Source: an optimization exercise on an open RTL-to-GDS flow (aim: small area and a short achievable clock period). Production flows keep margins and buffers that such runs may drop.
RTL that was checked went through simulation tests only; none was proved equivalent to the original.
Some runs may be left out. An edit can pass the tests and still lose a function that they never use.
For runs 1 to 3, only the layout was checked, not whether the RTL still works.
Power figures rest on the tool's default switching activity, not on a simulated workload.

**Run 1: routed metal, one color a layer**

Scale bar: 50 µm. Only two layers are drawn.
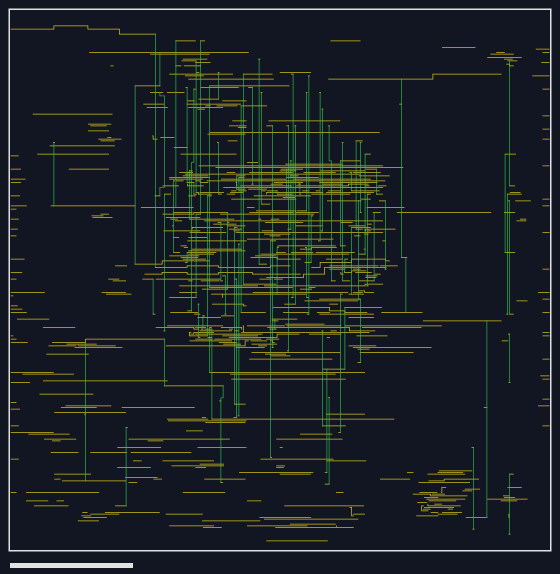
**Run 1: nets reached from selected ports**

Scale bar: 50 µm.
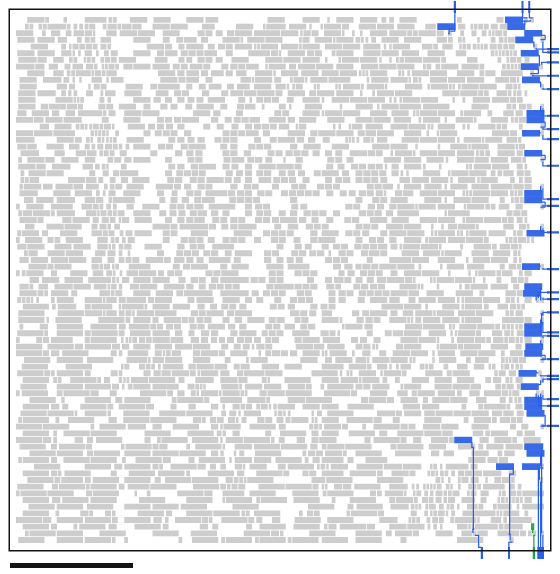
**Run 1: the clock tree on the layout**

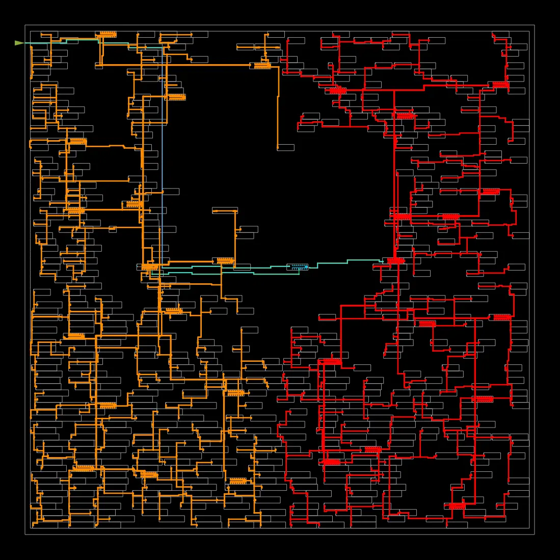
**Run 1: cell density map**

Scale bar: 50 µm. 22 x 22 tiles, from dark purple (low) to yellow (high), 0 to 100% covered.
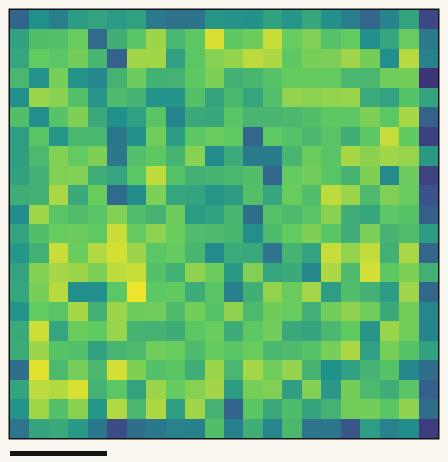
--- flow/config.mk ---
export PLATFORM = sky130hd
export DESIGN_NAME = computing_core
export DESIGN_NICKNAME = computing_core
export VERILOG_FILES = /design/flow/design.v
export SDC_FILE = /design/flow/constraint.sdc
export NUM_CORES = 4
export LEC_CHECK = 0
export ABC_CLOCK_PERIOD_IN_PS = 2500
export CAP_MARGIN = 20
export CORE_MARGIN = 2
export CORE_UTILIZATION = 65
export CTS_CLUSTER_DIAMETER = 80
export CTS_CLUSTER_SIZE = 30
export SETUP_SLACK_MARGIN = 5
export SLEW_MARGIN = 20
--- flow/constraint.sdc ---
create_clock -name core_clock -period 8.0 [get_ports {clk}]
set_input_delay 1.6000 -clock core_clock [delete_from_list [all_inputs] [get_ports {clk}]]
set_output_delay 1.6000 -clock core_clock [all_outputs]
set_load 0.01 [all_outputs]
--- flow/design.v ---
`timescale 1ns / 1ps
module computing_core(
    input clk,
    input reset,
    input [31:0] data_kernel,
    input [31:0] data_in_0,
    output [31:0] data_out_0,
    output en,
    output reg done
    );
    reg [5:0] st;
    wire [5:0] nst = (st == 6'd46) ? 6'd23 : st + 6'd1;
    always @(posedge clk or negedge reset)
        if (!reset) st <= 6'd0;
        else st <= nst;
    reg en_n, dn_n;
    reg [5:0] wsl_n;
    reg [6:0] ysl_n;    
    always @(*) begin
        case (st)
        6'd0: en_n = 1'b1;
        6'd1: en_n = 1'b1;
        6'd2: en_n = 1'b1;
        6'd3: en_n = 1'b1;
        6'd4: en_n = 1'b1;
        6'd5: en_n = 1'b1;
        6'd6: en_n = 1'b1;
        6'd7: en_n = 1'b1;
        6'd8: en_n = 1'b0;
        6'd9: en_n = 1'b0;
        6'd10: en_n = 1'b0;
        6'd11: en_n = 1'b0;
        6'd12: en_n = 1'b0;
        6'd13: en_n = 1'b0;
        6'd14: en_n = 1'b0;
        6'd15: en_n = 1'b0;
        6'd16: en_n = 1'b0;
        6'd17: en_n = 1'b0;
        6'd18: en_n = 1'b0;
        6'd19: en_n = 1'b0;
        6'd20: en_n = 1'b0;
        6'd21: en_n = 1'b1;
        6'd22: en_n = 1'b0;
        6'd23: en_n = 1'b1;
        6'd24: en_n = 1'b1;
        6'd25: en_n = 1'b1;
        6'd26: en_n = 1'b1;
        6'd27: en_n = 1'b1;
        6'd28: en_n = 1'b1;
        6'd29: en_n = 1'b1;
        6'd30: en_n = 1'b0;
        6'd31: en_n = 1'b0;
        6'd32: en_n = 1'b0;
        6'd33: en_n = 1'b0;
        6'd34: en_n = 1'b0;
        6'd35: en_n = 1'b0;
        6'd36: en_n = 1'b0;
        6'd37: en_n = 1'b0;
        6'd38: en_n = 1'b0;
        6'd39: en_n = 1'b0;
        6'd40: en_n = 1'b0;
        6'd41: en_n = 1'b0;
        6'd42: en_n = 1'b0;
        6'd43: en_n = 1'b0;
        6'd44: en_n = 1'b0;
        6'd45: en_n = 1'b1;
        6'd46: en_n = 1'b0;
        default: en_n = 1'b0;
        endcase
        case (nst)
        6'd0: begin dn_n = 1'b0; wsl_n = 6'b000000; ysl_n = 7'b1000000; end
        6'd1: begin dn_n = 1'b0; wsl_n = 6'b000001; ysl_n = 7'b1000000; end
        6'd2: begin dn_n = 1'b0; wsl_n = 6'b000010; ysl_n = 7'b1000000; end
        6'd3: begin dn_n = 1'b0; wsl_n = 6'b000001; ysl_n = 7'b0000001; end
        6'd4: begin dn_n = 1'b0; wsl_n = 6'b000100; ysl_n = 7'b0000010; end
        6'd5: begin dn_n = 1'b1; wsl_n = 6'b001000; ysl_n = 7'b0000001; end
        6'd6: begin dn_n = 1'b0; wsl_n = 6'b000010; ysl_n = 7'b0000010; end
        6'd7: begin dn_n = 1'b0; wsl_n = 6'b010000; ysl_n = 7'b0000001; end
        6'd8: begin dn_n = 1'b1; wsl_n = 6'b000000; ysl_n = 7'b0000100; end
        6'd9: begin dn_n = 1'b0; wsl_n = 6'b000000; ysl_n = 7'b0000001; end
        6'd10: begin dn_n = 1'b0; wsl_n = 6'b000000; ysl_n = 7'b0000100; end
        6'd11: begin dn_n = 1'b1; wsl_n = 6'b000000; ysl_n = 7'b0001000; end
        6'd12: begin dn_n = 1'b0; wsl_n = 6'b000000; ysl_n = 7'b0000100; end
        6'd13: begin dn_n = 1'b0; wsl_n = 6'b000000; ysl_n = 7'b0001000; end
        6'd14: begin dn_n = 1'b1; wsl_n = 6'b000000; ysl_n = 7'b0000010; end
        6'd15: begin dn_n = 1'b0; wsl_n = 6'b000000; ysl_n = 7'b0001000; end
        6'd16: begin dn_n = 1'b0; wsl_n = 6'b000000; ysl_n = 7'b0000010; end
        6'd17: begin dn_n = 1'b1; wsl_n = 6'b000000; ysl_n = 7'b0010000; end
        6'd18: begin dn_n = 1'b0; wsl_n = 6'b000000; ysl_n = 7'b0000010; end
        6'd19: begin dn_n = 1'b0; wsl_n = 6'b000000; ysl_n = 7'b0010000; end
        6'd20: begin dn_n = 1'b1; wsl_n = 6'b000000; ysl_n = 7'b0010000; end
        6'd21: begin dn_n = 1'b0; wsl_n = 6'b000001; ysl_n = 7'b0010000; end
        6'd22: begin dn_n = 1'b0; wsl_n = 6'b000000; ysl_n = 7'b0000001; end
        6'd23: begin dn_n = 1'b1; wsl_n = 6'b000010; ysl_n = 7'b1000000; end
        6'd24: begin dn_n = 1'b0; wsl_n = 6'b000001; ysl_n = 7'b0000001; end
        6'd25: begin dn_n = 1'b0; wsl_n = 6'b000100; ysl_n = 7'b0000010; end
        6'd26: begin dn_n = 1'b1; wsl_n = 6'b001000; ysl_n = 7'b0000001; end
        6'd27: begin dn_n = 1'b0; wsl_n = 6'b000010; ysl_n = 7'b0000010; end
        6'd28: begin dn_n = 1'b0; wsl_n = 6'b010000; ysl_n = 7'b0000001; end
        6'd29: begin dn_n = 1'b1; wsl_n = 6'b100000; ysl_n = 7'b0000100; end
        6'd30: begin dn_n = 1'b0; wsl_n = 6'b000000; ysl_n = 7'b0000001; end
        6'd31: begin dn_n = 1'b0; wsl_n = 6'b000000; ysl_n = 7'b0000100; end
        6'd32: begin dn_n = 1'b1; wsl_n = 6'b000000; ysl_n = 7'b0001000; end
        6'd33: begin dn_n = 1'b0; wsl_n = 6'b000000; ysl_n = 7'b0000100; end
        6'd34: begin dn_n = 1'b0; wsl_n = 6'b000000; ysl_n = 7'b0001000; end
        6'd35: begin dn_n = 1'b1; wsl_n = 6'b000000; ysl_n = 7'b0000010; end
        6'd36: begin dn_n = 1'b0; wsl_n = 6'b000000; ysl_n = 7'b0001000; end
        6'd37: begin dn_n = 1'b0; wsl_n = 6'b000000; ysl_n = 7'b0000010; end
        6'd38: begin dn_n = 1'b1; wsl_n = 6'b000000; ysl_n = 7'b0010000; end
        6'd39: begin dn_n = 1'b0; wsl_n = 6'b000000; ysl_n = 7'b0000010; end
        6'd40: begin dn_n = 1'b0; wsl_n = 6'b000000; ysl_n = 7'b0010000; end
        6'd41: begin dn_n = 1'b1; wsl_n = 6'b000000; ysl_n = 7'b0100000; end
        6'd42: begin dn_n = 1'b0; wsl_n = 6'b000000; ysl_n = 7'b0010000; end
        6'd43: begin dn_n = 1'b0; wsl_n = 6'b000000; ysl_n = 7'b0100000; end
        6'd44: begin dn_n = 1'b1; wsl_n = 6'b000000; ysl_n = 7'b0100000; end
        6'd45: begin dn_n = 1'b0; wsl_n = 6'b000001; ysl_n = 7'b0100000; end
        6'd46: begin dn_n = 1'b0; wsl_n = 6'b000000; ysl_n = 7'b0000001; end
        default: begin dn_n = 1'b0; wsl_n = 6'b0; ysl_n = 7'b0; end
        endcase
    end
    reg dpre, en_b;
    assign en = ~en_b;
    always @(posedge clk or negedge reset)
        if (!reset) begin
            en_b <= 1'b0;
            dpre <= 1'b0;
            done <= 1'b0;
        end else begin
            en_b <= ~en_n;
            dpre <= dn_n;
            done <= dpre;
        end
    reg [5:0] wsl;
    reg [6:0] ysl;
    always @(posedge clk) begin
        wsl <= wsl_n;
        ysl <= ysl_n;
    end
    reg [31:0] q0;
    reg [31:0] q1;
    reg [31:0] q2;
    reg [31:0] q3;
    reg [31:0] q4;
    reg [31:0] q5;
    always @(posedge clk) begin
        if (wsl[0]) q0 <= data_in_0;
        if (wsl[1]) q1 <= data_in_0;
        if (wsl[2]) q2 <= data_in_0;
        if (wsl[3]) q3 <= data_in_0;
        if (wsl[4]) q4 <= data_in_0;
        if (wsl[5]) q5 <= data_in_0;
    end
    reg [31:0] kr0, kr1, kr2;
    always @(posedge clk) begin
        kr0 <= (st < 6'd3) ? data_kernel : kr2;
        kr1 <= kr0;
        kr2 <= kr1;
    end
    wire [31:0] xs = ({32{ysl[0]}} & q0) | ({32{ysl[1]}} & q1) | ({32{ysl[2]}} & q2) | ({32{ysl[3]}} & q3) | ({32{ysl[4]}} & q4) | ({32{ysl[5]}} & q5) | ({32{ysl[6]}} & data_in_0);
    wire [33:0] xe = {1'b0, xs, 1'b0};
    wire [10:0] c2, c1, c0;
    reg [10:0] b_m1, b_m2, b_m3, b_m4, b_neg;
    genvar g;
    generate for (g = 0; g < 11; g = g + 1) begin : enc
        assign c2[g] = xe[3*g+2] ^ xe[3*g+3];
        assign c1[g] = xe[3*g+1] ^ xe[3*g+3];
        assign c0[g] = xe[3*g] ^ xe[3*g+3];
        always @(posedge clk) begin
            b_neg[g] <= xe[3*g+3];
            b_m1[g] <= ~c2[g] & (c1[g] ^ c0[g]);
            b_m2[g] <= (c2[g] & ~c1[g] & ~c0[g]) | (~c2[g] & c1[g] & c0[g]);
            b_m3[g] <= c2[g] & (c1[g] ^ c0[g]);
            b_m4[g] <= c2[g] & c1[g] & c0[g];
        end
    end endgenerate
    reg [31:0] k3;
    always @(posedge clk)
        k3 <= kr2 + {kr2[30:0], 1'b0};
    wire pp0_0 = (((b_m1[0] & kr0[0]) | (b_m3[0] & k3[0])) ^ b_neg[0]);
    wire pp0_1 = (((b_m1[0] & kr0[1]) | (b_m3[0] & k3[1]) | (b_m2[0] & kr0[0])) ^ b_neg[0]);
    wire pp0_2 = (((b_m1[0] & kr0[2]) | (b_m3[0] & k3[2]) | (b_m2[0] & kr0[1]) | (b_m4[0] & kr0[0])) ^ b_neg[0]);
    wire pp0_3 = (((b_m1[0] & kr0[3]) | (b_m3[0] & k3[3]) | (b_m2[0] & kr0[2]) | (b_m4[0] & kr0[1])) ^ b_neg[0]);
    wire pp0_4 = (((b_m1[0] & kr0[4]) | (b_m3[0] & k3[4]) | (b_m2[0] & kr0[3]) | (b_m4[0] & kr0[2])) ^ b_neg[0]);
    wire pp0_5 = (((b_m1[0] & kr0[5]) | (b_m3[0] & k3[5]) | (b_m2[0] & kr0[4]) | (b_m4[0] & kr0[3])) ^ b_neg[0]);
    wire pp0_6 = (((b_m1[0] & kr0[6]) | (b_m3[0] & k3[6]) | (b_m2[0] & kr0[5]) | (b_m4[0] & kr0[4])) ^ b_neg[0]);
    wire pp0_7 = (((b_m1[0] & kr0[7]) | (b_m3[0] & k3[7]) | (b_m2[0] & kr0[6]) | (b_m4[0] & kr0[5])) ^ b_neg[0]);
    wire pp0_8 = (((b_m1[0] & kr0[8]) | (b_m3[0] & k3[8]) | (b_m2[0] & kr0[7]) | (b_m4[0] & kr0[6])) ^ b_neg[0]);
    wire pp0_9 = (((b_m1[0] & kr0[9]) | (b_m3[0] & k3[9]) | (b_m2[0] & kr0[8]) | (b_m4[0] & kr0[7])) ^ b_neg[0]);
    wire pp0_10 = (((b_m1[0] & kr0[10]) | (b_m3[0] & k3[10]) | (b_m2[0] & kr0[9]) | (b_m4[0] & kr0[8])) ^ b_neg[0]);
    wire pp0_11 = (((b_m1[0] & kr0[11]) | (b_m3[0] & k3[11]) | (b_m2[0] & kr0[10]) | (b_m4[0] & kr0[9])) ^ b_neg[0]);
    wire pp0_12 = (((b_m1[0] & kr0[12]) | (b_m3[0] & k3[12]) | (b_m2[0] & kr0[11]) | (b_m4[0] & kr0[10])) ^ b_neg[0]);
    wire pp0_13 = (((b_m1[0] & kr0[13]) | (b_m3[0] & k3[13]) | (b_m2[0] & kr0[12]) | (b_m4[0] & kr0[11])) ^ b_neg[0]);
    wire pp0_14 = (((b_m1[0] & kr0[14]) | (b_m3[0] & k3[14]) | (b_m2[0] & kr0[13]) | (b_m4[0] & kr0[12])) ^ b_neg[0]);
    wire pp0_15 = (((b_m1[0] & kr0[15]) | (b_m3[0] & k3[15]) | (b_m2[0] & kr0[14]) | (b_m4[0] & kr0[13])) ^ b_neg[0]);
    wire pp0_16 = (((b_m1[0] & kr0[16]) | (b_m3[0] & k3[16]) | (b_m2[0] & kr0[15]) | (b_m4[0] & kr0[14])) ^ b_neg[0]);
    wire pp0_17 = (((b_m1[0] & kr0[17]) | (b_m3[0] & k3[17]) | (b_m2[0] & kr0[16]) | (b_m4[0] & kr0[15])) ^ b_neg[0]);
    wire pp0_18 = (((b_m1[0] & kr0[18]) | (b_m3[0] & k3[18]) | (b_m2[0] & kr0[17]) | (b_m4[0] & kr0[16])) ^ b_neg[0]);
    wire pp0_19 = (((b_m1[0] & kr0[19]) | (b_m3[0] & k3[19]) | (b_m2[0] & kr0[18]) | (b_m4[0] & kr0[17])) ^ b_neg[0]);
    wire pp0_20 = (((b_m1[0] & kr0[20]) | (b_m3[0] & k3[20]) | (b_m2[0] & kr0[19]) | (b_m4[0] & kr0[18])) ^ b_neg[0]);
    wire pp0_21 = (((b_m1[0] & kr0[21]) | (b_m3[0] & k3[21]) | (b_m2[0] & kr0[20]) | (b_m4[0] & kr0[19])) ^ b_neg[0]);
    wire pp0_22 = (((b_m1[0] & kr0[22]) | (b_m3[0] & k3[22]) | (b_m2[0] & kr0[21]) | (b_m4[0] & kr0[20])) ^ b_neg[0]);
    wire pp0_23 = (((b_m1[0] & kr0[23]) | (b_m3[0] & k3[23]) | (b_m2[0] & kr0[22]) | (b_m4[0] & kr0[21])) ^ b_neg[0]);
    wire pp0_24 = (((b_m1[0] & kr0[24]) | (b_m3[0] & k3[24]) | (b_m2[0] & kr0[23]) | (b_m4[0] & kr0[22])) ^ b_neg[0]);
    wire pp0_25 = (((b_m1[0] & kr0[25]) | (b_m3[0] & k3[25]) | (b_m2[0] & kr0[24]) | (b_m4[0] & kr0[23])) ^ b_neg[0]);
    wire pp0_26 = (((b_m1[0] & kr0[26]) | (b_m3[0] & k3[26]) | (b_m2[0] & kr0[25]) | (b_m4[0] & kr0[24])) ^ b_neg[0]);
    wire pp0_27 = (((b_m1[0] & kr0[27]) | (b_m3[0] & k3[27]) | (b_m2[0] & kr0[26]) | (b_m4[0] & kr0[25])) ^ b_neg[0]);
    wire pp0_28 = (((b_m1[0] & kr0[28]) | (b_m3[0] & k3[28]) | (b_m2[0] & kr0[27]) | (b_m4[0] & kr0[26])) ^ b_neg[0]);
    wire pp0_29 = (((b_m1[0] & kr0[29]) | (b_m3[0] & k3[29]) | (b_m2[0] & kr0[28]) | (b_m4[0] & kr0[27])) ^ b_neg[0]);
    wire pp0_30 = (((b_m1[0] & kr0[30]) | (b_m3[0] & k3[30]) | (b_m2[0] & kr0[29]) | (b_m4[0] & kr0[28])) ^ b_neg[0]);
    wire pp0_31 = (((b_m1[0] & kr0[31]) | (b_m3[0] & k3[31]) | (b_m2[0] & kr0[30]) | (b_m4[0] & kr0[29])) ^ b_neg[0]);
    wire pp1_0 = (((b_m1[1] & kr0[0]) | (b_m3[1] & k3[0])) ^ b_neg[1]);
    wire pp1_1 = (((b_m1[1] & kr0[1]) | (b_m3[1] & k3[1]) | (b_m2[1] & kr0[0])) ^ b_neg[1]);
    wire pp1_2 = (((b_m1[1] & kr0[2]) | (b_m3[1] & k3[2]) | (b_m2[1] & kr0[1]) | (b_m4[1] & kr0[0])) ^ b_neg[1]);
    wire pp1_3 = (((b_m1[1] & kr0[3]) | (b_m3[1] & k3[3]) | (b_m2[1] & kr0[2]) | (b_m4[1] & kr0[1])) ^ b_neg[1]);
    wire pp1_4 = (((b_m1[1] & kr0[4]) | (b_m3[1] & k3[4]) | (b_m2[1] & kr0[3]) | (b_m4[1] & kr0[2])) ^ b_neg[1]);
    wire pp1_5 = (((b_m1[1] & kr0[5]) | (b_m3[1] & k3[5]) | (b_m2[1] & kr0[4]) | (b_m4[1] & kr0[3])) ^ b_neg[1]);
    wire pp1_6 = (((b_m1[1] & kr0[6]) | (b_m3[1] & k3[6]) | (b_m2[1] & kr0[5]) | (b_m4[1] & kr0[4])) ^ b_neg[1]);
    wire pp1_7 = (((b_m1[1] & kr0[7]) | (b_m3[1] & k3[7]) | (b_m2[1] & kr0[6]) | (b_m4[1] & kr0[5])) ^ b_neg[1]);
    wire pp1_8 = (((b_m1[1] & kr0[8]) | (b_m3[1] & k3[8]) | (b_m2[1] & kr0[7]) | (b_m4[1] & kr0[6])) ^ b_neg[1]);
    wire pp1_9 = (((b_m1[1] & kr0[9]) | (b_m3[1] & k3[9]) | (b_m2[1] & kr0[8]) | (b_m4[1] & kr0[7])) ^ b_neg[1]);
    wire pp1_10 = (((b_m1[1] & kr0[10]) | (b_m3[1] & k3[10]) | (b_m2[1] & kr0[9]) | (b_m4[1] & kr0[8])) ^ b_neg[1]);
    wire pp1_11 = (((b_m1[1] & kr0[11]) | (b_m3[1] & k3[11]) | (b_m2[1] & kr0[10]) | (b_m4[1] & kr0[9])) ^ b_neg[1]);
    wire pp1_12 = (((b_m1[1] & kr0[12]) | (b_m3[1] & k3[12]) | (b_m2[1] & kr0[11]) | (b_m4[1] & kr0[10])) ^ b_neg[1]);
    wire pp1_13 = (((b_m1[1] & kr0[13]) | (b_m3[1] & k3[13]) | (b_m2[1] & kr0[12]) | (b_m4[1] & kr0[11])) ^ b_neg[1]);
    wire pp1_14 = (((b_m1[1] & kr0[14]) | (b_m3[1] & k3[14]) | (b_m2[1] & kr0[13]) | (b_m4[1] & kr0[12])) ^ b_neg[1]);
    wire pp1_15 = (((b_m1[1] & kr0[15]) | (b_m3[1] & k3[15]) | (b_m2[1] & kr0[14]) | (b_m4[1] & kr0[13])) ^ b_neg[1]);
    wire pp1_16 = (((b_m1[1] & kr0[16]) | (b_m3[1] & k3[16]) | (b_m2[1] & kr0[15]) | (b_m4[1] & kr0[14])) ^ b_neg[1]);
    wire pp1_17 = (((b_m1[1] & kr0[17]) | (b_m3[1] & k3[17]) | (b_m2[1] & kr0[16]) | (b_m4[1] & kr0[15])) ^ b_neg[1]);
    wire pp1_18 = (((b_m1[1] & kr0[18]) | (b_m3[1] & k3[18]) | (b_m2[1] & kr0[17]) | (b_m4[1] & kr0[16])) ^ b_neg[1]);
    wire pp1_19 = (((b_m1[1] & kr0[19]) | (b_m3[1] & k3[19]) | (b_m2[1] & kr0[18]) | (b_m4[1] & kr0[17])) ^ b_neg[1]);
    wire pp1_20 = (((b_m1[1] & kr0[20]) | (b_m3[1] & k3[20]) | (b_m2[1] & kr0[19]) | (b_m4[1] & kr0[18])) ^ b_neg[1]);
    wire pp1_21 = (((b_m1[1] & kr0[21]) | (b_m3[1] & k3[21]) | (b_m2[1] & kr0[20]) | (b_m4[1] & kr0[19])) ^ b_neg[1]);
    wire pp1_22 = (((b_m1[1] & kr0[22]) | (b_m3[1] & k3[22]) | (b_m2[1] & kr0[21]) | (b_m4[1] & kr0[20])) ^ b_neg[1]);
    wire pp1_23 = (((b_m1[1] & kr0[23]) | (b_m3[1] & k3[23]) | (b_m2[1] & kr0[22]) | (b_m4[1] & kr0[21])) ^ b_neg[1]);
    wire pp1_24 = (((b_m1[1] & kr0[24]) | (b_m3[1] & k3[24]) | (b_m2[1] & kr0[23]) | (b_m4[1] & kr0[22])) ^ b_neg[1]);
    wire pp1_25 = (((b_m1[1] & kr0[25]) | (b_m3[1] & k3[25]) | (b_m2[1] & kr0[24]) | (b_m4[1] & kr0[23])) ^ b_neg[1]);
    wire pp1_26 = (((b_m1[1] & kr0[26]) | (b_m3[1] & k3[26]) | (b_m2[1] & kr0[25]) | (b_m4[1] & kr0[24])) ^ b_neg[1]);
    wire pp1_27 = (((b_m1[1] & kr0[27]) | (b_m3[1] & k3[27]) | (b_m2[1] & kr0[26]) | (b_m4[1] & kr0[25])) ^ b_neg[1]);
    wire pp1_28 = (((b_m1[1] & kr0[28]) | (b_m3[1] & k3[28]) | (b_m2[1] & kr0[27]) | (b_m4[1] & kr0[26])) ^ b_neg[1]);
    wire pp2_0 = (((b_m1[2] & kr0[0]) | (b_m3[2] & k3[0])) ^ b_neg[2]);
    wire pp2_1 = (((b_m1[2] & kr0[1]) | (b_m3[2] & k3[1]) | (b_m2[2] & kr0[0])) ^ b_neg[2]);
    wire pp2_2 = (((b_m1[2] & kr0[2]) | (b_m3[2] & k3[2]) | (b_m2[2] & kr0[1]) | (b_m4[2] & kr0[0])) ^ b_neg[2]);
    wire pp2_3 = (((b_m1[2] & kr0[3]) | (b_m3[2] & k3[3]) | (b_m2[2] & kr0[2]) | (b_m4[2] & kr0[1])) ^ b_neg[2]);
    wire pp2_4 = (((b_m1[2] & kr0[4]) | (b_m3[2] & k3[4]) | (b_m2[2] & kr0[3]) | (b_m4[2] & kr0[2])) ^ b_neg[2]);
    wire pp2_5 = (((b_m1[2] & kr0[5]) | (b_m3[2] & k3[5]) | (b_m2[2] & kr0[4]) | (b_m4[2] & kr0[3])) ^ b_neg[2]);
    wire pp2_6 = (((b_m1[2] & kr0[6]) | (b_m3[2] & k3[6]) | (b_m2[2] & kr0[5]) | (b_m4[2] & kr0[4])) ^ b_neg[2]);
    wire pp2_7 = (((b_m1[2] & kr0[7]) | (b_m3[2] & k3[7]) | (b_m2[2] & kr0[6]) | (b_m4[2] & kr0[5])) ^ b_neg[2]);
    wire pp2_8 = (((b_m1[2] & kr0[8]) | (b_m3[2] & k3[8]) | (b_m2[2] & kr0[7]) | (b_m4[2] & kr0[6])) ^ b_neg[2]);
    wire pp2_9 = (((b_m1[2] & kr0[9]) | (b_m3[2] & k3[9]) | (b_m2[2] & kr0[8]) | (b_m4[2] & kr0[7])) ^ b_neg[2]);
    wire pp2_10 = (((b_m1[2] & kr0[10]) | (b_m3[2] & k3[10]) | (b_m2[2] & kr0[9]) | (b_m4[2] & kr0[8])) ^ b_neg[2]);
    wire pp2_11 = (((b_m1[2] & kr0[11]) | (b_m3[2] & k3[11]) | (b_m2[2] & kr0[10]) | (b_m4[2] & kr0[9])) ^ b_neg[2]);
    wire pp2_12 = (((b_m1[2] & kr0[12]) | (b_m3[2] & k3[12]) | (b_m2[2] & kr0[11]) | (b_m4[2] & kr0[10])) ^ b_neg[2]);
    wire pp2_13 = (((b_m1[2] & kr0[13]) | (b_m3[2] & k3[13]) | (b_m2[2] & kr0[12]) | (b_m4[2] & kr0[11])) ^ b_neg[2]);
    wire pp2_14 = (((b_m1[2] & kr0[14]) | (b_m3[2] & k3[14]) | (b_m2[2] & kr0[13]) | (b_m4[2] & kr0[12])) ^ b_neg[2]);
    wire pp2_15 = (((b_m1[2] & kr0[15]) | (b_m3[2] & k3[15]) | (b_m2[2] & kr0[14]) | (b_m4[2] & kr0[13])) ^ b_neg[2]);
    wire pp2_16 = (((b_m1[2] & kr0[16]) | (b_m3[2] & k3[16]) | (b_m2[2] & kr0[15]) | (b_m4[2] & kr0[14])) ^ b_neg[2]);
    wire pp2_17 = (((b_m1[2] & kr0[17]) | (b_m3[2] & k3[17]) | (b_m2[2] & kr0[16]) | (b_m4[2] & kr0[15])) ^ b_neg[2]);
    wire pp2_18 = (((b_m1[2] & kr0[18]) | (b_m3[2] & k3[18]) | (b_m2[2] & kr0[17]) | (b_m4[2] & kr0[16])) ^ b_neg[2]);
    wire pp2_19 = (((b_m1[2] & kr0[19]) | (b_m3[2] & k3[19]) | (b_m2[2] & kr0[18]) | (b_m4[2] & kr0[17])) ^ b_neg[2]);
    wire pp2_20 = (((b_m1[2] & kr0[20]) | (b_m3[2] & k3[20]) | (b_m2[2] & kr0[19]) | (b_m4[2] & kr0[18])) ^ b_neg[2]);
    wire pp2_21 = (((b_m1[2] & kr0[21]) | (b_m3[2] & k3[21]) | (b_m2[2] & kr0[20]) | (b_m4[2] & kr0[19])) ^ b_neg[2]);
    wire pp2_22 = (((b_m1[2] & kr0[22]) | (b_m3[2] & k3[22]) | (b_m2[2] & kr0[21]) | (b_m4[2] & kr0[20])) ^ b_neg[2]);
    wire pp2_23 = (((b_m1[2] & kr0[23]) | (b_m3[2] & k3[23]) | (b_m2[2] & kr0[22]) | (b_m4[2] & kr0[21])) ^ b_neg[2]);
    wire pp2_24 = (((b_m1[2] & kr0[24]) | (b_m3[2] & k3[24]) | (b_m2[2] & kr0[23]) | (b_m4[2] & kr0[22])) ^ b_neg[2]);
    wire pp2_25 = (((b_m1[2] & kr0[25]) | (b_m3[2] & k3[25]) | (b_m2[2] & kr0[24]) | (b_m4[2] & kr0[23])) ^ b_neg[2]);
    wire pp3_0 = (((b_m1[3] & kr0[0]) | (b_m3[3] & k3[0])) ^ b_neg[3]);
    wire pp3_1 = (((b_m1[3] & kr0[1]) | (b_m3[3] & k3[1]) | (b_m2[3] & kr0[0])) ^ b_neg[3]);
    wire pp3_2 = (((b_m1[3] & kr0[2]) | (b_m3[3] & k3[2]) | (b_m2[3] & kr0[1]) | (b_m4[3] & kr0[0])) ^ b_neg[3]);
    wire pp3_3 = (((b_m1[3] & kr0[3]) | (b_m3[3] & k3[3]) | (b_m2[3] & kr0[2]) | (b_m4[3] & kr0[1])) ^ b_neg[3]);
    wire pp3_4 = (((b_m1[3] & kr0[4]) | (b_m3[3] & k3[4]) | (b_m2[3] & kr0[3]) | (b_m4[3] & kr0[2])) ^ b_neg[3]);
    wire pp3_5 = (((b_m1[3] & kr0[5]) | (b_m3[3] & k3[5]) | (b_m2[3] & kr0[4]) | (b_m4[3] & kr0[3])) ^ b_neg[3]);
    wire pp3_6 = (((b_m1[3] & kr0[6]) | (b_m3[3] & k3[6]) | (b_m2[3] & kr0[5]) | (b_m4[3] & kr0[4])) ^ b_neg[3]);
    wire pp3_7 = (((b_m1[3] & kr0[7]) | (b_m3[3] & k3[7]) | (b_m2[3] & kr0[6]) | (b_m4[3] & kr0[5])) ^ b_neg[3]);
    wire pp3_8 = (((b_m1[3] & kr0[8]) | (b_m3[3] & k3[8]) | (b_m2[3] & kr0[7]) | (b_m4[3] & kr0[6])) ^ b_neg[3]);
    wire pp3_9 = (((b_m1[3] & kr0[9]) | (b_m3[3] & k3[9]) | (b_m2[3] & kr0[8]) | (b_m4[3] & kr0[7])) ^ b_neg[3]);
    wire pp3_10 = (((b_m1[3] & kr0[10]) | (b_m3[3] & k3[10]) | (b_m2[3] & kr0[9]) | (b_m4[3] & kr0[8])) ^ b_neg[3]);
    wire pp3_11 = (((b_m1[3] & kr0[11]) | (b_m3[3] & k3[11]) | (b_m2[3] & kr0[10]) | (b_m4[3] & kr0[9])) ^ b_neg[3]);
    wire pp3_12 = (((b_m1[3] & kr0[12]) | (b_m3[3] & k3[12]) | (b_m2[3] & kr0[11]) | (b_m4[3] & kr0[10])) ^ b_neg[3]);
    wire pp3_13 = (((b_m1[3] & kr0[13]) | (b_m3[3] & k3[13]) | (b_m2[3] & kr0[12]) | (b_m4[3] & kr0[11])) ^ b_neg[3]);
    wire pp3_14 = (((b_m1[3] & kr0[14]) | (b_m3[3] & k3[14]) | (b_m2[3] & kr0[13]) | (b_m4[3] & kr0[12])) ^ b_neg[3]);
    wire pp3_15 = (((b_m1[3] & kr0[15]) | (b_m3[3] & k3[15]) | (b_m2[3] & kr0[14]) | (b_m4[3] & kr0[13])) ^ b_neg[3]);
    wire pp3_16 = (((b_m1[3] & kr0[16]) | (b_m3[3] & k3[16]) | (b_m2[3] & kr0[15]) | (b_m4[3] & kr0[14])) ^ b_neg[3]);
    wire pp3_17 = (((b_m1[3] & kr0[17]) | (b_m3[3] & k3[17]) | (b_m2[3] & kr0[16]) | (b_m4[3] & kr0[15])) ^ b_neg[3]);
    wire pp3_18 = (((b_m1[3] & kr0[18]) | (b_m3[3] & k3[18]) | (b_m2[3] & kr0[17]) | (b_m4[3] & kr0[16])) ^ b_neg[3]);
    wire pp3_19 = (((b_m1[3] & kr0[19]) | (b_m3[3] & k3[19]) | (b_m2[3] & kr0[18]) | (b_m4[3] & kr0[17])) ^ b_neg[3]);
    wire pp3_20 = (((b_m1[3] & kr0[20]) | (b_m3[3] & k3[20]) | (b_m2[3] & kr0[19]) | (b_m4[3] & kr0[18])) ^ b_neg[3]);
    wire pp3_21 = (((b_m1[3] & kr0[21]) | (b_m3[3] & k3[21]) | (b_m2[3] & kr0[20]) | (b_m4[3] & kr0[19])) ^ b_neg[3]);
    wire pp3_22 = (((b_m1[3] & kr0[22]) | (b_m3[3] & k3[22]) | (b_m2[3] & kr0[21]) | (b_m4[3] & kr0[20])) ^ b_neg[3]);
    wire pp4_0 = (((b_m1[4] & kr0[0]) | (b_m3[4] & k3[0])) ^ b_neg[4]);
    wire pp4_1 = (((b_m1[4] & kr0[1]) | (b_m3[4] & k3[1]) | (b_m2[4] & kr0[0])) ^ b_neg[4]);
    wire pp4_2 = (((b_m1[4] & kr0[2]) | (b_m3[4] & k3[2]) | (b_m2[4] & kr0[1]) | (b_m4[4] & kr0[0])) ^ b_neg[4]);
    wire pp4_3 = (((b_m1[4] & kr0[3]) | (b_m3[4] & k3[3]) | (b_m2[4] & kr0[2]) | (b_m4[4] & kr0[1])) ^ b_neg[4]);
    wire pp4_4 = (((b_m1[4] & kr0[4]) | (b_m3[4] & k3[4]) | (b_m2[4] & kr0[3]) | (b_m4[4] & kr0[2])) ^ b_neg[4]);
    wire pp4_5 = (((b_m1[4] & kr0[5]) | (b_m3[4] & k3[5]) | (b_m2[4] & kr0[4]) | (b_m4[4] & kr0[3])) ^ b_neg[4]);
    wire pp4_6 = (((b_m1[4] & kr0[6]) | (b_m3[4] & k3[6]) | (b_m2[4] & kr0[5]) | (b_m4[4] & kr0[4])) ^ b_neg[4]);
    wire pp4_7 = (((b_m1[4] & kr0[7]) | (b_m3[4] & k3[7]) | (b_m2[4] & kr0[6]) | (b_m4[4] & kr0[5])) ^ b_neg[4]);
    wire pp4_8 = (((b_m1[4] & kr0[8]) | (b_m3[4] & k3[8]) | (b_m2[4] & kr0[7]) | (b_m4[4] & kr0[6])) ^ b_neg[4]);
    wire pp4_9 = (((b_m1[4] & kr0[9]) | (b_m3[4] & k3[9]) | (b_m2[4] & kr0[8]) | (b_m4[4] & kr0[7])) ^ b_neg[4]);
    wire pp4_10 = (((b_m1[4] & kr0[10]) | (b_m3[4] & k3[10]) | (b_m2[4] & kr0[9]) | (b_m4[4] & kr0[8])) ^ b_neg[4]);
    wire pp4_11 = (((b_m1[4] & kr0[11]) | (b_m3[4] & k3[11]) | (b_m2[4] & kr0[10]) | (b_m4[4] & kr0[9])) ^ b_neg[4]);
    wire pp4_12 = (((b_m1[4] & kr0[12]) | (b_m3[4] & k3[12]) | (b_m2[4] & kr0[11]) | (b_m4[4] & kr0[10])) ^ b_neg[4]);
    wire pp4_13 = (((b_m1[4] & kr0[13]) | (b_m3[4] & k3[13]) | (b_m2[4] & kr0[12]) | (b_m4[4] & kr0[11])) ^ b_neg[4]);
    wire pp4_14 = (((b_m1[4] & kr0[14]) | (b_m3[4] & k3[14]) | (b_m2[4] & kr0[13]) | (b_m4[4] & kr0[12])) ^ b_neg[4]);
    wire pp4_15 = (((b_m1[4] & kr0[15]) | (b_m3[4] & k3[15]) | (b_m2[4] & kr0[14]) | (b_m4[4] & kr0[13])) ^ b_neg[4]);
    wire pp4_16 = (((b_m1[4] & kr0[16]) | (b_m3[4] & k3[16]) | (b_m2[4] & kr0[15]) | (b_m4[4] & kr0[14])) ^ b_neg[4]);
    wire pp4_17 = (((b_m1[4] & kr0[17]) | (b_m3[4] & k3[17]) | (b_m2[4] & kr0[16]) | (b_m4[4] & kr0[15])) ^ b_neg[4]);
    wire pp4_18 = (((b_m1[4] & kr0[18]) | (b_m3[4] & k3[18]) | (b_m2[4] & kr0[17]) | (b_m4[4] & kr0[16])) ^ b_neg[4]);
    wire pp4_19 = (((b_m1[4] & kr0[19]) | (b_m3[4] & k3[19]) | (b_m2[4] & kr0[18]) | (b_m4[4] & kr0[17])) ^ b_neg[4]);
    wire pp5_0 = (((b_m1[5] & kr0[0]) | (b_m3[5] & k3[0])) ^ b_neg[5]);
    wire pp5_1 = (((b_m1[5] & kr0[1]) | (b_m3[5] & k3[1]) | (b_m2[5] & kr0[0])) ^ b_neg[5]);
    wire pp5_2 = (((b_m1[5] & kr0[2]) | (b_m3[5] & k3[2]) | (b_m2[5] & kr0[1]) | (b_m4[5] & kr0[0])) ^ b_neg[5]);
    wire pp5_3 = (((b_m1[5] & kr0[3]) | (b_m3[5] & k3[3]) | (b_m2[5] & kr0[2]) | (b_m4[5] & kr0[1])) ^ b_neg[5]);
    wire pp5_4 = (((b_m1[5] & kr0[4]) | (b_m3[5] & k3[4]) | (b_m2[5] & kr0[3]) | (b_m4[5] & kr0[2])) ^ b_neg[5]);
    wire pp5_5 = (((b_m1[5] & kr0[5]) | (b_m3[5] & k3[5]) | (b_m2[5] & kr0[4]) | (b_m4[5] & kr0[3])) ^ b_neg[5]);
    wire pp5_6 = (((b_m1[5] & kr0[6]) | (b_m3[5] & k3[6]) | (b_m2[5] & kr0[5]) | (b_m4[5] & kr0[4])) ^ b_neg[5]);
    wire pp5_7 = (((b_m1[5] & kr0[7]) | (b_m3[5] & k3[7]) | (b_m2[5] & kr0[6]) | (b_m4[5] & kr0[5])) ^ b_neg[5]);
    wire pp5_8 = (((b_m1[5] & kr0[8]) | (b_m3[5] & k3[8]) | (b_m2[5] & kr0[7]) | (b_m4[5] & kr0[6])) ^ b_neg[5]);
    wire pp5_9 = (((b_m1[5] & kr0[9]) | (b_m3[5] & k3[9]) | (b_m2[5] & kr0[8]) | (b_m4[5] & kr0[7])) ^ b_neg[5]);
    wire pp5_10 = (((b_m1[5] & kr0[10]) | (b_m3[5] & k3[10]) | (b_m2[5] & kr0[9]) | (b_m4[5] & kr0[8])) ^ b_neg[5]);
    wire pp5_11 = (((b_m1[5] & kr0[11]) | (b_m3[5] & k3[11]) | (b_m2[5] & kr0[10]) | (b_m4[5] & kr0[9])) ^ b_neg[5]);
    wire pp5_12 = (((b_m1[5] & kr0[12]) | (b_m3[5] & k3[12]) | (b_m2[5] & kr0[11]) | (b_m4[5] & kr0[10])) ^ b_neg[5]);
    wire pp5_13 = (((b_m1[5] & kr0[13]) | (b_m3[5] & k3[13]) | (b_m2[5] & kr0[12]) | (b_m4[5] & kr0[11])) ^ b_neg[5]);
    wire pp5_14 = (((b_m1[5] & kr0[14]) | (b_m3[5] & k3[14]) | (b_m2[5] & kr0[13]) | (b_m4[5] & kr0[12])) ^ b_neg[5]);
    wire pp5_15 = (((b_m1[5] & kr0[15]) | (b_m3[5] & k3[15]) | (b_m2[5] & kr0[14]) | (b_m4[5] & kr0[13])) ^ b_neg[5]);
    wire pp5_16 = (((b_m1[5] & kr0[16]) | (b_m3[5] & k3[16]) | (b_m2[5] & kr0[15]) | (b_m4[5] & kr0[14])) ^ b_neg[5]);
    wire pp6_0 = (((b_m1[6] & kr0[0]) | (b_m3[6] & k3[0])) ^ b_neg[6]);
    wire pp6_1 = (((b_m1[6] & kr0[1]) | (b_m3[6] & k3[1]) | (b_m2[6] & kr0[0])) ^ b_neg[6]);
    wire pp6_2 = (((b_m1[6] & kr0[2]) | (b_m3[6] & k3[2]) | (b_m2[6] & kr0[1]) | (b_m4[6] & kr0[0])) ^ b_neg[6]);
    wire pp6_3 = (((b_m1[6] & kr0[3]) | (b_m3[6] & k3[3]) | (b_m2[6] & kr0[2]) | (b_m4[6] & kr0[1])) ^ b_neg[6]);
    wire pp6_4 = (((b_m1[6] & kr0[4]) | (b_m3[6] & k3[4]) | (b_m2[6] & kr0[3]) | (b_m4[6] & kr0[2])) ^ b_neg[6]);
    wire pp6_5 = (((b_m1[6] & kr0[5]) | (b_m3[6] & k3[5]) | (b_m2[6] & kr0[4]) | (b_m4[6] & kr0[3])) ^ b_neg[6]);
    wire pp6_6 = (((b_m1[6] & kr0[6]) | (b_m3[6] & k3[6]) | (b_m2[6] & kr0[5]) | (b_m4[6] & kr0[4])) ^ b_neg[6]);
    wire pp6_7 = (((b_m1[6] & kr0[7]) | (b_m3[6] & k3[7]) | (b_m2[6] & kr0[6]) | (b_m4[6] & kr0[5])) ^ b_neg[6]);
    wire pp6_8 = (((b_m1[6] & kr0[8]) | (b_m3[6] & k3[8]) | (b_m2[6] & kr0[7]) | (b_m4[6] & kr0[6])) ^ b_neg[6]);
    wire pp6_9 = (((b_m1[6] & kr0[9]) | (b_m3[6] & k3[9]) | (b_m2[6] & kr0[8]) | (b_m4[6] & kr0[7])) ^ b_neg[6]);
    wire pp6_10 = (((b_m1[6] & kr0[10]) | (b_m3[6] & k3[10]) | (b_m2[6] & kr0[9]) | (b_m4[6] & kr0[8])) ^ b_neg[6]);
    wire pp6_11 = (((b_m1[6] & kr0[11]) | (b_m3[6] & k3[11]) | (b_m2[6] & kr0[10]) | (b_m4[6] & kr0[9])) ^ b_neg[6]);
    wire pp6_12 = (((b_m1[6] & kr0[12]) | (b_m3[6] & k3[12]) | (b_m2[6] & kr0[11]) | (b_m4[6] & kr0[10])) ^ b_neg[6]);
    wire pp6_13 = (((b_m1[6] & kr0[13]) | (b_m3[6] & k3[13]) | (b_m2[6] & kr0[12]) | (b_m4[6] & kr0[11])) ^ b_neg[6]);
    wire pp7_0 = (((b_m1[7] & kr0[0]) | (b_m3[7] & k3[0])) ^ b_neg[7]);
    wire pp7_1 = (((b_m1[7] & kr0[1]) | (b_m3[7] & k3[1]) | (b_m2[7] & kr0[0])) ^ b_neg[7]);
    wire pp7_2 = (((b_m1[7] & kr0[2]) | (b_m3[7] & k3[2]) | (b_m2[7] & kr0[1]) | (b_m4[7] & kr0[0])) ^ b_neg[7]);
    wire pp7_3 = (((b_m1[7] & kr0[3]) | (b_m3[7] & k3[3]) | (b_m2[7] & kr0[2]) | (b_m4[7] & kr0[1])) ^ b_neg[7]);
    wire pp7_4 = (((b_m1[7] & kr0[4]) | (b_m3[7] & k3[4]) | (b_m2[7] & kr0[3]) | (b_m4[7] & kr0[2])) ^ b_neg[7]);
    wire pp7_5 = (((b_m1[7] & kr0[5]) | (b_m3[7] & k3[5]) | (b_m2[7] & kr0[4]) | (b_m4[7] & kr0[3])) ^ b_neg[7]);
    wire pp7_6 = (((b_m1[7] & kr0[6]) | (b_m3[7] & k3[6]) | (b_m2[7] & kr0[5]) | (b_m4[7] & kr0[4])) ^ b_neg[7]);
    wire pp7_7 = (((b_m1[7] & kr0[7]) | (b_m3[7] & k3[7]) | (b_m2[7] & kr0[6]) | (b_m4[7] & kr0[5])) ^ b_neg[7]);
    wire pp7_8 = (((b_m1[7] & kr0[8]) | (b_m3[7] & k3[8]) | (b_m2[7] & kr0[7]) | (b_m4[7] & kr0[6])) ^ b_neg[7]);
    wire pp7_9 = (((b_m1[7] & kr0[9]) | (b_m3[7] & k3[9]) | (b_m2[7] & kr0[8]) | (b_m4[7] & kr0[7])) ^ b_neg[7]);
    wire pp7_10 = (((b_m1[7] & kr0[10]) | (b_m3[7] & k3[10]) | (b_m2[7] & kr0[9]) | (b_m4[7] & kr0[8])) ^ b_neg[7]);
    wire pp8_0 = (((b_m1[8] & kr0[0]) | (b_m3[8] & k3[0])) ^ b_neg[8]);
    wire pp8_1 = (((b_m1[8] & kr0[1]) | (b_m3[8] & k3[1]) | (b_m2[8] & kr0[0])) ^ b_neg[8]);
    wire pp8_2 = (((b_m1[8] & kr0[2]) | (b_m3[8] & k3[2]) | (b_m2[8] & kr0[1]) | (b_m4[8] & kr0[0])) ^ b_neg[8]);
    wire pp8_3 = (((b_m1[8] & kr0[3]) | (b_m3[8] & k3[3]) | (b_m2[8] & kr0[2]) | (b_m4[8] & kr0[1])) ^ b_neg[8]);
    wire pp8_4 = (((b_m1[8] & kr0[4]) | (b_m3[8] & k3[4]) | (b_m2[8] & kr0[3]) | (b_m4[8] & kr0[2])) ^ b_neg[8]);
    wire pp8_5 = (((b_m1[8] & kr0[5]) | (b_m3[8] & k3[5]) | (b_m2[8] & kr0[4]) | (b_m4[8] & kr0[3])) ^ b_neg[8]);
    wire pp8_6 = (((b_m1[8] & kr0[6]) | (b_m3[8] & k3[6]) | (b_m2[8] & kr0[5]) | (b_m4[8] & kr0[4])) ^ b_neg[8]);
    wire pp8_7 = (((b_m1[8] & kr0[7]) | (b_m3[8] & k3[7]) | (b_m2[8] & kr0[6]) | (b_m4[8] & kr0[5])) ^ b_neg[8]);
    wire pp9_0 = (((b_m1[9] & kr0[0]) | (b_m3[9] & k3[0])) ^ b_neg[9]);
    wire pp9_1 = (((b_m1[9] & kr0[1]) | (b_m3[9] & k3[1]) | (b_m2[9] & kr0[0])) ^ b_neg[9]);
    wire pp9_2 = (((b_m1[9] & kr0[2]) | (b_m3[9] & k3[2]) | (b_m2[9] & kr0[1]) | (b_m4[9] & kr0[0])) ^ b_neg[9]);
    wire pp9_3 = (((b_m1[9] & kr0[3]) | (b_m3[9] & k3[3]) | (b_m2[9] & kr0[2]) | (b_m4[9] & kr0[1])) ^ b_neg[9]);
    wire pp9_4 = (((b_m1[9] & kr0[4]) | (b_m3[9] & k3[4]) | (b_m2[9] & kr0[3]) | (b_m4[9] & kr0[2])) ^ b_neg[9]);
    wire pp10_0 = (((b_m1[10] & kr0[0]) | (b_m3[10] & k3[0])) ^ b_neg[10]);
    wire pp10_1 = (((b_m1[10] & kr0[1]) | (b_m3[10] & k3[1]) | (b_m2[10] & kr0[0])) ^ b_neg[10]);
    wire ta_s0 = (pp0_24 ^ pp1_21);
    wire ta_c0 = pp0_24 & pp1_21;
    wire ta_s1 = (pp0_25 ^ pp1_22);
    wire ta_c1 = pp0_25 & pp1_22;
    wire ta_s2 = (pp0_26 ^ pp1_23);
    wire ta_c2 = pp0_26 & pp1_23;
    wire ta_s3 = pp0_27 ^ pp1_24 ^ pp2_21;
    wire ta_c3 = (pp0_27 & pp1_24) | (pp0_27 & pp2_21) | (pp1_24 & pp2_21);
    wire ta_s4 = (pp3_18 ^ pp4_15);
    wire ta_c4 = pp3_18 & pp4_15;
    wire ta_s5 = pp0_28 ^ pp1_25 ^ pp2_22;
    wire ta_c5 = (pp0_28 & pp1_25) | (pp0_28 & pp2_22) | (pp1_25 & pp2_22);
    wire ta_s6 = (pp3_19 ^ pp4_16);
    wire ta_c6 = pp3_19 & pp4_16;
    wire ta_s7 = pp0_29 ^ pp1_26 ^ pp2_23;
    wire ta_c7 = (pp0_29 & pp1_26) | (pp0_29 & pp2_23) | (pp1_26 & pp2_23);
    wire ta_s8 = (pp3_20 ^ pp4_17);
    wire ta_c8 = pp3_20 & pp4_17;
    wire ta_s9 = pp0_30 ^ pp1_27 ^ pp2_24;
    wire ta_c9 = (pp0_30 & pp1_27) | (pp0_30 & pp2_24) | (pp1_27 & pp2_24);
    wire ta_s10 = pp3_21 ^ pp4_18 ^ pp5_15;
    wire ta_c10 = (pp3_21 & pp4_18) | (pp3_21 & pp5_15) | (pp4_18 & pp5_15);
    wire ta_s11 = (pp6_12 ^ pp7_9);
    wire ta_c11 = pp6_12 & pp7_9;
    wire ta_s12 = pp0_31 ^ pp1_28 ^ pp2_25;
    wire ta_s13 = pp3_22 ^ pp4_19 ^ pp5_16;
    wire ta_s14 = (pp6_13 ^ pp7_10);
    wire ta_s15 = (pp0_15 ^ pp1_12);
    wire ta_c15 = pp0_15 & pp1_12;
    wire ta_s16 = (pp0_16 ^ pp1_13);
    wire ta_c16 = pp0_16 & pp1_13;
    wire ta_s17 = (pp0_17 ^ pp1_14);
    wire ta_c17 = pp0_17 & pp1_14;
    wire ta_s18 = pp0_18 ^ pp1_15 ^ pp2_12;
    wire ta_c18 = (pp0_18 & pp1_15) | (pp0_18 & pp2_12) | (pp1_15 & pp2_12);
    wire ta_s19 = (pp3_9 ^ pp4_6);
    wire ta_c19 = pp3_9 & pp4_6;
    wire ta_s20 = pp0_19 ^ pp1_16 ^ pp2_13;
    wire ta_c20 = (pp0_19 & pp1_16) | (pp0_19 & pp2_13) | (pp1_16 & pp2_13);
    wire ta_s21 = (pp3_10 ^ pp4_7);
    wire ta_c21 = pp3_10 & pp4_7;
    wire ta_s22 = pp0_20 ^ pp1_17 ^ pp2_14;
    wire ta_c22 = (pp0_20 & pp1_17) | (pp0_20 & pp2_14) | (pp1_17 & pp2_14);
    wire ta_s23 = (pp3_11 ^ pp4_8);
    wire ta_c23 = pp3_11 & pp4_8;
    wire ta_s24 = pp0_21 ^ pp1_18 ^ pp2_15;
    wire ta_c24 = (pp0_21 & pp1_18) | (pp0_21 & pp2_15) | (pp1_18 & pp2_15);
    wire ta_s25 = pp3_12 ^ pp4_9 ^ pp5_6;
    wire ta_c25 = (pp3_12 & pp4_9) | (pp3_12 & pp5_6) | (pp4_9 & pp5_6);
    wire ta_s26 = (pp6_3 ^ pp7_0);
    wire ta_c26 = pp6_3 & pp7_0;
    wire ta_s27 = pp0_22 ^ pp1_19 ^ pp2_16;
    wire ta_c27 = (pp0_22 & pp1_19) | (pp0_22 & pp2_16) | (pp1_19 & pp2_16);
    wire ta_s28 = pp3_13 ^ pp4_10 ^ pp5_7;
    wire ta_c28 = (pp3_13 & pp4_10) | (pp3_13 & pp5_7) | (pp4_10 & pp5_7);
    wire ta_s29 = (pp6_4 ^ pp7_1);
    wire ta_c29 = pp6_4 & pp7_1;
    wire ta_s30 = pp0_23 ^ pp1_20 ^ pp2_17;
    wire ta_c30 = (pp0_23 & pp1_20) | (pp0_23 & pp2_17) | (pp1_20 & pp2_17);
    wire ta_s31 = pp3_14 ^ pp4_11 ^ pp5_8;
    wire ta_c31 = (pp3_14 & pp4_11) | (pp3_14 & pp5_8) | (pp4_11 & pp5_8);
    wire ta_s32 = (pp6_5 ^ pp7_2);
    wire ta_c32 = pp6_5 & pp7_2;
    wire ta_s33 = ta_s0 ^ pp2_18 ^ pp3_15;
    wire ta_c33 = (ta_s0 & pp2_18) | (ta_s0 & pp3_15) | (pp2_18 & pp3_15);
    wire ta_s34 = pp4_12 ^ pp5_9 ^ pp6_6;
    wire ta_c34 = (pp4_12 & pp5_9) | (pp4_12 & pp6_6) | (pp5_9 & pp6_6);
    wire ta_s35 = pp7_3 ^ pp8_0 ^ b_neg[8];
    wire ta_c35 = (pp7_3 & pp8_0) | (pp7_3 & b_neg[8]) | (pp8_0 & b_neg[8]);
    wire ta_s36 = ta_c0 ^ ta_s1 ^ pp2_19;
    wire ta_c36 = (ta_c0 & ta_s1) | (ta_c0 & pp2_19) | (ta_s1 & pp2_19);
    wire ta_s37 = pp3_16 ^ pp4_13 ^ pp5_10;
    wire ta_c37 = (pp3_16 & pp4_13) | (pp3_16 & pp5_10) | (pp4_13 & pp5_10);
    wire ta_s38 = pp6_7 ^ pp7_4 ^ pp8_1;
    wire ta_c38 = (pp6_7 & pp7_4) | (pp6_7 & pp8_1) | (pp7_4 & pp8_1);
    wire ta_s39 = ta_c1 ^ ta_s2 ^ pp2_20;
    wire ta_c39 = (ta_c1 & ta_s2) | (ta_c1 & pp2_20) | (ta_s2 & pp2_20);
    wire ta_s40 = pp3_17 ^ pp4_14 ^ pp5_11;
    wire ta_c40 = (pp3_17 & pp4_14) | (pp3_17 & pp5_11) | (pp4_14 & pp5_11);
    wire ta_s41 = pp6_8 ^ pp7_5 ^ pp8_2;
    wire ta_c41 = (pp6_8 & pp7_5) | (pp6_8 & pp8_2) | (pp7_5 & pp8_2);
    wire ta_s42 = ta_c2 ^ ta_s3 ^ ta_s4;
    wire ta_c42 = (ta_c2 & ta_s3) | (ta_c2 & ta_s4) | (ta_s3 & ta_s4);
    wire ta_s43 = pp5_12 ^ pp6_9 ^ pp7_6;
    wire ta_c43 = (pp5_12 & pp6_9) | (pp5_12 & pp7_6) | (pp6_9 & pp7_6);
    wire ta_s44 = pp8_3 ^ pp9_0 ^ b_neg[9];
    wire ta_c44 = (pp8_3 & pp9_0) | (pp8_3 & b_neg[9]) | (pp9_0 & b_neg[9]);
    wire ta_s45 = ta_c3 ^ ta_c4 ^ ta_s5;
    wire ta_c45 = (ta_c3 & ta_c4) | (ta_c3 & ta_s5) | (ta_c4 & ta_s5);
    wire ta_s46 = ta_s6 ^ pp5_13 ^ pp6_10;
    wire ta_c46 = (ta_s6 & pp5_13) | (ta_s6 & pp6_10) | (pp5_13 & pp6_10);
    wire ta_s47 = pp7_7 ^ pp8_4 ^ pp9_1;
    wire ta_c47 = (pp7_7 & pp8_4) | (pp7_7 & pp9_1) | (pp8_4 & pp9_1);
    wire ta_s48 = ta_c5 ^ ta_c6 ^ ta_s7;
    wire ta_c48 = (ta_c5 & ta_c6) | (ta_c5 & ta_s7) | (ta_c6 & ta_s7);
    wire ta_s49 = ta_s8 ^ pp5_14 ^ pp6_11;
    wire ta_c49 = (ta_s8 & pp5_14) | (ta_s8 & pp6_11) | (pp5_14 & pp6_11);
    wire ta_s50 = pp7_8 ^ pp8_5 ^ pp9_2;
    wire ta_c50 = (pp7_8 & pp8_5) | (pp7_8 & pp9_2) | (pp8_5 & pp9_2);
    wire ta_s51 = ta_c7 ^ ta_c8 ^ ta_s9;
    wire ta_c51 = (ta_c7 & ta_c8) | (ta_c7 & ta_s9) | (ta_c8 & ta_s9);
    wire ta_s52 = ta_s10 ^ ta_s11 ^ pp8_6;
    wire ta_c52 = (ta_s10 & ta_s11) | (ta_s10 & pp8_6) | (ta_s11 & pp8_6);
    wire ta_s53 = pp9_3 ^ pp10_0 ^ b_neg[10];
    wire ta_c53 = (pp9_3 & pp10_0) | (pp9_3 & b_neg[10]) | (pp10_0 & b_neg[10]);
    wire ta_s54 = ta_c9 ^ ta_c10 ^ ta_c11;
    wire ta_s55 = ta_s12 ^ ta_s13 ^ ta_s14;
    wire ta_s56 = pp8_7 ^ pp9_4 ^ pp10_1;
    wire ta_s57 = (pp0_9 ^ pp1_6);
    wire ta_c57 = pp0_9 & pp1_6;
    wire ta_s58 = (pp0_10 ^ pp1_7);
    wire ta_c58 = pp0_10 & pp1_7;
    wire ta_s59 = (pp0_11 ^ pp1_8);
    wire ta_c59 = pp0_11 & pp1_8;
    wire ta_s60 = pp0_12 ^ pp1_9 ^ pp2_6;
    wire ta_c60 = (pp0_12 & pp1_9) | (pp0_12 & pp2_6) | (pp1_9 & pp2_6);
    wire ta_s61 = (pp3_3 ^ pp4_0);
    wire ta_c61 = pp3_3 & pp4_0;
    wire ta_s62 = pp0_13 ^ pp1_10 ^ pp2_7;
    wire ta_c62 = (pp0_13 & pp1_10) | (pp0_13 & pp2_7) | (pp1_10 & pp2_7);
    wire ta_s63 = (pp3_4 ^ pp4_1);
    wire ta_c63 = pp3_4 & pp4_1;
    wire ta_s64 = pp0_14 ^ pp1_11 ^ pp2_8;
    wire ta_c64 = (pp0_14 & pp1_11) | (pp0_14 & pp2_8) | (pp1_11 & pp2_8);
    wire ta_s65 = (pp3_5 ^ pp4_2);
    wire ta_c65 = pp3_5 & pp4_2;
    wire ta_s66 = ta_s15 ^ pp2_9 ^ pp3_6;
    wire ta_c66 = (ta_s15 & pp2_9) | (ta_s15 & pp3_6) | (pp2_9 & pp3_6);
    wire ta_s67 = pp4_3 ^ pp5_0 ^ b_neg[5];
    wire ta_c67 = (pp4_3 & pp5_0) | (pp4_3 & b_neg[5]) | (pp5_0 & b_neg[5]);
    wire ta_s68 = ta_c15 ^ ta_s16 ^ pp2_10;
    wire ta_c68 = (ta_c15 & ta_s16) | (ta_c15 & pp2_10) | (ta_s16 & pp2_10);
    wire ta_s69 = pp3_7 ^ pp4_4 ^ pp5_1;
    wire ta_c69 = (pp3_7 & pp4_4) | (pp3_7 & pp5_1) | (pp4_4 & pp5_1);
    wire ta_s70 = ta_c16 ^ ta_s17 ^ pp2_11;
    wire ta_c70 = (ta_c16 & ta_s17) | (ta_c16 & pp2_11) | (ta_s17 & pp2_11);
    wire ta_s71 = pp3_8 ^ pp4_5 ^ pp5_2;
    wire ta_c71 = (pp3_8 & pp4_5) | (pp3_8 & pp5_2) | (pp4_5 & pp5_2);
    wire ta_s72 = ta_c17 ^ ta_s18 ^ ta_s19;
    wire ta_c72 = (ta_c17 & ta_s18) | (ta_c17 & ta_s19) | (ta_s18 & ta_s19);
    wire ta_s73 = pp5_3 ^ pp6_0 ^ b_neg[6];
    wire ta_c73 = (pp5_3 & pp6_0) | (pp5_3 & b_neg[6]) | (pp6_0 & b_neg[6]);
    wire ta_s74 = ta_c18 ^ ta_c19 ^ ta_s20;
    wire ta_c74 = (ta_c18 & ta_c19) | (ta_c18 & ta_s20) | (ta_c19 & ta_s20);
    wire ta_s75 = ta_s21 ^ pp5_4 ^ pp6_1;
    wire ta_c75 = (ta_s21 & pp5_4) | (ta_s21 & pp6_1) | (pp5_4 & pp6_1);
    wire ta_s76 = ta_c20 ^ ta_c21 ^ ta_s22;
    wire ta_c76 = (ta_c20 & ta_c21) | (ta_c20 & ta_s22) | (ta_c21 & ta_s22);
    wire ta_s77 = ta_s23 ^ pp5_5 ^ pp6_2;
    wire ta_c77 = (ta_s23 & pp5_5) | (ta_s23 & pp6_2) | (pp5_5 & pp6_2);
    wire ta_s78 = ta_c22 ^ ta_c23 ^ ta_s24;
    wire ta_c78 = (ta_c22 & ta_c23) | (ta_c22 & ta_s24) | (ta_c23 & ta_s24);
    wire ta_s79 = ta_s25 ^ ta_s26 ^ b_neg[7];
    wire ta_c79 = (ta_s25 & ta_s26) | (ta_s25 & b_neg[7]) | (ta_s26 & b_neg[7]);
    wire ta_s80 = ta_c24 ^ ta_c25 ^ ta_c26;
    wire ta_c80 = (ta_c24 & ta_c25) | (ta_c24 & ta_c26) | (ta_c25 & ta_c26);
    wire ta_s81 = ta_s27 ^ ta_s28 ^ ta_s29;
    wire ta_c81 = (ta_s27 & ta_s28) | (ta_s27 & ta_s29) | (ta_s28 & ta_s29);
    wire ta_s82 = ta_c27 ^ ta_c28 ^ ta_c29;
    wire ta_c82 = (ta_c27 & ta_c28) | (ta_c27 & ta_c29) | (ta_c28 & ta_c29);
    wire ta_s83 = ta_s30 ^ ta_s31 ^ ta_s32;
    wire ta_c83 = (ta_s30 & ta_s31) | (ta_s30 & ta_s32) | (ta_s31 & ta_s32);
    wire ta_s84 = ta_c30 ^ ta_c31 ^ ta_c32;
    wire ta_c84 = (ta_c30 & ta_c31) | (ta_c30 & ta_c32) | (ta_c31 & ta_c32);
    wire ta_s85 = ta_s33 ^ ta_s34 ^ ta_s35;
    wire ta_c85 = (ta_s33 & ta_s34) | (ta_s33 & ta_s35) | (ta_s34 & ta_s35);
    wire ta_s86 = ta_c33 ^ ta_c34 ^ ta_c35;
    wire ta_c86 = (ta_c33 & ta_c34) | (ta_c33 & ta_c35) | (ta_c34 & ta_c35);
    wire ta_s87 = ta_s36 ^ ta_s37 ^ ta_s38;
    wire ta_c87 = (ta_s36 & ta_s37) | (ta_s36 & ta_s38) | (ta_s37 & ta_s38);
    wire ta_s88 = ta_c36 ^ ta_c37 ^ ta_c38;
    wire ta_c88 = (ta_c36 & ta_c37) | (ta_c36 & ta_c38) | (ta_c37 & ta_c38);
    wire ta_s89 = ta_s39 ^ ta_s40 ^ ta_s41;
    wire ta_c89 = (ta_s39 & ta_s40) | (ta_s39 & ta_s41) | (ta_s40 & ta_s41);
    wire ta_s90 = ta_c39 ^ ta_c40 ^ ta_c41;
    wire ta_c90 = (ta_c39 & ta_c40) | (ta_c39 & ta_c41) | (ta_c40 & ta_c41);
    wire ta_s91 = ta_s42 ^ ta_s43 ^ ta_s44;
    wire ta_c91 = (ta_s42 & ta_s43) | (ta_s42 & ta_s44) | (ta_s43 & ta_s44);
    wire ta_s92 = ta_c42 ^ ta_c43 ^ ta_c44;
    wire ta_c92 = (ta_c42 & ta_c43) | (ta_c42 & ta_c44) | (ta_c43 & ta_c44);
    wire ta_s93 = ta_s45 ^ ta_s46 ^ ta_s47;
    wire ta_c93 = (ta_s45 & ta_s46) | (ta_s45 & ta_s47) | (ta_s46 & ta_s47);
    wire ta_s94 = ta_c45 ^ ta_c46 ^ ta_c47;
    wire ta_c94 = (ta_c45 & ta_c46) | (ta_c45 & ta_c47) | (ta_c46 & ta_c47);
    wire ta_s95 = ta_s48 ^ ta_s49 ^ ta_s50;
    wire ta_c95 = (ta_s48 & ta_s49) | (ta_s48 & ta_s50) | (ta_s49 & ta_s50);
    wire ta_s96 = ta_c48 ^ ta_c49 ^ ta_c50;
    wire ta_c96 = (ta_c48 & ta_c49) | (ta_c48 & ta_c50) | (ta_c49 & ta_c50);
    wire ta_s97 = ta_s51 ^ ta_s52 ^ ta_s53;
    wire ta_c97 = (ta_s51 & ta_s52) | (ta_s51 & ta_s53) | (ta_s52 & ta_s53);
    wire ta_s98 = ta_c51 ^ ta_c52 ^ ta_c53;
    wire ta_s99 = ta_s54 ^ ta_s55 ^ ta_s56;
    reg [112:0] ca;    
    always @(posedge clk) begin
        ca[0] <= pp0_0;
        ca[1] <= b_neg[0];
        ca[2] <= pp0_1;
        ca[3] <= pp0_2;
        ca[4] <= pp0_3;
        ca[5] <= pp1_0;
        ca[6] <= b_neg[1];
        ca[7] <= pp0_4;
        ca[8] <= pp1_1;
        ca[9] <= pp0_5;
        ca[10] <= pp1_2;
        ca[11] <= pp0_6;
        ca[12] <= pp1_3;
        ca[13] <= pp2_0;
        ca[14] <= b_neg[2];
        ca[15] <= pp0_7;
        ca[16] <= pp1_4;
        ca[17] <= pp2_1;
        ca[18] <= pp0_8;
        ca[19] <= pp1_5;
        ca[20] <= pp2_2;
        ca[21] <= ta_s57;
        ca[22] <= pp2_3;
        ca[23] <= pp3_0;
        ca[24] <= b_neg[3];
        ca[25] <= ta_c57;
        ca[26] <= ta_s58;
        ca[27] <= pp2_4;
        ca[28] <= pp3_1;
        ca[29] <= ta_c58;
        ca[30] <= ta_s59;
        ca[31] <= pp2_5;
        ca[32] <= pp3_2;
        ca[33] <= ta_c59;
        ca[34] <= ta_s60;
        ca[35] <= ta_s61;
        ca[36] <= b_neg[4];
        ca[37] <= ta_c60;
        ca[38] <= ta_c61;
        ca[39] <= ta_s62;
        ca[40] <= ta_s63;
        ca[41] <= ta_c62;
        ca[42] <= ta_c63;
        ca[43] <= ta_s64;
        ca[44] <= ta_s65;
        ca[45] <= ta_c64;
        ca[46] <= ta_c65;
        ca[47] <= ta_s66;
        ca[48] <= ta_s67;
        ca[49] <= ta_c66;
        ca[50] <= ta_c67;
        ca[51] <= ta_s68;
        ca[52] <= ta_s69;
        ca[53] <= ta_c68;
        ca[54] <= ta_c69;
        ca[55] <= ta_s70;
        ca[56] <= ta_s71;
        ca[57] <= ta_c70;
        ca[58] <= ta_c71;
        ca[59] <= ta_s72;
        ca[60] <= ta_s73;
        ca[61] <= ta_c72;
        ca[62] <= ta_c73;
        ca[63] <= ta_s74;
        ca[64] <= ta_s75;
        ca[65] <= ta_c74;
        ca[66] <= ta_c75;
        ca[67] <= ta_s76;
        ca[68] <= ta_s77;
        ca[69] <= ta_c76;
        ca[70] <= ta_c77;
        ca[71] <= ta_s78;
        ca[72] <= ta_s79;
        ca[73] <= ta_c78;
        ca[74] <= ta_c79;
        ca[75] <= ta_s80;
        ca[76] <= ta_s81;
        ca[77] <= ta_c80;
        ca[78] <= ta_c81;
        ca[79] <= ta_s82;
        ca[80] <= ta_s83;
        ca[81] <= ta_c82;
        ca[82] <= ta_c83;
        ca[83] <= ta_s84;
        ca[84] <= ta_s85;
        ca[85] <= ta_c84;
        ca[86] <= ta_c85;
        ca[87] <= ta_s86;
        ca[88] <= ta_s87;
        ca[89] <= ta_c86;
        ca[90] <= ta_c87;
        ca[91] <= ta_s88;
        ca[92] <= ta_s89;
        ca[93] <= ta_c88;
        ca[94] <= ta_c89;
        ca[95] <= ta_s90;
        ca[96] <= ta_s91;
        ca[97] <= ta_c90;
        ca[98] <= ta_c91;
        ca[99] <= ta_s92;
        ca[100] <= ta_s93;
        ca[101] <= ta_c92;
        ca[102] <= ta_c93;
        ca[103] <= ta_s94;
        ca[104] <= ta_s95;
        ca[105] <= ta_c94;
        ca[106] <= ta_c95;
        ca[107] <= ta_s96;
        ca[108] <= ta_s97;
        ca[109] <= ta_c96;
        ca[110] <= ta_c97;
        ca[111] <= ta_s98;
        ca[112] <= ta_s99;
    end
    reg [31:0] acc0, acc1;
    wire [31:0] m0 = dpre ? 32'd0 : acc0;
    wire [31:0] m1 = dpre ? 32'd0 : acc1;
    wire tb_s100 = (ca[4] ^ ca[5]);
    wire tb_c100 = ca[4] & ca[5];
    wire tb_s101 = (ca[7] ^ ca[8]);
    wire tb_c101 = ca[7] & ca[8];
    wire tb_s102 = (ca[9] ^ ca[10]);
    wire tb_c102 = ca[9] & ca[10];
    wire tb_s103 = ca[11] ^ ca[12] ^ ca[13];
    wire tb_c103 = (ca[11] & ca[12]) | (ca[11] & ca[13]) | (ca[12] & ca[13]);
    wire tb_s104 = (ca[14] ^ m0[6]);
    wire tb_c104 = ca[14] & m0[6];
    wire tb_s105 = ca[15] ^ ca[16] ^ ca[17];
    wire tb_c105 = (ca[15] & ca[16]) | (ca[15] & ca[17]) | (ca[16] & ca[17]);
    wire tb_s106 = (m0[7] ^ m1[7]);
    wire tb_c106 = m0[7] & m1[7];
    wire tb_s107 = ca[18] ^ ca[19] ^ ca[20];
    wire tb_c107 = (ca[18] & ca[19]) | (ca[18] & ca[20]) | (ca[19] & ca[20]);
    wire tb_s108 = (m0[8] ^ m1[8]);
    wire tb_c108 = m0[8] & m1[8];
    wire tb_s109 = ca[21] ^ ca[22] ^ ca[23];
    wire tb_c109 = (ca[21] & ca[22]) | (ca[21] & ca[23]) | (ca[22] & ca[23]);
    wire tb_s110 = ca[24] ^ m0[9] ^ m1[9];
    wire tb_c110 = (ca[24] & m0[9]) | (ca[24] & m1[9]) | (m0[9] & m1[9]);
    wire tb_s111 = ca[25] ^ ca[26] ^ ca[27];
    wire tb_c111 = (ca[25] & ca[26]) | (ca[25] & ca[27]) | (ca[26] & ca[27]);
    wire tb_s112 = ca[28] ^ m0[10] ^ m1[10];
    wire tb_c112 = (ca[28] & m0[10]) | (ca[28] & m1[10]) | (m0[10] & m1[10]);
    wire tb_s113 = ca[29] ^ ca[30] ^ ca[31];
    wire tb_c113 = (ca[29] & ca[30]) | (ca[29] & ca[31]) | (ca[30] & ca[31]);
    wire tb_s114 = ca[32] ^ m0[11] ^ m1[11];
    wire tb_c114 = (ca[32] & m0[11]) | (ca[32] & m1[11]) | (m0[11] & m1[11]);
    wire tb_s115 = ca[33] ^ ca[34] ^ ca[35];
    wire tb_c115 = (ca[33] & ca[34]) | (ca[33] & ca[35]) | (ca[34] & ca[35]);
    wire tb_s116 = ca[36] ^ m0[12] ^ m1[12];
    wire tb_c116 = (ca[36] & m0[12]) | (ca[36] & m1[12]) | (m0[12] & m1[12]);
    wire tb_s117 = ca[37] ^ ca[38] ^ ca[39];
    wire tb_c117 = (ca[37] & ca[38]) | (ca[37] & ca[39]) | (ca[38] & ca[39]);
    wire tb_s118 = ca[40] ^ m0[13] ^ m1[13];
    wire tb_c118 = (ca[40] & m0[13]) | (ca[40] & m1[13]) | (m0[13] & m1[13]);
    wire tb_s119 = ca[41] ^ ca[42] ^ ca[43];
    wire tb_c119 = (ca[41] & ca[42]) | (ca[41] & ca[43]) | (ca[42] & ca[43]);
    wire tb_s120 = ca[44] ^ m0[14] ^ m1[14];
    wire tb_c120 = (ca[44] & m0[14]) | (ca[44] & m1[14]) | (m0[14] & m1[14]);
    wire tb_s121 = ca[45] ^ ca[46] ^ ca[47];
    wire tb_c121 = (ca[45] & ca[46]) | (ca[45] & ca[47]) | (ca[46] & ca[47]);
    wire tb_s122 = ca[48] ^ m0[15] ^ m1[15];
    wire tb_c122 = (ca[48] & m0[15]) | (ca[48] & m1[15]) | (m0[15] & m1[15]);
    wire tb_s123 = ca[49] ^ ca[50] ^ ca[51];
    wire tb_c123 = (ca[49] & ca[50]) | (ca[49] & ca[51]) | (ca[50] & ca[51]);
    wire tb_s124 = ca[52] ^ m0[16] ^ m1[16];
    wire tb_c124 = (ca[52] & m0[16]) | (ca[52] & m1[16]) | (m0[16] & m1[16]);
    wire tb_s125 = ca[53] ^ ca[54] ^ ca[55];
    wire tb_c125 = (ca[53] & ca[54]) | (ca[53] & ca[55]) | (ca[54] & ca[55]);
    wire tb_s126 = ca[56] ^ m0[17] ^ m1[17];
    wire tb_c126 = (ca[56] & m0[17]) | (ca[56] & m1[17]) | (m0[17] & m1[17]);
    wire tb_s127 = ca[57] ^ ca[58] ^ ca[59];
    wire tb_c127 = (ca[57] & ca[58]) | (ca[57] & ca[59]) | (ca[58] & ca[59]);
    wire tb_s128 = ca[60] ^ m0[18] ^ m1[18];
    wire tb_c128 = (ca[60] & m0[18]) | (ca[60] & m1[18]) | (m0[18] & m1[18]);
    wire tb_s129 = ca[61] ^ ca[62] ^ ca[63];
    wire tb_c129 = (ca[61] & ca[62]) | (ca[61] & ca[63]) | (ca[62] & ca[63]);
    wire tb_s130 = ca[64] ^ m0[19] ^ m1[19];
    wire tb_c130 = (ca[64] & m0[19]) | (ca[64] & m1[19]) | (m0[19] & m1[19]);
    wire tb_s131 = ca[65] ^ ca[66] ^ ca[67];
    wire tb_c131 = (ca[65] & ca[66]) | (ca[65] & ca[67]) | (ca[66] & ca[67]);
    wire tb_s132 = ca[68] ^ m0[20] ^ m1[20];
    wire tb_c132 = (ca[68] & m0[20]) | (ca[68] & m1[20]) | (m0[20] & m1[20]);
    wire tb_s133 = ca[69] ^ ca[70] ^ ca[71];
    wire tb_c133 = (ca[69] & ca[70]) | (ca[69] & ca[71]) | (ca[70] & ca[71]);
    wire tb_s134 = ca[72] ^ m0[21] ^ m1[21];
    wire tb_c134 = (ca[72] & m0[21]) | (ca[72] & m1[21]) | (m0[21] & m1[21]);
    wire tb_s135 = ca[73] ^ ca[74] ^ ca[75];
    wire tb_c135 = (ca[73] & ca[74]) | (ca[73] & ca[75]) | (ca[74] & ca[75]);
    wire tb_s136 = ca[76] ^ m0[22] ^ m1[22];
    wire tb_c136 = (ca[76] & m0[22]) | (ca[76] & m1[22]) | (m0[22] & m1[22]);
    wire tb_s137 = ca[77] ^ ca[78] ^ ca[79];
    wire tb_c137 = (ca[77] & ca[78]) | (ca[77] & ca[79]) | (ca[78] & ca[79]);
    wire tb_s138 = ca[80] ^ m0[23] ^ m1[23];
    wire tb_c138 = (ca[80] & m0[23]) | (ca[80] & m1[23]) | (m0[23] & m1[23]);
    wire tb_s139 = ca[81] ^ ca[82] ^ ca[83];
    wire tb_c139 = (ca[81] & ca[82]) | (ca[81] & ca[83]) | (ca[82] & ca[83]);
    wire tb_s140 = ca[84] ^ m0[24] ^ m1[24];
    wire tb_c140 = (ca[84] & m0[24]) | (ca[84] & m1[24]) | (m0[24] & m1[24]);
    wire tb_s141 = ca[85] ^ ca[86] ^ ca[87];
    wire tb_c141 = (ca[85] & ca[86]) | (ca[85] & ca[87]) | (ca[86] & ca[87]);
    wire tb_s142 = ca[88] ^ m0[25] ^ m1[25];
    wire tb_c142 = (ca[88] & m0[25]) | (ca[88] & m1[25]) | (m0[25] & m1[25]);
    wire tb_s143 = ca[89] ^ ca[90] ^ ca[91];
    wire tb_c143 = (ca[89] & ca[90]) | (ca[89] & ca[91]) | (ca[90] & ca[91]);
    wire tb_s144 = ca[92] ^ m0[26] ^ m1[26];
    wire tb_c144 = (ca[92] & m0[26]) | (ca[92] & m1[26]) | (m0[26] & m1[26]);
    wire tb_s145 = ca[93] ^ ca[94] ^ ca[95];
    wire tb_c145 = (ca[93] & ca[94]) | (ca[93] & ca[95]) | (ca[94] & ca[95]);
    wire tb_s146 = ca[96] ^ m0[27] ^ m1[27];
    wire tb_c146 = (ca[96] & m0[27]) | (ca[96] & m1[27]) | (m0[27] & m1[27]);
    wire tb_s147 = ca[97] ^ ca[98] ^ ca[99];
    wire tb_c147 = (ca[97] & ca[98]) | (ca[97] & ca[99]) | (ca[98] & ca[99]);
    wire tb_s148 = ca[100] ^ m0[28] ^ m1[28];
    wire tb_c148 = (ca[100] & m0[28]) | (ca[100] & m1[28]) | (m0[28] & m1[28]);
    wire tb_s149 = ca[101] ^ ca[102] ^ ca[103];
    wire tb_c149 = (ca[101] & ca[102]) | (ca[101] & ca[103]) | (ca[102] & ca[103]);
    wire tb_s150 = ca[104] ^ m0[29] ^ m1[29];
    wire tb_c150 = (ca[104] & m0[29]) | (ca[104] & m1[29]) | (m0[29] & m1[29]);
    wire tb_s151 = ca[105] ^ ca[106] ^ ca[107];
    wire tb_c151 = (ca[105] & ca[106]) | (ca[105] & ca[107]) | (ca[106] & ca[107]);
    wire tb_s152 = ca[108] ^ m0[30] ^ m1[30];
    wire tb_c152 = (ca[108] & m0[30]) | (ca[108] & m1[30]) | (m0[30] & m1[30]);
    wire tb_s153 = ca[109] ^ ca[110] ^ ca[111];
    wire tb_s154 = ca[112] ^ m0[31] ^ m1[31];
    wire tb_s155 = (ca[0] ^ ca[1]);
    wire tb_c155 = ca[0] & ca[1];
    wire tb_s156 = (ca[2] ^ m0[1]);
    wire tb_c156 = ca[2] & m0[1];
    wire tb_s157 = (ca[3] ^ m0[2]);
    wire tb_c157 = ca[3] & m0[2];
    wire tb_s158 = tb_s100 ^ ca[6] ^ m0[3];
    wire tb_c158 = (tb_s100 & ca[6]) | (tb_s100 & m0[3]) | (ca[6] & m0[3]);
    wire tb_s159 = tb_c100 ^ tb_s101 ^ m0[4];
    wire tb_c159 = (tb_c100 & tb_s101) | (tb_c100 & m0[4]) | (tb_s101 & m0[4]);
    wire tb_s160 = tb_c101 ^ tb_s102 ^ m0[5];
    wire tb_c160 = (tb_c101 & tb_s102) | (tb_c101 & m0[5]) | (tb_s102 & m0[5]);
    wire tb_s161 = tb_c102 ^ tb_s103 ^ tb_s104;
    wire tb_c161 = (tb_c102 & tb_s103) | (tb_c102 & tb_s104) | (tb_s103 & tb_s104);
    wire tb_s162 = tb_c103 ^ tb_c104 ^ tb_s105;
    wire tb_c162 = (tb_c103 & tb_c104) | (tb_c103 & tb_s105) | (tb_c104 & tb_s105);
    wire tb_s163 = tb_c105 ^ tb_c106 ^ tb_s107;
    wire tb_c163 = (tb_c105 & tb_c106) | (tb_c105 & tb_s107) | (tb_c106 & tb_s107);
    wire tb_s164 = tb_c107 ^ tb_c108 ^ tb_s109;
    wire tb_c164 = (tb_c107 & tb_c108) | (tb_c107 & tb_s109) | (tb_c108 & tb_s109);
    wire tb_s165 = tb_c109 ^ tb_c110 ^ tb_s111;
    wire tb_c165 = (tb_c109 & tb_c110) | (tb_c109 & tb_s111) | (tb_c110 & tb_s111);
    wire tb_s166 = tb_c111 ^ tb_c112 ^ tb_s113;
    wire tb_c166 = (tb_c111 & tb_c112) | (tb_c111 & tb_s113) | (tb_c112 & tb_s113);
    wire tb_s167 = tb_c113 ^ tb_c114 ^ tb_s115;
    wire tb_c167 = (tb_c113 & tb_c114) | (tb_c113 & tb_s115) | (tb_c114 & tb_s115);
    wire tb_s168 = tb_c115 ^ tb_c116 ^ tb_s117;
    wire tb_c168 = (tb_c115 & tb_c116) | (tb_c115 & tb_s117) | (tb_c116 & tb_s117);
    wire tb_s169 = tb_c117 ^ tb_c118 ^ tb_s119;
    wire tb_c169 = (tb_c117 & tb_c118) | (tb_c117 & tb_s119) | (tb_c118 & tb_s119);
    wire tb_s170 = tb_c119 ^ tb_c120 ^ tb_s121;
    wire tb_c170 = (tb_c119 & tb_c120) | (tb_c119 & tb_s121) | (tb_c120 & tb_s121);
    wire tb_s171 = tb_c121 ^ tb_c122 ^ tb_s123;
    wire tb_c171 = (tb_c121 & tb_c122) | (tb_c121 & tb_s123) | (tb_c122 & tb_s123);
    wire tb_s172 = tb_c123 ^ tb_c124 ^ tb_s125;
    wire tb_c172 = (tb_c123 & tb_c124) | (tb_c123 & tb_s125) | (tb_c124 & tb_s125);
    wire tb_s173 = tb_c125 ^ tb_c126 ^ tb_s127;
    wire tb_c173 = (tb_c125 & tb_c126) | (tb_c125 & tb_s127) | (tb_c126 & tb_s127);
    wire tb_s174 = tb_c127 ^ tb_c128 ^ tb_s129;
    wire tb_c174 = (tb_c127 & tb_c128) | (tb_c127 & tb_s129) | (tb_c128 & tb_s129);
    wire tb_s175 = tb_c129 ^ tb_c130 ^ tb_s131;
    wire tb_c175 = (tb_c129 & tb_c130) | (tb_c129 & tb_s131) | (tb_c130 & tb_s131);
    wire tb_s176 = tb_c131 ^ tb_c132 ^ tb_s133;
    wire tb_c176 = (tb_c131 & tb_c132) | (tb_c131 & tb_s133) | (tb_c132 & tb_s133);
    wire tb_s177 = tb_c133 ^ tb_c134 ^ tb_s135;
    wire tb_c177 = (tb_c133 & tb_c134) | (tb_c133 & tb_s135) | (tb_c134 & tb_s135);
    wire tb_s178 = tb_c135 ^ tb_c136 ^ tb_s137;
    wire tb_c178 = (tb_c135 & tb_c136) | (tb_c135 & tb_s137) | (tb_c136 & tb_s137);
    wire tb_s179 = tb_c137 ^ tb_c138 ^ tb_s139;
    wire tb_c179 = (tb_c137 & tb_c138) | (tb_c137 & tb_s139) | (tb_c138 & tb_s139);
    wire tb_s180 = tb_c139 ^ tb_c140 ^ tb_s141;
    wire tb_c180 = (tb_c139 & tb_c140) | (tb_c139 & tb_s141) | (tb_c140 & tb_s141);
    wire tb_s181 = tb_c141 ^ tb_c142 ^ tb_s143;
    wire tb_c181 = (tb_c141 & tb_c142) | (tb_c141 & tb_s143) | (tb_c142 & tb_s143);
    wire tb_s182 = tb_c143 ^ tb_c144 ^ tb_s145;
    wire tb_c182 = (tb_c143 & tb_c144) | (tb_c143 & tb_s145) | (tb_c144 & tb_s145);
    wire tb_s183 = tb_c145 ^ tb_c146 ^ tb_s147;
    wire tb_c183 = (tb_c145 & tb_c146) | (tb_c145 & tb_s147) | (tb_c146 & tb_s147);
    wire tb_s184 = tb_c147 ^ tb_c148 ^ tb_s149;
    wire tb_c184 = (tb_c147 & tb_c148) | (tb_c147 & tb_s149) | (tb_c148 & tb_s149);
    wire tb_s185 = tb_c149 ^ tb_c150 ^ tb_s151;
    wire tb_c185 = (tb_c149 & tb_c150) | (tb_c149 & tb_s151) | (tb_c150 & tb_s151);
    wire tb_s186 = tb_c151 ^ tb_c152 ^ tb_s153;
    wire tb_s187 = (tb_s155 ^ m0[0]);
    wire tb_c187 = tb_s155 & m0[0];
    wire tb_s188 = tb_c155 ^ tb_s156 ^ m1[1];
    wire tb_c188 = (tb_c155 & tb_s156) | (tb_c155 & m1[1]) | (tb_s156 & m1[1]);
    wire tb_s189 = tb_c156 ^ tb_s157 ^ m1[2];
    wire tb_c189 = (tb_c156 & tb_s157) | (tb_c156 & m1[2]) | (tb_s157 & m1[2]);
    wire tb_s190 = tb_c157 ^ tb_s158 ^ m1[3];
    wire tb_c190 = (tb_c157 & tb_s158) | (tb_c157 & m1[3]) | (tb_s158 & m1[3]);
    wire tb_s191 = tb_c158 ^ tb_s159 ^ m1[4];
    wire tb_c191 = (tb_c158 & tb_s159) | (tb_c158 & m1[4]) | (tb_s159 & m1[4]);
    wire tb_s192 = tb_c159 ^ tb_s160 ^ m1[5];
    wire tb_c192 = (tb_c159 & tb_s160) | (tb_c159 & m1[5]) | (tb_s160 & m1[5]);
    wire tb_s193 = tb_c160 ^ tb_s161 ^ m1[6];
    wire tb_c193 = (tb_c160 & tb_s161) | (tb_c160 & m1[6]) | (tb_s161 & m1[6]);
    wire tb_s194 = tb_c161 ^ tb_s162 ^ tb_s106;
    wire tb_c194 = (tb_c161 & tb_s162) | (tb_c161 & tb_s106) | (tb_s162 & tb_s106);
    wire tb_s195 = tb_c162 ^ tb_s163 ^ tb_s108;
    wire tb_c195 = (tb_c162 & tb_s163) | (tb_c162 & tb_s108) | (tb_s163 & tb_s108);
    wire tb_s196 = tb_c163 ^ tb_s164 ^ tb_s110;
    wire tb_c196 = (tb_c163 & tb_s164) | (tb_c163 & tb_s110) | (tb_s164 & tb_s110);
    wire tb_s197 = tb_c164 ^ tb_s165 ^ tb_s112;
    wire tb_c197 = (tb_c164 & tb_s165) | (tb_c164 & tb_s112) | (tb_s165 & tb_s112);
    wire tb_s198 = tb_c165 ^ tb_s166 ^ tb_s114;
    wire tb_c198 = (tb_c165 & tb_s166) | (tb_c165 & tb_s114) | (tb_s166 & tb_s114);
    wire tb_s199 = tb_c166 ^ tb_s167 ^ tb_s116;
    wire tb_c199 = (tb_c166 & tb_s167) | (tb_c166 & tb_s116) | (tb_s167 & tb_s116);
    wire tb_s200 = tb_c167 ^ tb_s168 ^ tb_s118;
    wire tb_c200 = (tb_c167 & tb_s168) | (tb_c167 & tb_s118) | (tb_s168 & tb_s118);
    wire tb_s201 = tb_c168 ^ tb_s169 ^ tb_s120;
    wire tb_c201 = (tb_c168 & tb_s169) | (tb_c168 & tb_s120) | (tb_s169 & tb_s120);
    wire tb_s202 = tb_c169 ^ tb_s170 ^ tb_s122;
    wire tb_c202 = (tb_c169 & tb_s170) | (tb_c169 & tb_s122) | (tb_s170 & tb_s122);
    wire tb_s203 = tb_c170 ^ tb_s171 ^ tb_s124;
    wire tb_c203 = (tb_c170 & tb_s171) | (tb_c170 & tb_s124) | (tb_s171 & tb_s124);
    wire tb_s204 = tb_c171 ^ tb_s172 ^ tb_s126;
    wire tb_c204 = (tb_c171 & tb_s172) | (tb_c171 & tb_s126) | (tb_s172 & tb_s126);
    wire tb_s205 = tb_c172 ^ tb_s173 ^ tb_s128;
    wire tb_c205 = (tb_c172 & tb_s173) | (tb_c172 & tb_s128) | (tb_s173 & tb_s128);
    wire tb_s206 = tb_c173 ^ tb_s174 ^ tb_s130;
    wire tb_c206 = (tb_c173 & tb_s174) | (tb_c173 & tb_s130) | (tb_s174 & tb_s130);
    wire tb_s207 = tb_c174 ^ tb_s175 ^ tb_s132;
    wire tb_c207 = (tb_c174 & tb_s175) | (tb_c174 & tb_s132) | (tb_s175 & tb_s132);
    wire tb_s208 = tb_c175 ^ tb_s176 ^ tb_s134;
    wire tb_c208 = (tb_c175 & tb_s176) | (tb_c175 & tb_s134) | (tb_s176 & tb_s134);
    wire tb_s209 = tb_c176 ^ tb_s177 ^ tb_s136;
    wire tb_c209 = (tb_c176 & tb_s177) | (tb_c176 & tb_s136) | (tb_s177 & tb_s136);
    wire tb_s210 = tb_c177 ^ tb_s178 ^ tb_s138;
    wire tb_c210 = (tb_c177 & tb_s178) | (tb_c177 & tb_s138) | (tb_s178 & tb_s138);
    wire tb_s211 = tb_c178 ^ tb_s179 ^ tb_s140;
    wire tb_c211 = (tb_c178 & tb_s179) | (tb_c178 & tb_s140) | (tb_s179 & tb_s140);
    wire tb_s212 = tb_c179 ^ tb_s180 ^ tb_s142;
    wire tb_c212 = (tb_c179 & tb_s180) | (tb_c179 & tb_s142) | (tb_s180 & tb_s142);
    wire tb_s213 = tb_c180 ^ tb_s181 ^ tb_s144;
    wire tb_c213 = (tb_c180 & tb_s181) | (tb_c180 & tb_s144) | (tb_s181 & tb_s144);
    wire tb_s214 = tb_c181 ^ tb_s182 ^ tb_s146;
    wire tb_c214 = (tb_c181 & tb_s182) | (tb_c181 & tb_s146) | (tb_s182 & tb_s146);
    wire tb_s215 = tb_c182 ^ tb_s183 ^ tb_s148;
    wire tb_c215 = (tb_c182 & tb_s183) | (tb_c182 & tb_s148) | (tb_s183 & tb_s148);
    wire tb_s216 = tb_c183 ^ tb_s184 ^ tb_s150;
    wire tb_c216 = (tb_c183 & tb_s184) | (tb_c183 & tb_s150) | (tb_s184 & tb_s150);
    wire tb_s217 = tb_c184 ^ tb_s185 ^ tb_s152;
    wire tb_c217 = (tb_c184 & tb_s185) | (tb_c184 & tb_s152) | (tb_s185 & tb_s152);
    wire tb_s218 = tb_c185 ^ tb_s186 ^ tb_s154;
    always @(posedge clk) begin
        acc0[0] <= tb_s187;
        acc1[0] <= m1[0];
        acc0[1] <= tb_c187;
        acc1[1] <= tb_s188;
        acc0[2] <= tb_c188;
        acc1[2] <= tb_s189;
        acc0[3] <= tb_c189;
        acc1[3] <= tb_s190;
        acc0[4] <= tb_c190;
        acc1[4] <= tb_s191;
        acc0[5] <= tb_c191;
        acc1[5] <= tb_s192;
        acc0[6] <= tb_c192;
        acc1[6] <= tb_s193;
        acc0[7] <= tb_c193;
        acc1[7] <= tb_s194;
        acc0[8] <= tb_c194;
        acc1[8] <= tb_s195;
        acc0[9] <= tb_c195;
        acc1[9] <= tb_s196;
        acc0[10] <= tb_c196;
        acc1[10] <= tb_s197;
        acc0[11] <= tb_c197;
        acc1[11] <= tb_s198;
        acc0[12] <= tb_c198;
        acc1[12] <= tb_s199;
        acc0[13] <= tb_c199;
        acc1[13] <= tb_s200;
        acc0[14] <= tb_c200;
        acc1[14] <= tb_s201;
        acc0[15] <= tb_c201;
        acc1[15] <= tb_s202;
        acc0[16] <= tb_c202;
        acc1[16] <= tb_s203;
        acc0[17] <= tb_c203;
        acc1[17] <= tb_s204;
        acc0[18] <= tb_c204;
        acc1[18] <= tb_s205;
        acc0[19] <= tb_c205;
        acc1[19] <= tb_s206;
        acc0[20] <= tb_c206;
        acc1[20] <= tb_s207;
        acc0[21] <= tb_c207;
        acc1[21] <= tb_s208;
        acc0[22] <= tb_c208;
        acc1[22] <= tb_s209;
        acc0[23] <= tb_c209;
        acc1[23] <= tb_s210;
        acc0[24] <= tb_c210;
        acc1[24] <= tb_s211;
        acc0[25] <= tb_c211;
        acc1[25] <= tb_s212;
        acc0[26] <= tb_c212;
        acc1[26] <= tb_s213;
        acc0[27] <= tb_c213;
        acc1[27] <= tb_s214;
        acc0[28] <= tb_c214;
        acc1[28] <= tb_s215;
        acc0[29] <= tb_c215;
        acc1[29] <= tb_s216;
        acc0[30] <= tb_c216;
        acc1[30] <= tb_s217;
        acc0[31] <= tb_c217;
        acc1[31] <= tb_s218;
    end
    reg [31:0] s;
    always @(posedge clk)
        s <= acc0 + acc1;
    assign data_out_0 = s;
endmodule
--- flow/flow/run.sh ---
#!/bin/bash
# Own flow: the standard layout, with two changes to how the layout is made:
# the port buffers are plain buffers (buf_2) instead of the delay cells
# buffer_ports picks by default, and timing repair aims at a tighter setup margin.
# Each step's full output goes to a log file in the work folder.
set -uo pipefail
bash standard.sh synth > synth.log 2>&1 || { tail -n 50 synth.log; exit 1; }
bash standard.sh "BUFFER_PORTS_ARGS=-buffer_cell sky130_fd_sc_hd__buf_2" SETUP_SLACK_MARGIN=5.25 finish > layout.log 2>&1 || { tail -n 50 layout.log; exit 1; }
--- flow/standard.sh ---
#!/bin/bash
# synth_recipe.tcl (not shown) runs the flow's synth.tcl, then flattens the netlist and writes it again
# the make line also repeats each setting of config.mk as NAME=value (left out here)
make -C /OpenROAD-flow-scripts/flow DESIGN_CONFIG=/design/flow/config.mk WORK_HOME=/design/flow/orfs CLKGATE_MAP_FILE= SYNTH_SCRIPT=/design/flow/synth_recipe.tcl "${@:-finish}"
==> impl_metrics.py, run 1 <==
metrics = {
    "status": {
        "outcome": "complete, no violations",
    },
    "sta": {
        "rsz0062_at_grt": "true",
        "tightest_slew_ns": 0.976,
        "slew_headroom_pct": 35.0,
        "post-route-period-util_pct": 35.0,
        "fin_ws_ns": 5.20,
        "final.setup_skew_ns": 0.0386,
        "finalMaxSlewViolations": 0,
        "finalHoldViolCount": 0,
        "fmax_mhz": 357,
        "min_period_ns": 2.80,
        "holdWs_ns": 0.331,
        "tns_ns": 0,
        "setup_viol": 0,
    },
    "global_route": {
        "grt_max_degree": 63,
        "busiest_layer": "met2",
        "grt_pass1_vias": 20300,
        "antenna_found_initial": 2,
        "grt_use_met2_pct": 47.1,
        "overflow": 0,
        "grt_util_met1_pct": 45.8,
        "use_met3_pct": 5.13,
        "grt_pass1_wl_mm": 117,
    },
    "final_layout": {
        "multi_input_area_share_pct": 45.6,
        "largest_reg_flops": 113,
        "diodes": 0,
        "dominant_cells": "multi-input gates",
        "stdcell_area_um2": 33200,
        "buffers": 168,
        "drive_above_1_share_pct": 13.3,
        "seq_area_share_pct": 42.5,
        "layout.nonclk_buf_share_pct": 3.81,
        "multiInputGateArea_um2": 15100,
        "final_cells": 3279,
        "clkbuf_count": 38,
        "seq_cells": 603,
        "final_common_cell": "dfxtp_1",
        "area_growth_pct": 9.08,
        "final.fill_count": 3245,
        "clock_area_share_pct": 3.37,
        "fin_nets": 2985,
        "nNonClkInverters": 214,
        "seq_area_um2": 14100,
        "final_cell_mix": "dfxtp_1 (362), inv_1 (209), xnor2_1 (206), edfxtp_1 (192), fa_1 (169)",
        "num-multi-input-gates": 1631,
        "regMostFlops": "ca",
    },
    "synth": {
        "syn_nets": 2982,
        "synth-edff-count": 192,
        "yosysMostFrequentCell": "dfxtp_1",
        "yosys_most_used_dff": "dfxtp_1",
        "yosysWarnings": 1,
        "netlist.area_leader.share_pct": 26.5,
        "synth_async_sr_flop_share_pct": 1.49,
        "ys_types": 65,
        "synth.avg_cell_area_um2": 11.5,
        "ys_top_cells_by_count": "dfxtp_1 (402), inv_1 (212), xnor2_1 (207)",
        "synth.largest_area_cell": "dfxtp_1",
        "syn-cell-area_um2": 30400,
        "synthCells": 2645,
        "synth-seq-area-share_pct": 46.2,
        "synth_area_leaders": "dfxtp_1 (26%), edfxtp_1 (19%), fa_1 (11%)",
        "ys_ff_latch": 603,
    },
    "clock_tree": {
        "post_cts_buffers": 12,
        "clock_path_buffers": 3,
        "ctsHoldBuffers": 0,
        "tritoncts": "built",
        "cts_resized": 64,
        "cts_buffers": 30,
        "clk_latency_ns": 0.63,
        "clk_pin_slew_ns": 0.11,
    },
    "die": {
        "rows": 79,
        "die_x_um": 220,
        "die_area_um2": 48500,
        "die_height_um": 220,
        "taps": 607,
    },
    "critical_path": {
        "crit_path_top_delay_cell": "fa_1",
        "crit_path_cell_trace": "buf_12, a22o_1, a221oi_2, xor2_1, fa_1, fa_1, inv_1, fa_1",
        "critPathArrivalTime_ns": 3.30,
        "cpMostUsedCell": "fa_1",
        "crit_required_ns": 8.50,
        "critical_path.startpoint_type": "register",
        "max_stage_delay_ns": 0.53,
        "endpoint_kind": "register",
        "crit_family": "adder cells",
        "critPathBufInv": 2,
        "timing_worst_setup_path_type": "reg -> reg",
        "path_max_fanout": 9,
    },
    "power": {
        "power_density_nw_per_um2": 302,
        "total_power_mw": 10.0,
        "p_leak_nw": 13.2,
        "peakVddDrop_uv": 375,
    },
    "route": {
        "drtAntennaViolNets": 0,
        "met1Wirelength_mm": 33.4,
        "dr.max_layer_used": "met4",
        "viasPerCell": 6.47,
        "dr_wl_met3_mm": 6.53,
        "drc": 0,
        "drtIter0Drc": 2350,
        "drtPass1Iterations": 8,
        "wl_met2_mm": 33.1,
    },
    "run": {
        "drv_cap": 0,
    },
    "placement": {
        "gp_congestion": 0.992,
        "place_area_um2": 31300,
        "place_ws_ns": 4.82,
        "hpwlAfterDp_mm": 51.8,
        "place_inst": 3199,
    },
    "min_path": {
        "hp-class": "reg -> reg",
    },
}
-- 'routed metal, one color a layer' (at the start) --
[green] M4 | wire length: 3650 µm
[yellow] M3 | wire length: 6530 µm
Vias: 21200
Detailed Route WL: 76.7 mm
post-DR wirelength/cell: 23.4 µm
overall global routing resource usage: 31.4%

-- 'nets reached from selected ports' (at the start) --
[blue] data_out_0 | bits: 32 | direction: output | edge: 24 east, 5 south, 3 north | end cells: 32 | buffers: 32 | wire: 425 µm
[green] en | bits: 1 | direction: output | edge: south | end cells: 1 | buffers: 1 | wire: 8.00 µm
I/O Buffers: 99
io pins: 100

-- 'the clock tree on the layout' (at the start) --
clock sink count: 603
number of H-tree levels: 1
CTS Root Cell: clkbuf_16

-- 'cell density map' (at the start) --
fullest tile: 98%
tiles over 75% full: 35%
mean over tiles: 67%
starting density of the core: 65.6%
Final Core Density: 71.5%
Core ar.: 46400 µm²

-- run 1: cells by family (layout without fill, tap and decap cells) --
kind of cell	Yosys count	in the layout	synth area share, %
AOI/OAI and AO/OA	669	669	17.6
DFF	603	603	46.2
buffers and inverters	411	438	5.10
and+or+nand+nor	361	361	5.97
xor gates and xnor gates	296	296	8.53
adders and majority gates	271	271	15.4
muxes	34	34	1.26
-- run 1: final timing paths --
| kind | slack (ns) | from | depth (start not counted) | to |
|---|---|---|---|---|
| min reg2reg | 0.33 | kr1[2]$_DFF_P_ | 0 | kr2[2]$_DFF_P_ |
| max | 5.20 | b_m4[0]$_DFF_P_ | 8 | ca[108]$_DFF_P_ |
| min in group asynchronous | 0.83 | reset | 1 | en_b$_DFF_PN0_ |
| max in group asynchronous | 6.97 | reset | 1 | st[0]$_DFF_PN0_ |
| max reg2reg | 5.20 | b_m4[0]$_DFF_P_ | 8 | ca[108]$_DFF_P_ |
| min | 0.33 | kr1[2]$_DFF_P_ | 0 | kr2[2]$_DFF_P_ |
-- run 1: report_power, final --
group          switching (mW)  internal [mW]  total [mW]
Combinational            2.23           1.74        3.97
Sequential              0.315           3.79        4.11
Clock                    1.07          0.859        1.93
Total                    3.62           6.39        10.0
**Run 1: routed metal per tile**

Scale bar: 50 µm. 22 x 22 tiles, from dark purple (low) to yellow (high), scaled to the fullest tile. Values are wire area over tile area, all layers added.
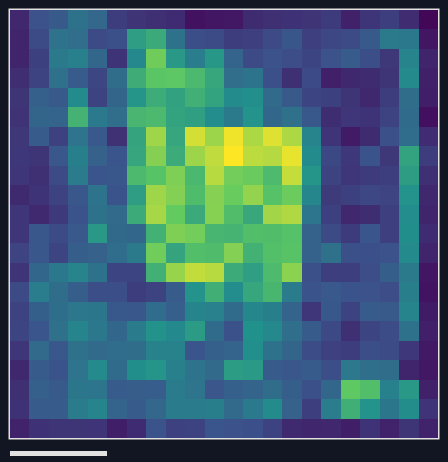

==> run 2: too many edits to list; what changed since run 1 <==
flow/design.v: 981 -> 1089 lines; modules unchanged: 0
  computing_core: edited, 980 -> 1088 lines
==> flow/run.sh (new file) <==
#!/bin/bash
# synth_recipe.tcl (not shown) runs the flow's synth.tcl, then flattens the netlist and writes it again
# the make line also repeats each setting of config.mk as NAME=value (left out here)
make -C /OpenROAD-flow-scripts/flow DESIGN_CONFIG=/design/flow/config.mk WORK_HOME=/design/flow/orfs CLKGATE_MAP_FILE= SYNTH_SCRIPT=/design/flow/synth_recipe.tcl finish
==> flow/config.mk (replaced) <==
export PLATFORM = sky130hd
export DESIGN_NAME = computing_core
export DESIGN_NICKNAME = computing_core
export VERILOG_FILES = /design/flow/design.v
export SDC_FILE = /design/flow/constraint.sdc
export NUM_CORES = 4
export LEC_CHECK = 0
export CAP_MARGIN = 20
export CORE_MARGIN = 2
export CORE_UTILIZATION = 40
export SLEW_MARGIN = 20
removed: flow/flow/run.sh
removed: flow/standard.sh
**Run 2: routed metal per tile**

Scale bar: 100 µm. 28 x 28 tiles, from dark purple (low) to yellow (high), scaled to the fullest tile. Values are wire area over tile area, all layers added.
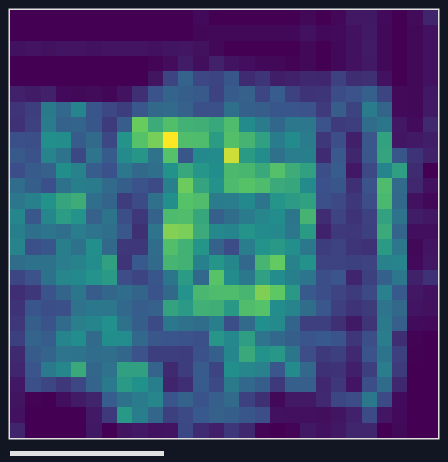
nearly empty tiles: 12%
fullest tile: 0.58
densest ninth of the die: center
tiles over half the peak: 14%
post-DR wirelength/cell: 20.8 µm
Detailed Route WL: 74.2 mm
overall global routing resource usage: 19.4%
Vias: 18700

==> impl_metrics.py, run 2 <==
metrics = {
    "min_path": {
        "hp-start": "kr1[14]$_DFF_P_",
        "hp-class": "reg -> reg",
        "whs_endpoint": "kr2[14]$_DFF_P_",
        "hold_path_depth": 0,
    },
    "sta": {
        "tns_ns": 0,
        "min_period_ns": 4.12,
        "finalHoldViolCount": 0,
        "slew_headroom_pct": 28.1,
        "final.setup_skew_ns": 0.0170,
        "holdWs_ns": 0.324,
        "finalMaxSlewViolations": 0,
        "post-route-period-util_pct": 51.5,
        "tightest_slew_ns": 1.08,
        "setup_viol": 0,
        "rsz0062_at_grt": "false",
        "fin_ws_ns": 3.88,
        "fmax_mhz": 243,
    },
    "final_layout": {
        "fin_nets": 2893,
        "regMostFlops": "ca",
        "final.fill_count": 6681,
        "drive_above_1_share_pct": 8.56,
        "final_common_cell": "dfxtp_1",
        "seq_area_um2": 14100,
        "finish.utilization_pct": 46.1,
        "final_cells": 3562,
        "stdcell_area_um2": 34200,
        "largest_reg_flops": 167,
        "area_growth_pct": 14.4,
        "multiInputGateArea_um2": 13800,
        "final_cell_mix": "dfxtp_1 (403), inv_1 (331), a22oi_1 (290), xnor2_1 (259), fa_1 (223)",
    },
    "placement": {
        "hpwlAfterDp_mm": 49.7,
        "place_area_um2": 31700,
        "place_inst": 3436,
        "gp_congestion": 0.922,
        "io_buffers": 99,
        "place_ws_ns": 3.83,
    },
    "die": {
        "die_area_um2": 76900,
        "boundaryPins": 100,
        "die_height_um": 277,
        "core_um2": 74200,
        "die_x_um": 277,
        "rows": 100,
        "initial_core_util_pct": 40.3,
    },
    "clock_tree": {
        "htree_num_levels": 3,
        "cts_root_buffer": "clkbuf_16",
        "clk_pin_slew_ns": 0.06,
        "post_cts_buffers": 0,
        "cts.sinks": 606,
        "cts_resized": 0,
        "clock_path_buffers": 3,
        "ctsHoldBuffers": 0,
        "clk_latency_ns": 0.61,
        "tritoncts": "built",
        "cts_buffers": 67,
    },
    "critical_path": {
        "crit_cells": 11,
        "rrSetupSlack_ns": 3.88,
        "crit_path_end": "s[26]$_DFF_P_",
        "crit_required_ns": 8.50,
        "crit_start": "done$_DFF_PN0_",
        "endpoint_kind": "register",
        "critPathArrivalTime_ns": 4.62,
        "path_max_fanout": 33,
        "timing_worst_setup_path_type": "reg -> reg",
        "critPathBufInv": 1,
        "max_stage_delay_ns": 0.90,
        "crit_path_cell_trace": "nand2b_1, fa_1, inv_1, ha_1, a21oi_1, nor2_1, o41ai_1, a21oi_1, o21ai_0, o21ai_0, a311oi_1",
        "reg2reg_depth": 11,
        "critical_path.startpoint_type": "register",
        "r2r-end": "s[26]$_DFF_P_",
        "crit_path_top_delay_cell": "dfrtp_1",
        "r2r_start": "done$_DFF_PN0_",
        "crit_family": "compound AO/OA/AOI/OAI gates",
    },
    "route": {
        "drtAntennaViolNets": 0,
        "viasPerCell": 5.26,
        "drtIter0Drc": 1526,
        "drc": 0,
        "drtPass1Iterations": 5,
    },
    "global_route": {
        "use_met3_pct": 3.27,
        "antenna_found_initial": 3,
        "overflow": 0,
        "grt_use_met2_pct": 32.8,
        "grt_util_met1_pct": 24.9,
        "grt_pass1_wl_mm": 116,
        "grt_max_degree": 34,
        "busiest_layer": "met2",
        "grt_pass1_vias": 19900,
    },
    "synth": {
        "netlist.area_leader.share_pct": 27.2,
        "syn-cell-area_um2": 29900,
        "ys_ff_latch": 606,
        "synth.largest_area_cell": "dfxtp_1",
        "synth.avg_cell_area_um2": 11.9,
        "synth-edff-count": 192,
        "synth-seq-area-share_pct": 47.2,
        "ys_types": 72,
        "synth_area_leaders": "dfxtp_1 (27%), edfxtp_1 (19%), fa_1 (15%)",
        "ys_top_cells_by_count": "dfxtp_1 (406), inv_1 (331), a22oi_1 (290)",
        "yosys_most_used_dff": "dfxtp_1",
        "syn_nets": 2860,
        "yosysWarnings": 1,
        "yosysMostFrequentCell": "dfxtp_1",
        "synthCells": 2504,
        "synth_async_sr_flop_share_pct": 1.32,
    },
    "power": {
        "combPwrFrac_pct": 43.5,
        "switchingPower_mw": 4.86,
        "power_frac_clock_pct": 25.5,
        "p_leak_nw": 13.8,
        "power_density_nw_per_um2": 387,
        "p_int_mw": 8.36,
        "pwr-share-seq_pct": 30.9,
        "p_sw_share_pct": 36.8,
        "total_power_mw": 13.2,
        "peakVddDrop_uv": 236,
    },
    "status": {
        "outcome": "complete, no violations",
    },
    "run": {
        "drv_cap": 0,
    },
}
**Run 2: routed metal, one color a layer**

Scale bar: 100 µm. Only two layers are drawn.
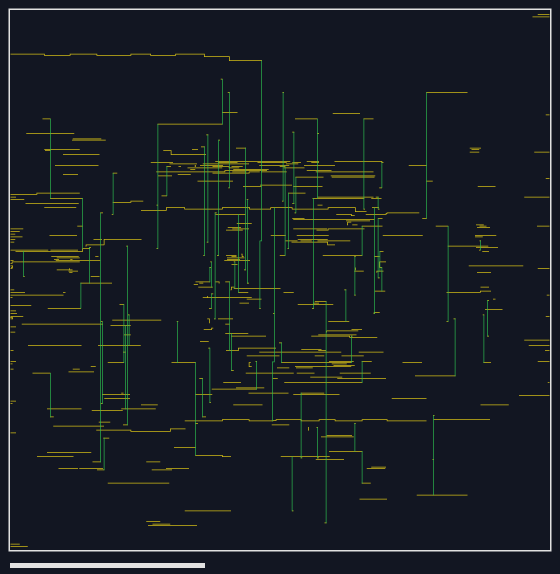

## run 2: layout make-up
| cell class | count | share of cell area, % |
|---|---|---|
| clock buffers | 88 | 5.61 |
| repair buffers | 143 | 3.90 |
| multi-input cells | 1388 | 40.5 |
| clock inverters | 36 | 1.58 |
| diodes | 1 | 0.00732 |
| well taps | 969 | 3.55 |
| flip-flops and latches | 606 | 41.2 |
| inverters | 331 | 3.63 |
## run 2: power by group through the flow
| stage | sequential, mW | clock [mW] | combinational, mW |
|---|---|---|---|
| after CTS | 4.10 | 3.45 | 5.78 |
| after detailed placement | 4.16 | 0 | 5.76 |
| after global placement | 4.16 | 0 | 5.63 |
| after floorplan | 4.10 | 0 | 3.96 |
| after global routing | 4.15 | 3.58 | 6.54 |
| final | 4.09 | 3.38 | 5.75 |
## run 2: metal layers
layer  wire (µm)  vias up
met5           0        -
met4        2500        0
met3        4070      163
met2       36200      672
met1       31400     9408
li1            -     8502
## run 2: logic make-up after synthesis
group / count (synthesis) / synth area share (%)
simple gates: 208 / 3.65
xor+xnor: 350 / 10.3
fa+ha+maj: 290 / 17.8
buf+inv: 510 / 6.68
compound gates: 484 / 12.4
flops: 606 / 47.2
mux: 56 / 2.09
**Run 2: cell density map**

Scale bar: 100 µm. 28 x 28 tiles, from dark purple (low) to yellow (high), 0 to 100% covered.
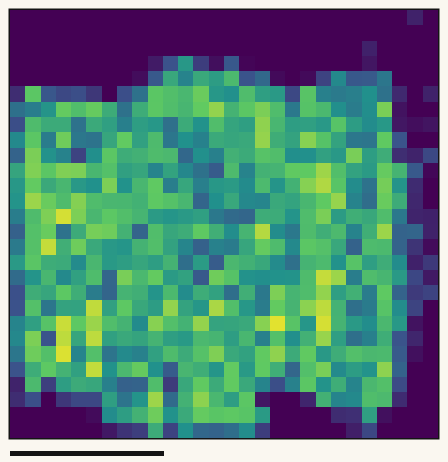

==> inputs of run 3 (changes only) <==
--- a/flow/config.mk
+++ b/flow/config.mk
@@ -5,7 +5,9 @@
 export SDC_FILE = /design/flow/constraint.sdc
 export NUM_CORES = 4
 export LEC_CHECK = 0
+export ABC_CLOCK_PERIOD_IN_PS = 2500
 export CAP_MARGIN = 20
 export CORE_MARGIN = 2
 export CORE_UTILIZATION = 40
+export SETUP_SLACK_MARGIN = 5
 export SLEW_MARGIN = 20
**Run 3: cell density map**

Scale bar: 100 µm. 28 x 28 tiles, from dark purple (low) to yellow (high), 0 to 100% covered.
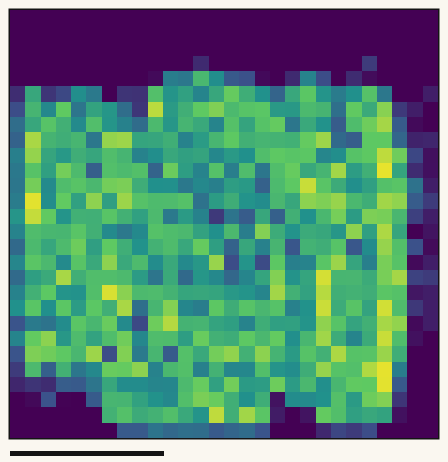
Final Core Density: 47.5%
starting density of the core: 40.3%
Core ar.: 74200 µm²

**Run 3: routed metal, one color a layer**

Scale bar: 100 µm. Only two layers are drawn.
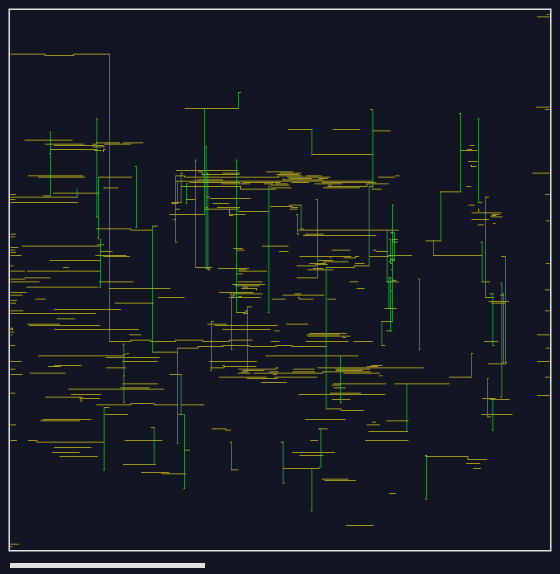
[yellow] M3 | wire length: 4360 µm
[green] M4 | wire length: 2100 µm
overall global routing resource usage: 19.7%
post-DR wirelength/cell: 21.1 µm
Detailed Route WL: 76.0 mm
Vias: 19100

==> impl_metrics.py, run 3 <==
metrics = {
    "synth": {
        "ys_types": 72,
        "synthSimpleGateAreaFrac_pct": 3.65,
        "synth.avg_cell_area_um2": 11.9,
        "synth-seq-area-share_pct": 47.2,
        "synth_async_sr_flop_share_pct": 1.32,
        "synth-edff-count": 192,
        "ys_ff_latch": 606,
        "yosysWarnings": 1,
        "synth.largest_area_cell": "dfxtp_1",
        "synthCells": 2504,
        "synth_area_leaders": "dfxtp_1 (27%), edfxtp_1 (19%), fa_1 (15%)",
        "synthMuxAreaShare_pct": 2.09,
        "synth-compound-area-share_pct": 12.4,
        "syn_nets": 2860,
        "synthAdderAreaFrac_pct": 17.8,
        "yosys_most_used_dff": "dfxtp_1",
        "syn-cell-area_um2": 29900,
        "synth_top_family_by_area": "adder cells",
        "yosysMostFrequentCell": "dfxtp_1",
        "ys_top_cells_by_count": "dfxtp_1 (406), inv_1 (331), a22oi_1 (290)",
        "synth_xor_area_share_pct": 10.3,
        "netlist.area_leader.share_pct": 27.2,
    },
    "final_layout": {
        "area_growth_pct": 18.0,
        "buffers": 189,
        "final_cell_mix": "dfxtp_1 (390), inv_1 (323), a22oi_1 (290), xnor2_1 (258), fa_1 (221)",
        "clock_area_share_pct": 6.81,
        "dominant_cells": "multi-input gates",
        "regMostFlops": "ca",
        "multi_input_area_share_pct": 41.3,
        "diodes": 0,
        "multiInputGateArea_um2": 14600,
        "stdcell_area_um2": 35300,
        "clkbuf_count": 94,
        "fin_nets": 2940,
        "layout.nonclk_buf_share_pct": 4.80,
        "nNonClkInverters": 331,
        "final.fill_count": 6613,
        "final_common_cell": "dfxtp_1",
        "num-multi-input-gates": 1389,
        "seq_cells": 606,
        "final_cells": 3607,
        "drive_above_1_share_pct": 14.6,
        "seq_area_share_pct": 40.1,
        "largest_reg_flops": 167,
        "seq_area_um2": 14100,
    },
    "sta": {
        "finalHoldViolCount": 0,
        "tightest_slew_ns": 1.00,
        "post-route-period-util_pct": 43.8,
        "final.setup_skew_ns": 0.0223,
        "setup_viol": 0,
        "min_period_ns": 3.50,
        "finalMaxSlewViolations": 0,
        "fmax_mhz": 285,
        "slew_headroom_pct": 33.2,
        "rsz0062_at_grt": "true",
        "holdWs_ns": 0.322,
        "fin_ws_ns": 4.50,
        "tns_ns": 0,
    },
    "clock_tree": {
        "ctsHoldBuffers": 0,
        "cts.sinks": 606,
        "clk_latency_ns": 0.61,
        "clk_pin_slew_ns": 0.06,
        "htree_num_levels": 3,
        "clock_path_buffers": 3,
        "tritoncts": "built",
        "cts_buffers": 67,
        "cts_root_buffer": "clkbuf_16",
    },
    "route": {
        "drc": 0,
        "drtAntennaViolNets": 0,
        "drtIter0Drc": 1613,
        "dr_wl_met3_mm": 4.36,
        "dr.max_layer_used": "met5",
        "wl_met2_mm": 37.9,
        "drtPass1Iterations": 7,
        "met1Wirelength_mm": 31.6,
        "viasPerCell": 5.29,
    },
    "placement": {
        "gp_congestion": 0.869,
        "place_ws_ns": 4.20,
        "hpwlAfterDp_mm": 49.3,
        "place_inst": 3435,
        "io_buffers": 99,
        "place_area_um2": 31800,
    },
    "critical_path": {
        "max_stage_delay_ns": 0.57,
        "crit_family": "simple AND/OR/NAND/NOR gates",
        "critical_path.startpoint_type": "register",
        "critPathBufInv": 2,
        "endpoint_kind": "register",
        "critPathArrivalTime_ns": 3.99,
        "crit_path_cell_trace": "buf_12, nand2b_4, fa_1, inv_2, ha_4, nand4_1, or3_4, or4_4, a221oi_4, a221oi_2, xnor2_1",
        "crit_required_ns": 8.48,
        "timing_worst_setup_path_type": "reg -> reg",
        "crit_path_top_delay_cell": "or4_4",
        "path_max_fanout": 7,
    },
    "die": {
        "die_height_um": 277,
        "rows": 100,
        "taps": 969,
        "die_x_um": 277,
        "die_area_um2": 76900,
        "boundaryPins": 100,
    },
    "min_path": {
        "hp-class": "reg -> reg",
    },
    "global_route": {
        "grt_max_degree": 34,
        "use_met3_pct": 2.95,
        "grt_util_met1_pct": 25.1,
        "antenna_found_initial": 3,
        "overflow": 0,
        "busiest_layer": "met2",
        "grt_pass1_wl_mm": 117,
        "grt_use_met2_pct": 34.0,
        "grt_pass1_vias": 20000,
    },
    "power": {
        "p_leak_nw": 14.1,
        "total_power_mw": 14.8,
        "peakVddDrop_uv": 285,
        "power_density_nw_per_um2": 420,
    },
    "status": {
        "outcome": "complete, no violations",
    },
    "run": {
        "drv_cap": 0,
    },
}
==> run 3: cell counts after synthesis <==
Identical to the previous run, type by type.
==> run 3: timing repair <==
| item | in CTS | in global routing |
|---|---|---|
| setup buffers | 25 | 23 |
| gates cloned | 1 | 0 |
| gates resized for setup | 141 | 61 |
| pin swaps | 29 | 43 |
| endpoints found under the setup margin | 118 | 44 |
==> run 3: path summary, 6_finish.rpt <==
| path | from | to | slack, ns | cells past startpoint |
|---|---|---|---|---|
| worst max-delay path | done$_DFF_PN0_ | s[31]$_DFF_P_ | 4.50 | 11 |
| worst max register to register | done$_DFF_PN0_ | s[31]$_DFF_P_ | 4.50 | 11 |
| max in group asynchronous | reset | done$_DFF_PN0_ | 6.27 | 1 |
| min in group asynchronous | reset | st[4]$_DFF_PN0_ | 1.34 | 1 |
| worst min-delay path | kr1[25]$_DFF_P_ | kr2[25]$_DFF_P_ | 0.32 | 0 |
| worst min register to register | kr1[25]$_DFF_P_ | kr2[25]$_DFF_P_ | 0.32 | 0 |
==> run 3: where the power goes <==
part | switching, mW | internal, mW
Sequential | 0.259 | 3.83
Combinational | 3.99 | 3.45
Clock | 1.25 | 2.03
Total | 5.50 | 9.31
**Run 3: the clock tree on the layout**

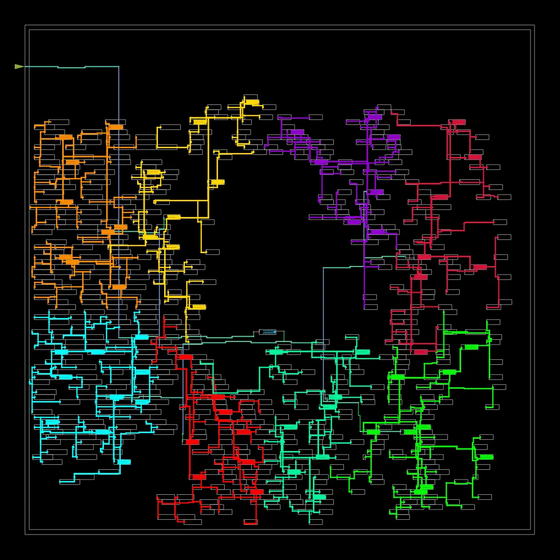

==> run 4: too many edits to list; what changed since run 3 <==
flow/design.v: 1089 -> 1274 lines; modules unchanged: 0
  computing_core: edited, 1088 -> 1273 lines
--- a/flow/config.mk
+++ b/flow/config.mk
@@ -9,5 +9,7 @@
 export CAP_MARGIN = 20
 export CORE_MARGIN = 2
-export CORE_UTILIZATION = 40
+export CORE_UTILIZATION = 65
+export CTS_CLUSTER_DIAMETER = 80
+export CTS_CLUSTER_SIZE = 30
 export SETUP_SLACK_MARGIN = 5
 export SLEW_MARGIN = 20
**Run 4: the clock tree on the layout**

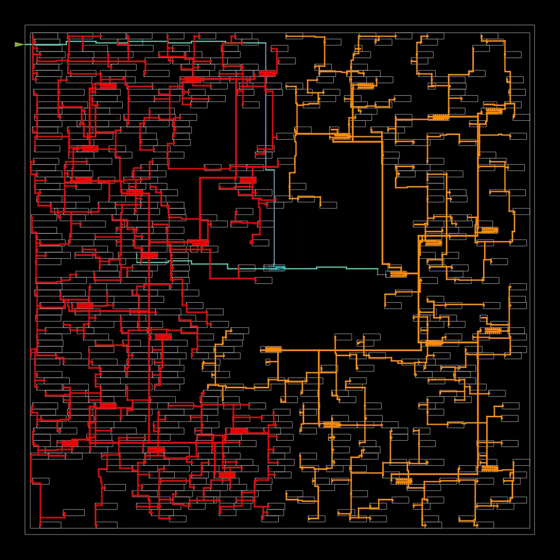
clock sink count: 620
num sequential: 620
CTS buffer count: 30

**Run 4: routed metal per tile**

Scale bar: 50 µm. 22 x 22 tiles, from dark purple (low) to yellow (high), scaled to the fullest tile. Values are wire area over tile area, all layers added.
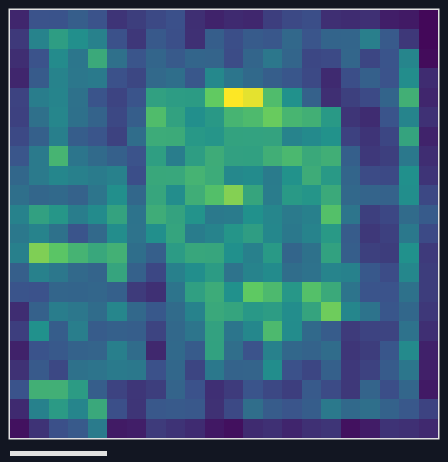
tiles over half the peak: 21%
densest ninth of the die: center
mean over tiles: 0.23
fullest tile: 0.63
post-DR wirelength/cell: 21.5 µm
overall global routing resource usage: 28.4%
Detailed Route WL: 68.8 mm
Vias: 19000

==> impl_metrics.py, run 4 <==
metrics = {
    "final_layout": {
        "final_cells": 3194,
        "fin_nets": 2949,
        "area_growth_pct": 7.63,
        "stdcell_area_um2": 32900,
        "regMostFlops": "ca",
        "final_cell_mix": "dfxtp_1 (393), inv_1 (347), a22oi_1 (322), xnor2_1 (256), fa_1 (252)",
        "diodes": 0,
        "largest_reg_flops": 167,
        "final.fill_count": 3335,
        "drive_above_1_share_pct": 6.07,
        "finish.utilization_pct": 70.7,
        "final_common_cell": "dfxtp_1",
    },
    "die": {
        "die_x_um": 221,
        "initial_core_util_pct": 65.7,
        "rows": 79,
        "core_um2": 46600,
        "die_area_um2": 48800,
        "boundaryPins": 100,
    },
    "clock_tree": {
        "post_cts_buffers": 0,
        "clk_pin_slew_ns": 0.11,
        "ctsHoldBuffers": 0,
        "cts_root_buffer": "clkbuf_16",
        "tritoncts": "built",
        "clk_latency_ns": 0.63,
        "clock_path_buffers": 3,
        "htree_num_levels": 1,
    },
    "power": {
        "power_leader": "combinational cells",
        "p_leak_nw": 13.4,
        "power_sequential_mw": 4.22,
        "switchingPower_mw": 4.34,
        "power_density_nw_per_um2": 343,
        "pg_comb_mw": 5.25,
        "pg_clk_mw": 1.82,
        "p_sw_share_pct": 38.4,
        "p_int_mw": 6.96,
        "pwr-share-seq_pct": 37.4,
        "combPwrFrac_pct": 46.5,
        "power_frac_clock_pct": 16.1,
        "total_power_mw": 11.3,
    },
    "global_route": {
        "busiest_layer": "met2",
        "overflow": 0,
        "grt_use_met2_pct": 48.5,
        "grt_pass1_wl_mm": 110,
        "grt_max_degree": 63,
        "antenna_found_initial": 0,
        "grt_pass1_vias": 19800,
        "use_met3_pct": 3.72,
        "grt_util_met1_pct": 37.9,
    },
    "placement": {
        "place_ws_ns": 4.67,
        "place_area_um2": 31900,
        "gp_congestion": 0.854,
        "place_inst": 3138,
        "io_buffers": 99,
    },
    "critical_path": {
        "r2r_start": "kr0[18]$_DFF_P_",
        "crit_start": "kr0[18]$_DFF_P_",
        "path_max_fanout": 15,
        "reg2reg_depth": 6,
        "endpoint_kind": "register",
        "critPathArrivalTime_ns": 3.40,
        "crit_path_end": "ca[153]$_DFF_P_",
        "critical_path.startpoint_type": "register",
        "timing_worst_setup_path_type": "reg -> reg",
        "r2r-end": "ca[153]$_DFF_P_",
    },
    "sta": {
        "holdWs_ns": 0.334,
        "fin_ws_ns": 5.10,
        "fmax_mhz": 345,
        "tns_ns": 0,
        "finalHoldViolCount": 0,
        "post-route-period-util_pct": 36.2,
        "rsz0062_at_grt": "true",
        "slew_headroom_pct": 37.4,
        "finalMaxSlewViolations": 0,
        "final.setup_skew_ns": 0.0222,
        "min_period_ns": 2.90,
        "tightest_slew_ns": 0.939,
    },
    "min_path": {
        "hp-class": "reg -> reg",
        "hp-start": "kr1[28]$_DFF_P_",
        "hold_path_depth": 0,
        "whs_endpoint": "kr2[28]$_DFF_P_",
    },
    "synth": {
        "syn-cell-area_um2": 30600,
        "yosysMostFrequentCell": "dfxtp_1",
        "ys_ff_latch": 620,
        "ys_types": 60,
        "synth.avg_cell_area_um2": 11.9,
        "synth_area_leaders": "dfxtp_1 (27%), edfxtp_1 (19%), fa_1 (16%)",
        "yosys_most_used_dff": "dfxtp_1",
        "syn_nets": 2962,
        "netlist.area_leader.share_pct": 27.4,
        "synth-seq-area-share_pct": 47.0,
        "synthCells": 2576,
        "synth_async_sr_flop_share_pct": 1.45,
        "synth-edff-count": 192,
        "ys_top_cells_by_count": "dfxtp_1 (419), inv_1 (346), a22oi_1 (322)",
        "synth.largest_area_cell": "dfxtp_1",
        "yosysWarnings": 1,
    },
    "route": {
        "dr.max_layer_used": "met4",
        "drtPass1Iterations": 8,
        "dr_wl_met3_mm": 4.01,
        "drtAntennaViolNets": 0,
        "viasPerCell": 5.93,
        "drtIter0Drc": 1613,
        "met1Wirelength_mm": 28.4,
        "drc": 0,
        "wl_met2_mm": 34.1,
    },
    "status": {
        "outcome": "complete, no violations",
    },
    "run": {
        "drv_cap": 0,
    },
}
==> run 4: changes by cell type in the layout (fill, tap and decap cells not counted), sizes merged, moves of 16 or more <==
cell / delta
fa: +29
mux2i: -17
a221o: -16
buf: -60
clkbuf: -56
a22o: -32
a222oi: +16
a22oi: +33
inv: +20
o21ai: +16
==> run 4: cells by family after synthesis <==
| kind of cell | share of synthesized area, % |
|---|---|
| muxes | 1.32 |
| adders and majority gates | 19.3 |
| DFF | 47.0 |
| AOI/OAI and AO/OA | 11.8 |
| xor gates and xnor gates | 10.0 |
| buffers and inverters | 6.42 |
| and+or+nand+nor | 4.16 |
==> run 4: cell type report <==
cell class | count | area [µm²] | area share [%]
timing repair buffer | 130 | 1180 | 3.57
sequential | 620 | 14400 | 43.8
tap | 607 | 759 | 2.31
multi-input combinational | 1434 | 14300 | 43.4
clock buffer | 37 | 777 | 2.36
clock inverter | 19 | 220 | 0.669
inverter | 347 | 1300 | 3.96
==> run 4: critical path, stage by stage, from the launching register on <==
cell and delay, ns:
dfxtp_1 0.77, a22oi_1 0.23, xor2_1 0.21, fa_1 0.53
fa_1 0.52, inv_1 0.06, fa_1 0.47
**Run 4: cell density map**

Scale bar: 50 µm. 22 x 22 tiles, from dark purple (low) to yellow (high), 0 to 100% covered.
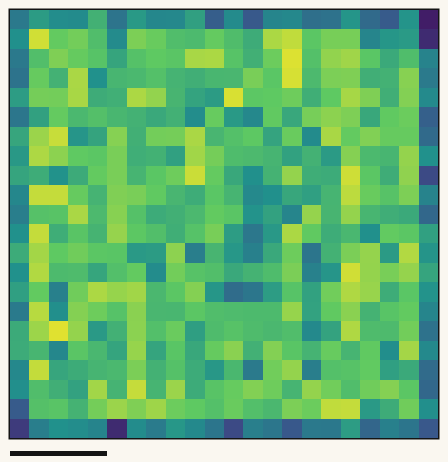

==> inputs of run 5 (changes only) <==
--- a/flow/config.mk
+++ b/flow/config.mk
@@ -8,8 +8,6 @@
 export ABC_CLOCK_PERIOD_IN_PS = 2500
 export CAP_MARGIN = 20
 export CORE_MARGIN = 2
-export CORE_UTILIZATION = 65
-export CTS_CLUSTER_DIAMETER = 80
-export CTS_CLUSTER_SIZE = 30
+export CORE_UTILIZATION = 50
 export SETUP_SLACK_MARGIN = 5
 export SLEW_MARGIN = 20
**Run 5: cell density map**

Scale bar: 100 µm. 25 x 25 tiles, from dark purple (low) to yellow (high), 0 to 100% covered.
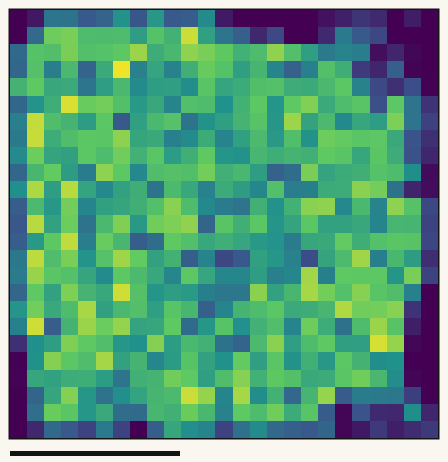
tiles over 75% full: 15%
fullest tile: 98%
nearly empty tiles: 5.9%
Core ar.: 60500 µm²
starting density of the core: 50.6%
Final Core Density: 57.4%

==> impl_metrics.py, run 5 <==
metrics = {
    "global_route": {
        "grt_pass1_vias": 20000,
        "antenna_found_initial": 0,
        "grt_max_degree": 64,
        "overflow": 0,
        "grt_pass1_wl_mm": 113,
    },
    "sta": {
        "slew_headroom_pct": 31.5,
        "setup_viol": 0,
        "tns_ns": 0,
        "final.setup_skew_ns": 0.0257,
        "holdWs_ns": 0.325,
        "min_period_ns": 2.87,
        "finalHoldViolCount": 0,
        "finalMaxSlewViolations": 0,
        "fin_ws_ns": 5.13,
        "post-route-period-util_pct": 35.9,
        "rsz0062_at_grt": "true",
    },
    "final_layout": {
        "regMostFlops": "ca",
        "drive_above_1_share_pct": 8.41,
        "multiInputGateArea_um2": 14300,
        "final.fill_count": 4981,
        "final_cell_mix": "dfxtp_1 (396), inv_1 (346), a22oi_1 (322), xnor2_1 (256), fa_1 (252)",
        "stdcell_area_um2": 34700,
        "final_cells": 3444,
        "diodes": 0,
        "area_growth_pct": 13.4,
    },
    "synth": {
        "synth-edff-count": 192,
        "ys_types": 60,
        "netlist.area_leader.share_pct": 27.4,
        "ys_ff_latch": 620,
        "syn_nets": 2962,
        "synth_area_leaders": "dfxtp_1 (27%), edfxtp_1 (19%), fa_1 (16%)",
        "yosysMostFrequentCell": "dfxtp_1",
        "synthCells": 2576,
        "yosysWarnings": 1,
        "yosys_most_used_dff": "dfxtp_1",
        "synth-seq-area-share_pct": 47.0,
        "synth_async_sr_flop_share_pct": 1.45,
        "syn-cell-area_um2": 30600,
        "synth.avg_cell_area_um2": 11.9,
        "synth.largest_area_cell": "dfxtp_1",
    },
    "critical_path": {
        "crit_required_ns": 6.40,
        "path_max_fanout": 1,
        "r2r_start": "kr0[11]$_DFF_P_",
        "timing_worst_setup_path_type": "reg -> out",
        "critical_path.startpoint_type": "register",
        "max_stage_delay_ns": 0.51,
        "endpoint_kind": "output port",
        "crit_cells": 1,
        "reg2reg_depth": 8,
        "critPathArrivalTime_ns": 1.27,
        "crit_family": "flip-flops",
        "crit_path_end": "en",
        "crit_path_cell_trace": "clkbuf_2",
        "critPathBufInv": 1,
        "crit_path_top_delay_cell": "dfstp_2",
        "crit_start": "en$_DFF_PN1_",
        "r2r-end": "ca[165]$_DFF_P_",
    },
    "placement": {
        "hpwlAfterDp_mm": 47.3,
        "place_ws_ns": 4.82,
        "gp_congestion": 0.821,
        "io_buffers": 99,
        "place_area_um2": 32200,
        "place_inst": 3318,
    },
    "route": {
        "drtIter0Drc": 1254,
        "drtAntennaViolNets": 0,
        "drc": 0,
        "viasPerCell": 5.48,
        "drtPass1Iterations": 6,
    },
    "power": {
        "peakVddDrop_uv": 213,
        "total_power_mw": 12.8,
        "p_leak_nw": 14.2,
        "power_density_nw_per_um2": 369,
    },
    "clock_tree": {
        "cts_buffers": 68,
        "clock_path_buffers": 3,
        "cts_root_buffer": "clkbuf_16",
        "cts.sinks": 620,
        "tritoncts": "built",
        "clk_latency_ns": 0.63,
        "htree_num_levels": 3,
    },
    "die": {
        "die_area_um2": 63200,
        "die_height_um": 251,
        "rows": 90,
        "boundaryPins": 100,
    },
    "min_path": {
        "hold_path_depth": 0,
        "hp-class": "reg -> reg",
        "whs_endpoint": "kr2[0]$_DFF_P_",
        "hp-start": "kr1[0]$_DFF_P_",
    },
    "status": {
        "outcome": "complete, no violations",
    },
}
**Run 5: routed metal, one color a layer**

Scale bar: 100 µm. Only two layers are drawn.
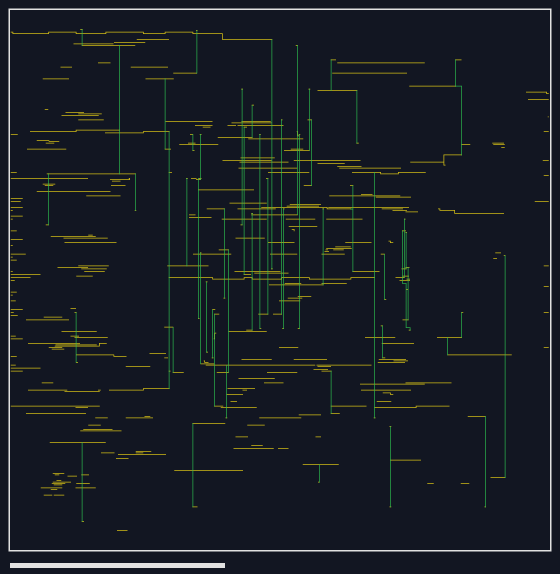
[yellow] M3 | wire length: 3430 µm
[green] M4 | wire length: 2310 µm
post-DR wirelength/cell: 20.4 µm
Vias: 18900
overall global routing resource usage: 23.0%
Detailed Route WL: 70.2 mm

-- run 5: routing by layer --
layer	vias to the layer above	wire (µm)	track usage (%)
li1	8716	-	-
met1	9438	30100	30.2
met4	0	2310	9.29
met2	596	34300	38.3
met3	122	3430	3.40
met5	-	0	0
-- run 5: where the power goes --
group	switching, mW	internal (mW)
combinational	2.96	2.21
clock	1.33	2.06
sequential	0.271	3.95
total	4.57	8.23
-- run 5: layout make-up --
class | instances | share of cell area (%)
clock buffer | 95 | 5.75
inverter | 347 | 3.76
tap | 782 | 2.82
sequential | 620 | 41.5
timing repair buffer | 136 | 3.52
multi-input combinational | 1434 | 41.1
clock inverter | 30 | 1.48
-- run 5: logic make-up (layout without fill, tap and decap cells) --
kind of cell,after synthesis,in the layout,synth area share [%]
DFF,620,620,47.0
AOI/OAI and AO/OA,490,490,11.8
xor gates and xnor gates,351,351,10.0
muxes,36,36,1.32
adders and majority gates,320,320,19.3
and+or+nand+nor,237,237,4.16
buffers and inverters,522,608,6.42
-- run 5: repair_timing --
item / 4_1_cts / 5_1_grt
buffers inserted: 0 / 1
pin swaps: 0 / 1
gates resized for setup: 43 / 14
hold buffers: 0 / 0
setup endpoints to repair: 44 / 11

==> screenshots <==
Nets reached from selected ports.
panel A
Scale bar: 100 µm.
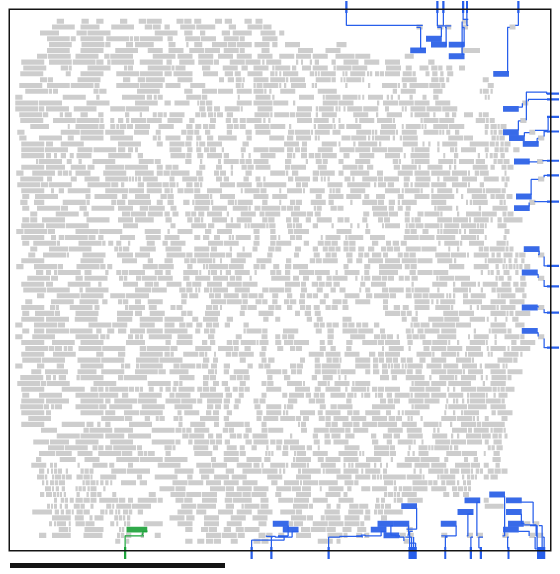
panel B
Scale bar: 50 µm.
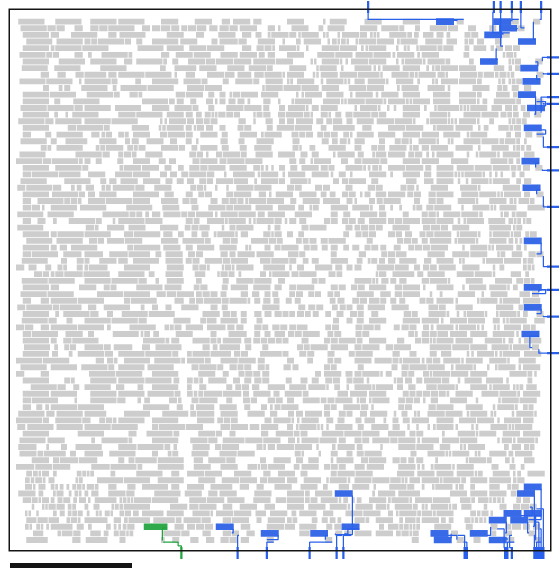
panel C
Scale bar: 100 µm.
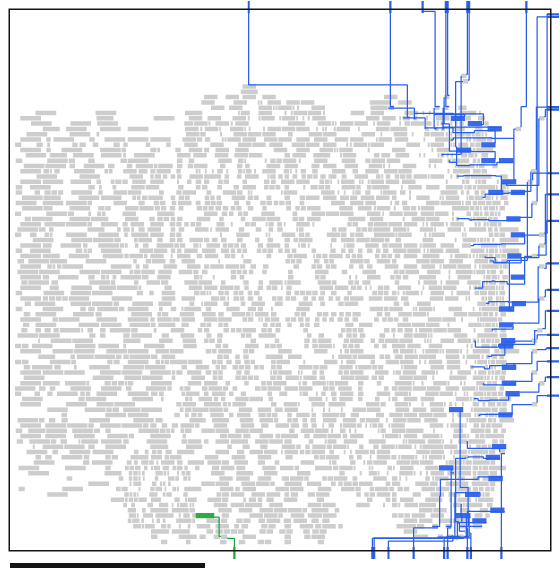
Panel B comes from run 4.
Panel C comes from run 3.
Panel A comes from run 5.

Key to panel C:
[green] en | bits: 1 | direction: output | edge: south | end cells: 1 | buffers: 1 | wire: 23.3 µm
[blue] data_out_0 | bits: 32 | direction: output | edge: 15 east, 9 south, 8 north | end cells: 32 | buffers: 32 | wire: 2680 µm

Re-timed with assumed drivers on the ports (clkbuf_16 on the clock, buf_2 on other inputs), run 5 has 5.068 ns of setup slack against 5.129 ns with ideal ports, and 4.785 ns once port delays also move by the mid clock arrival of 0.680 ns.
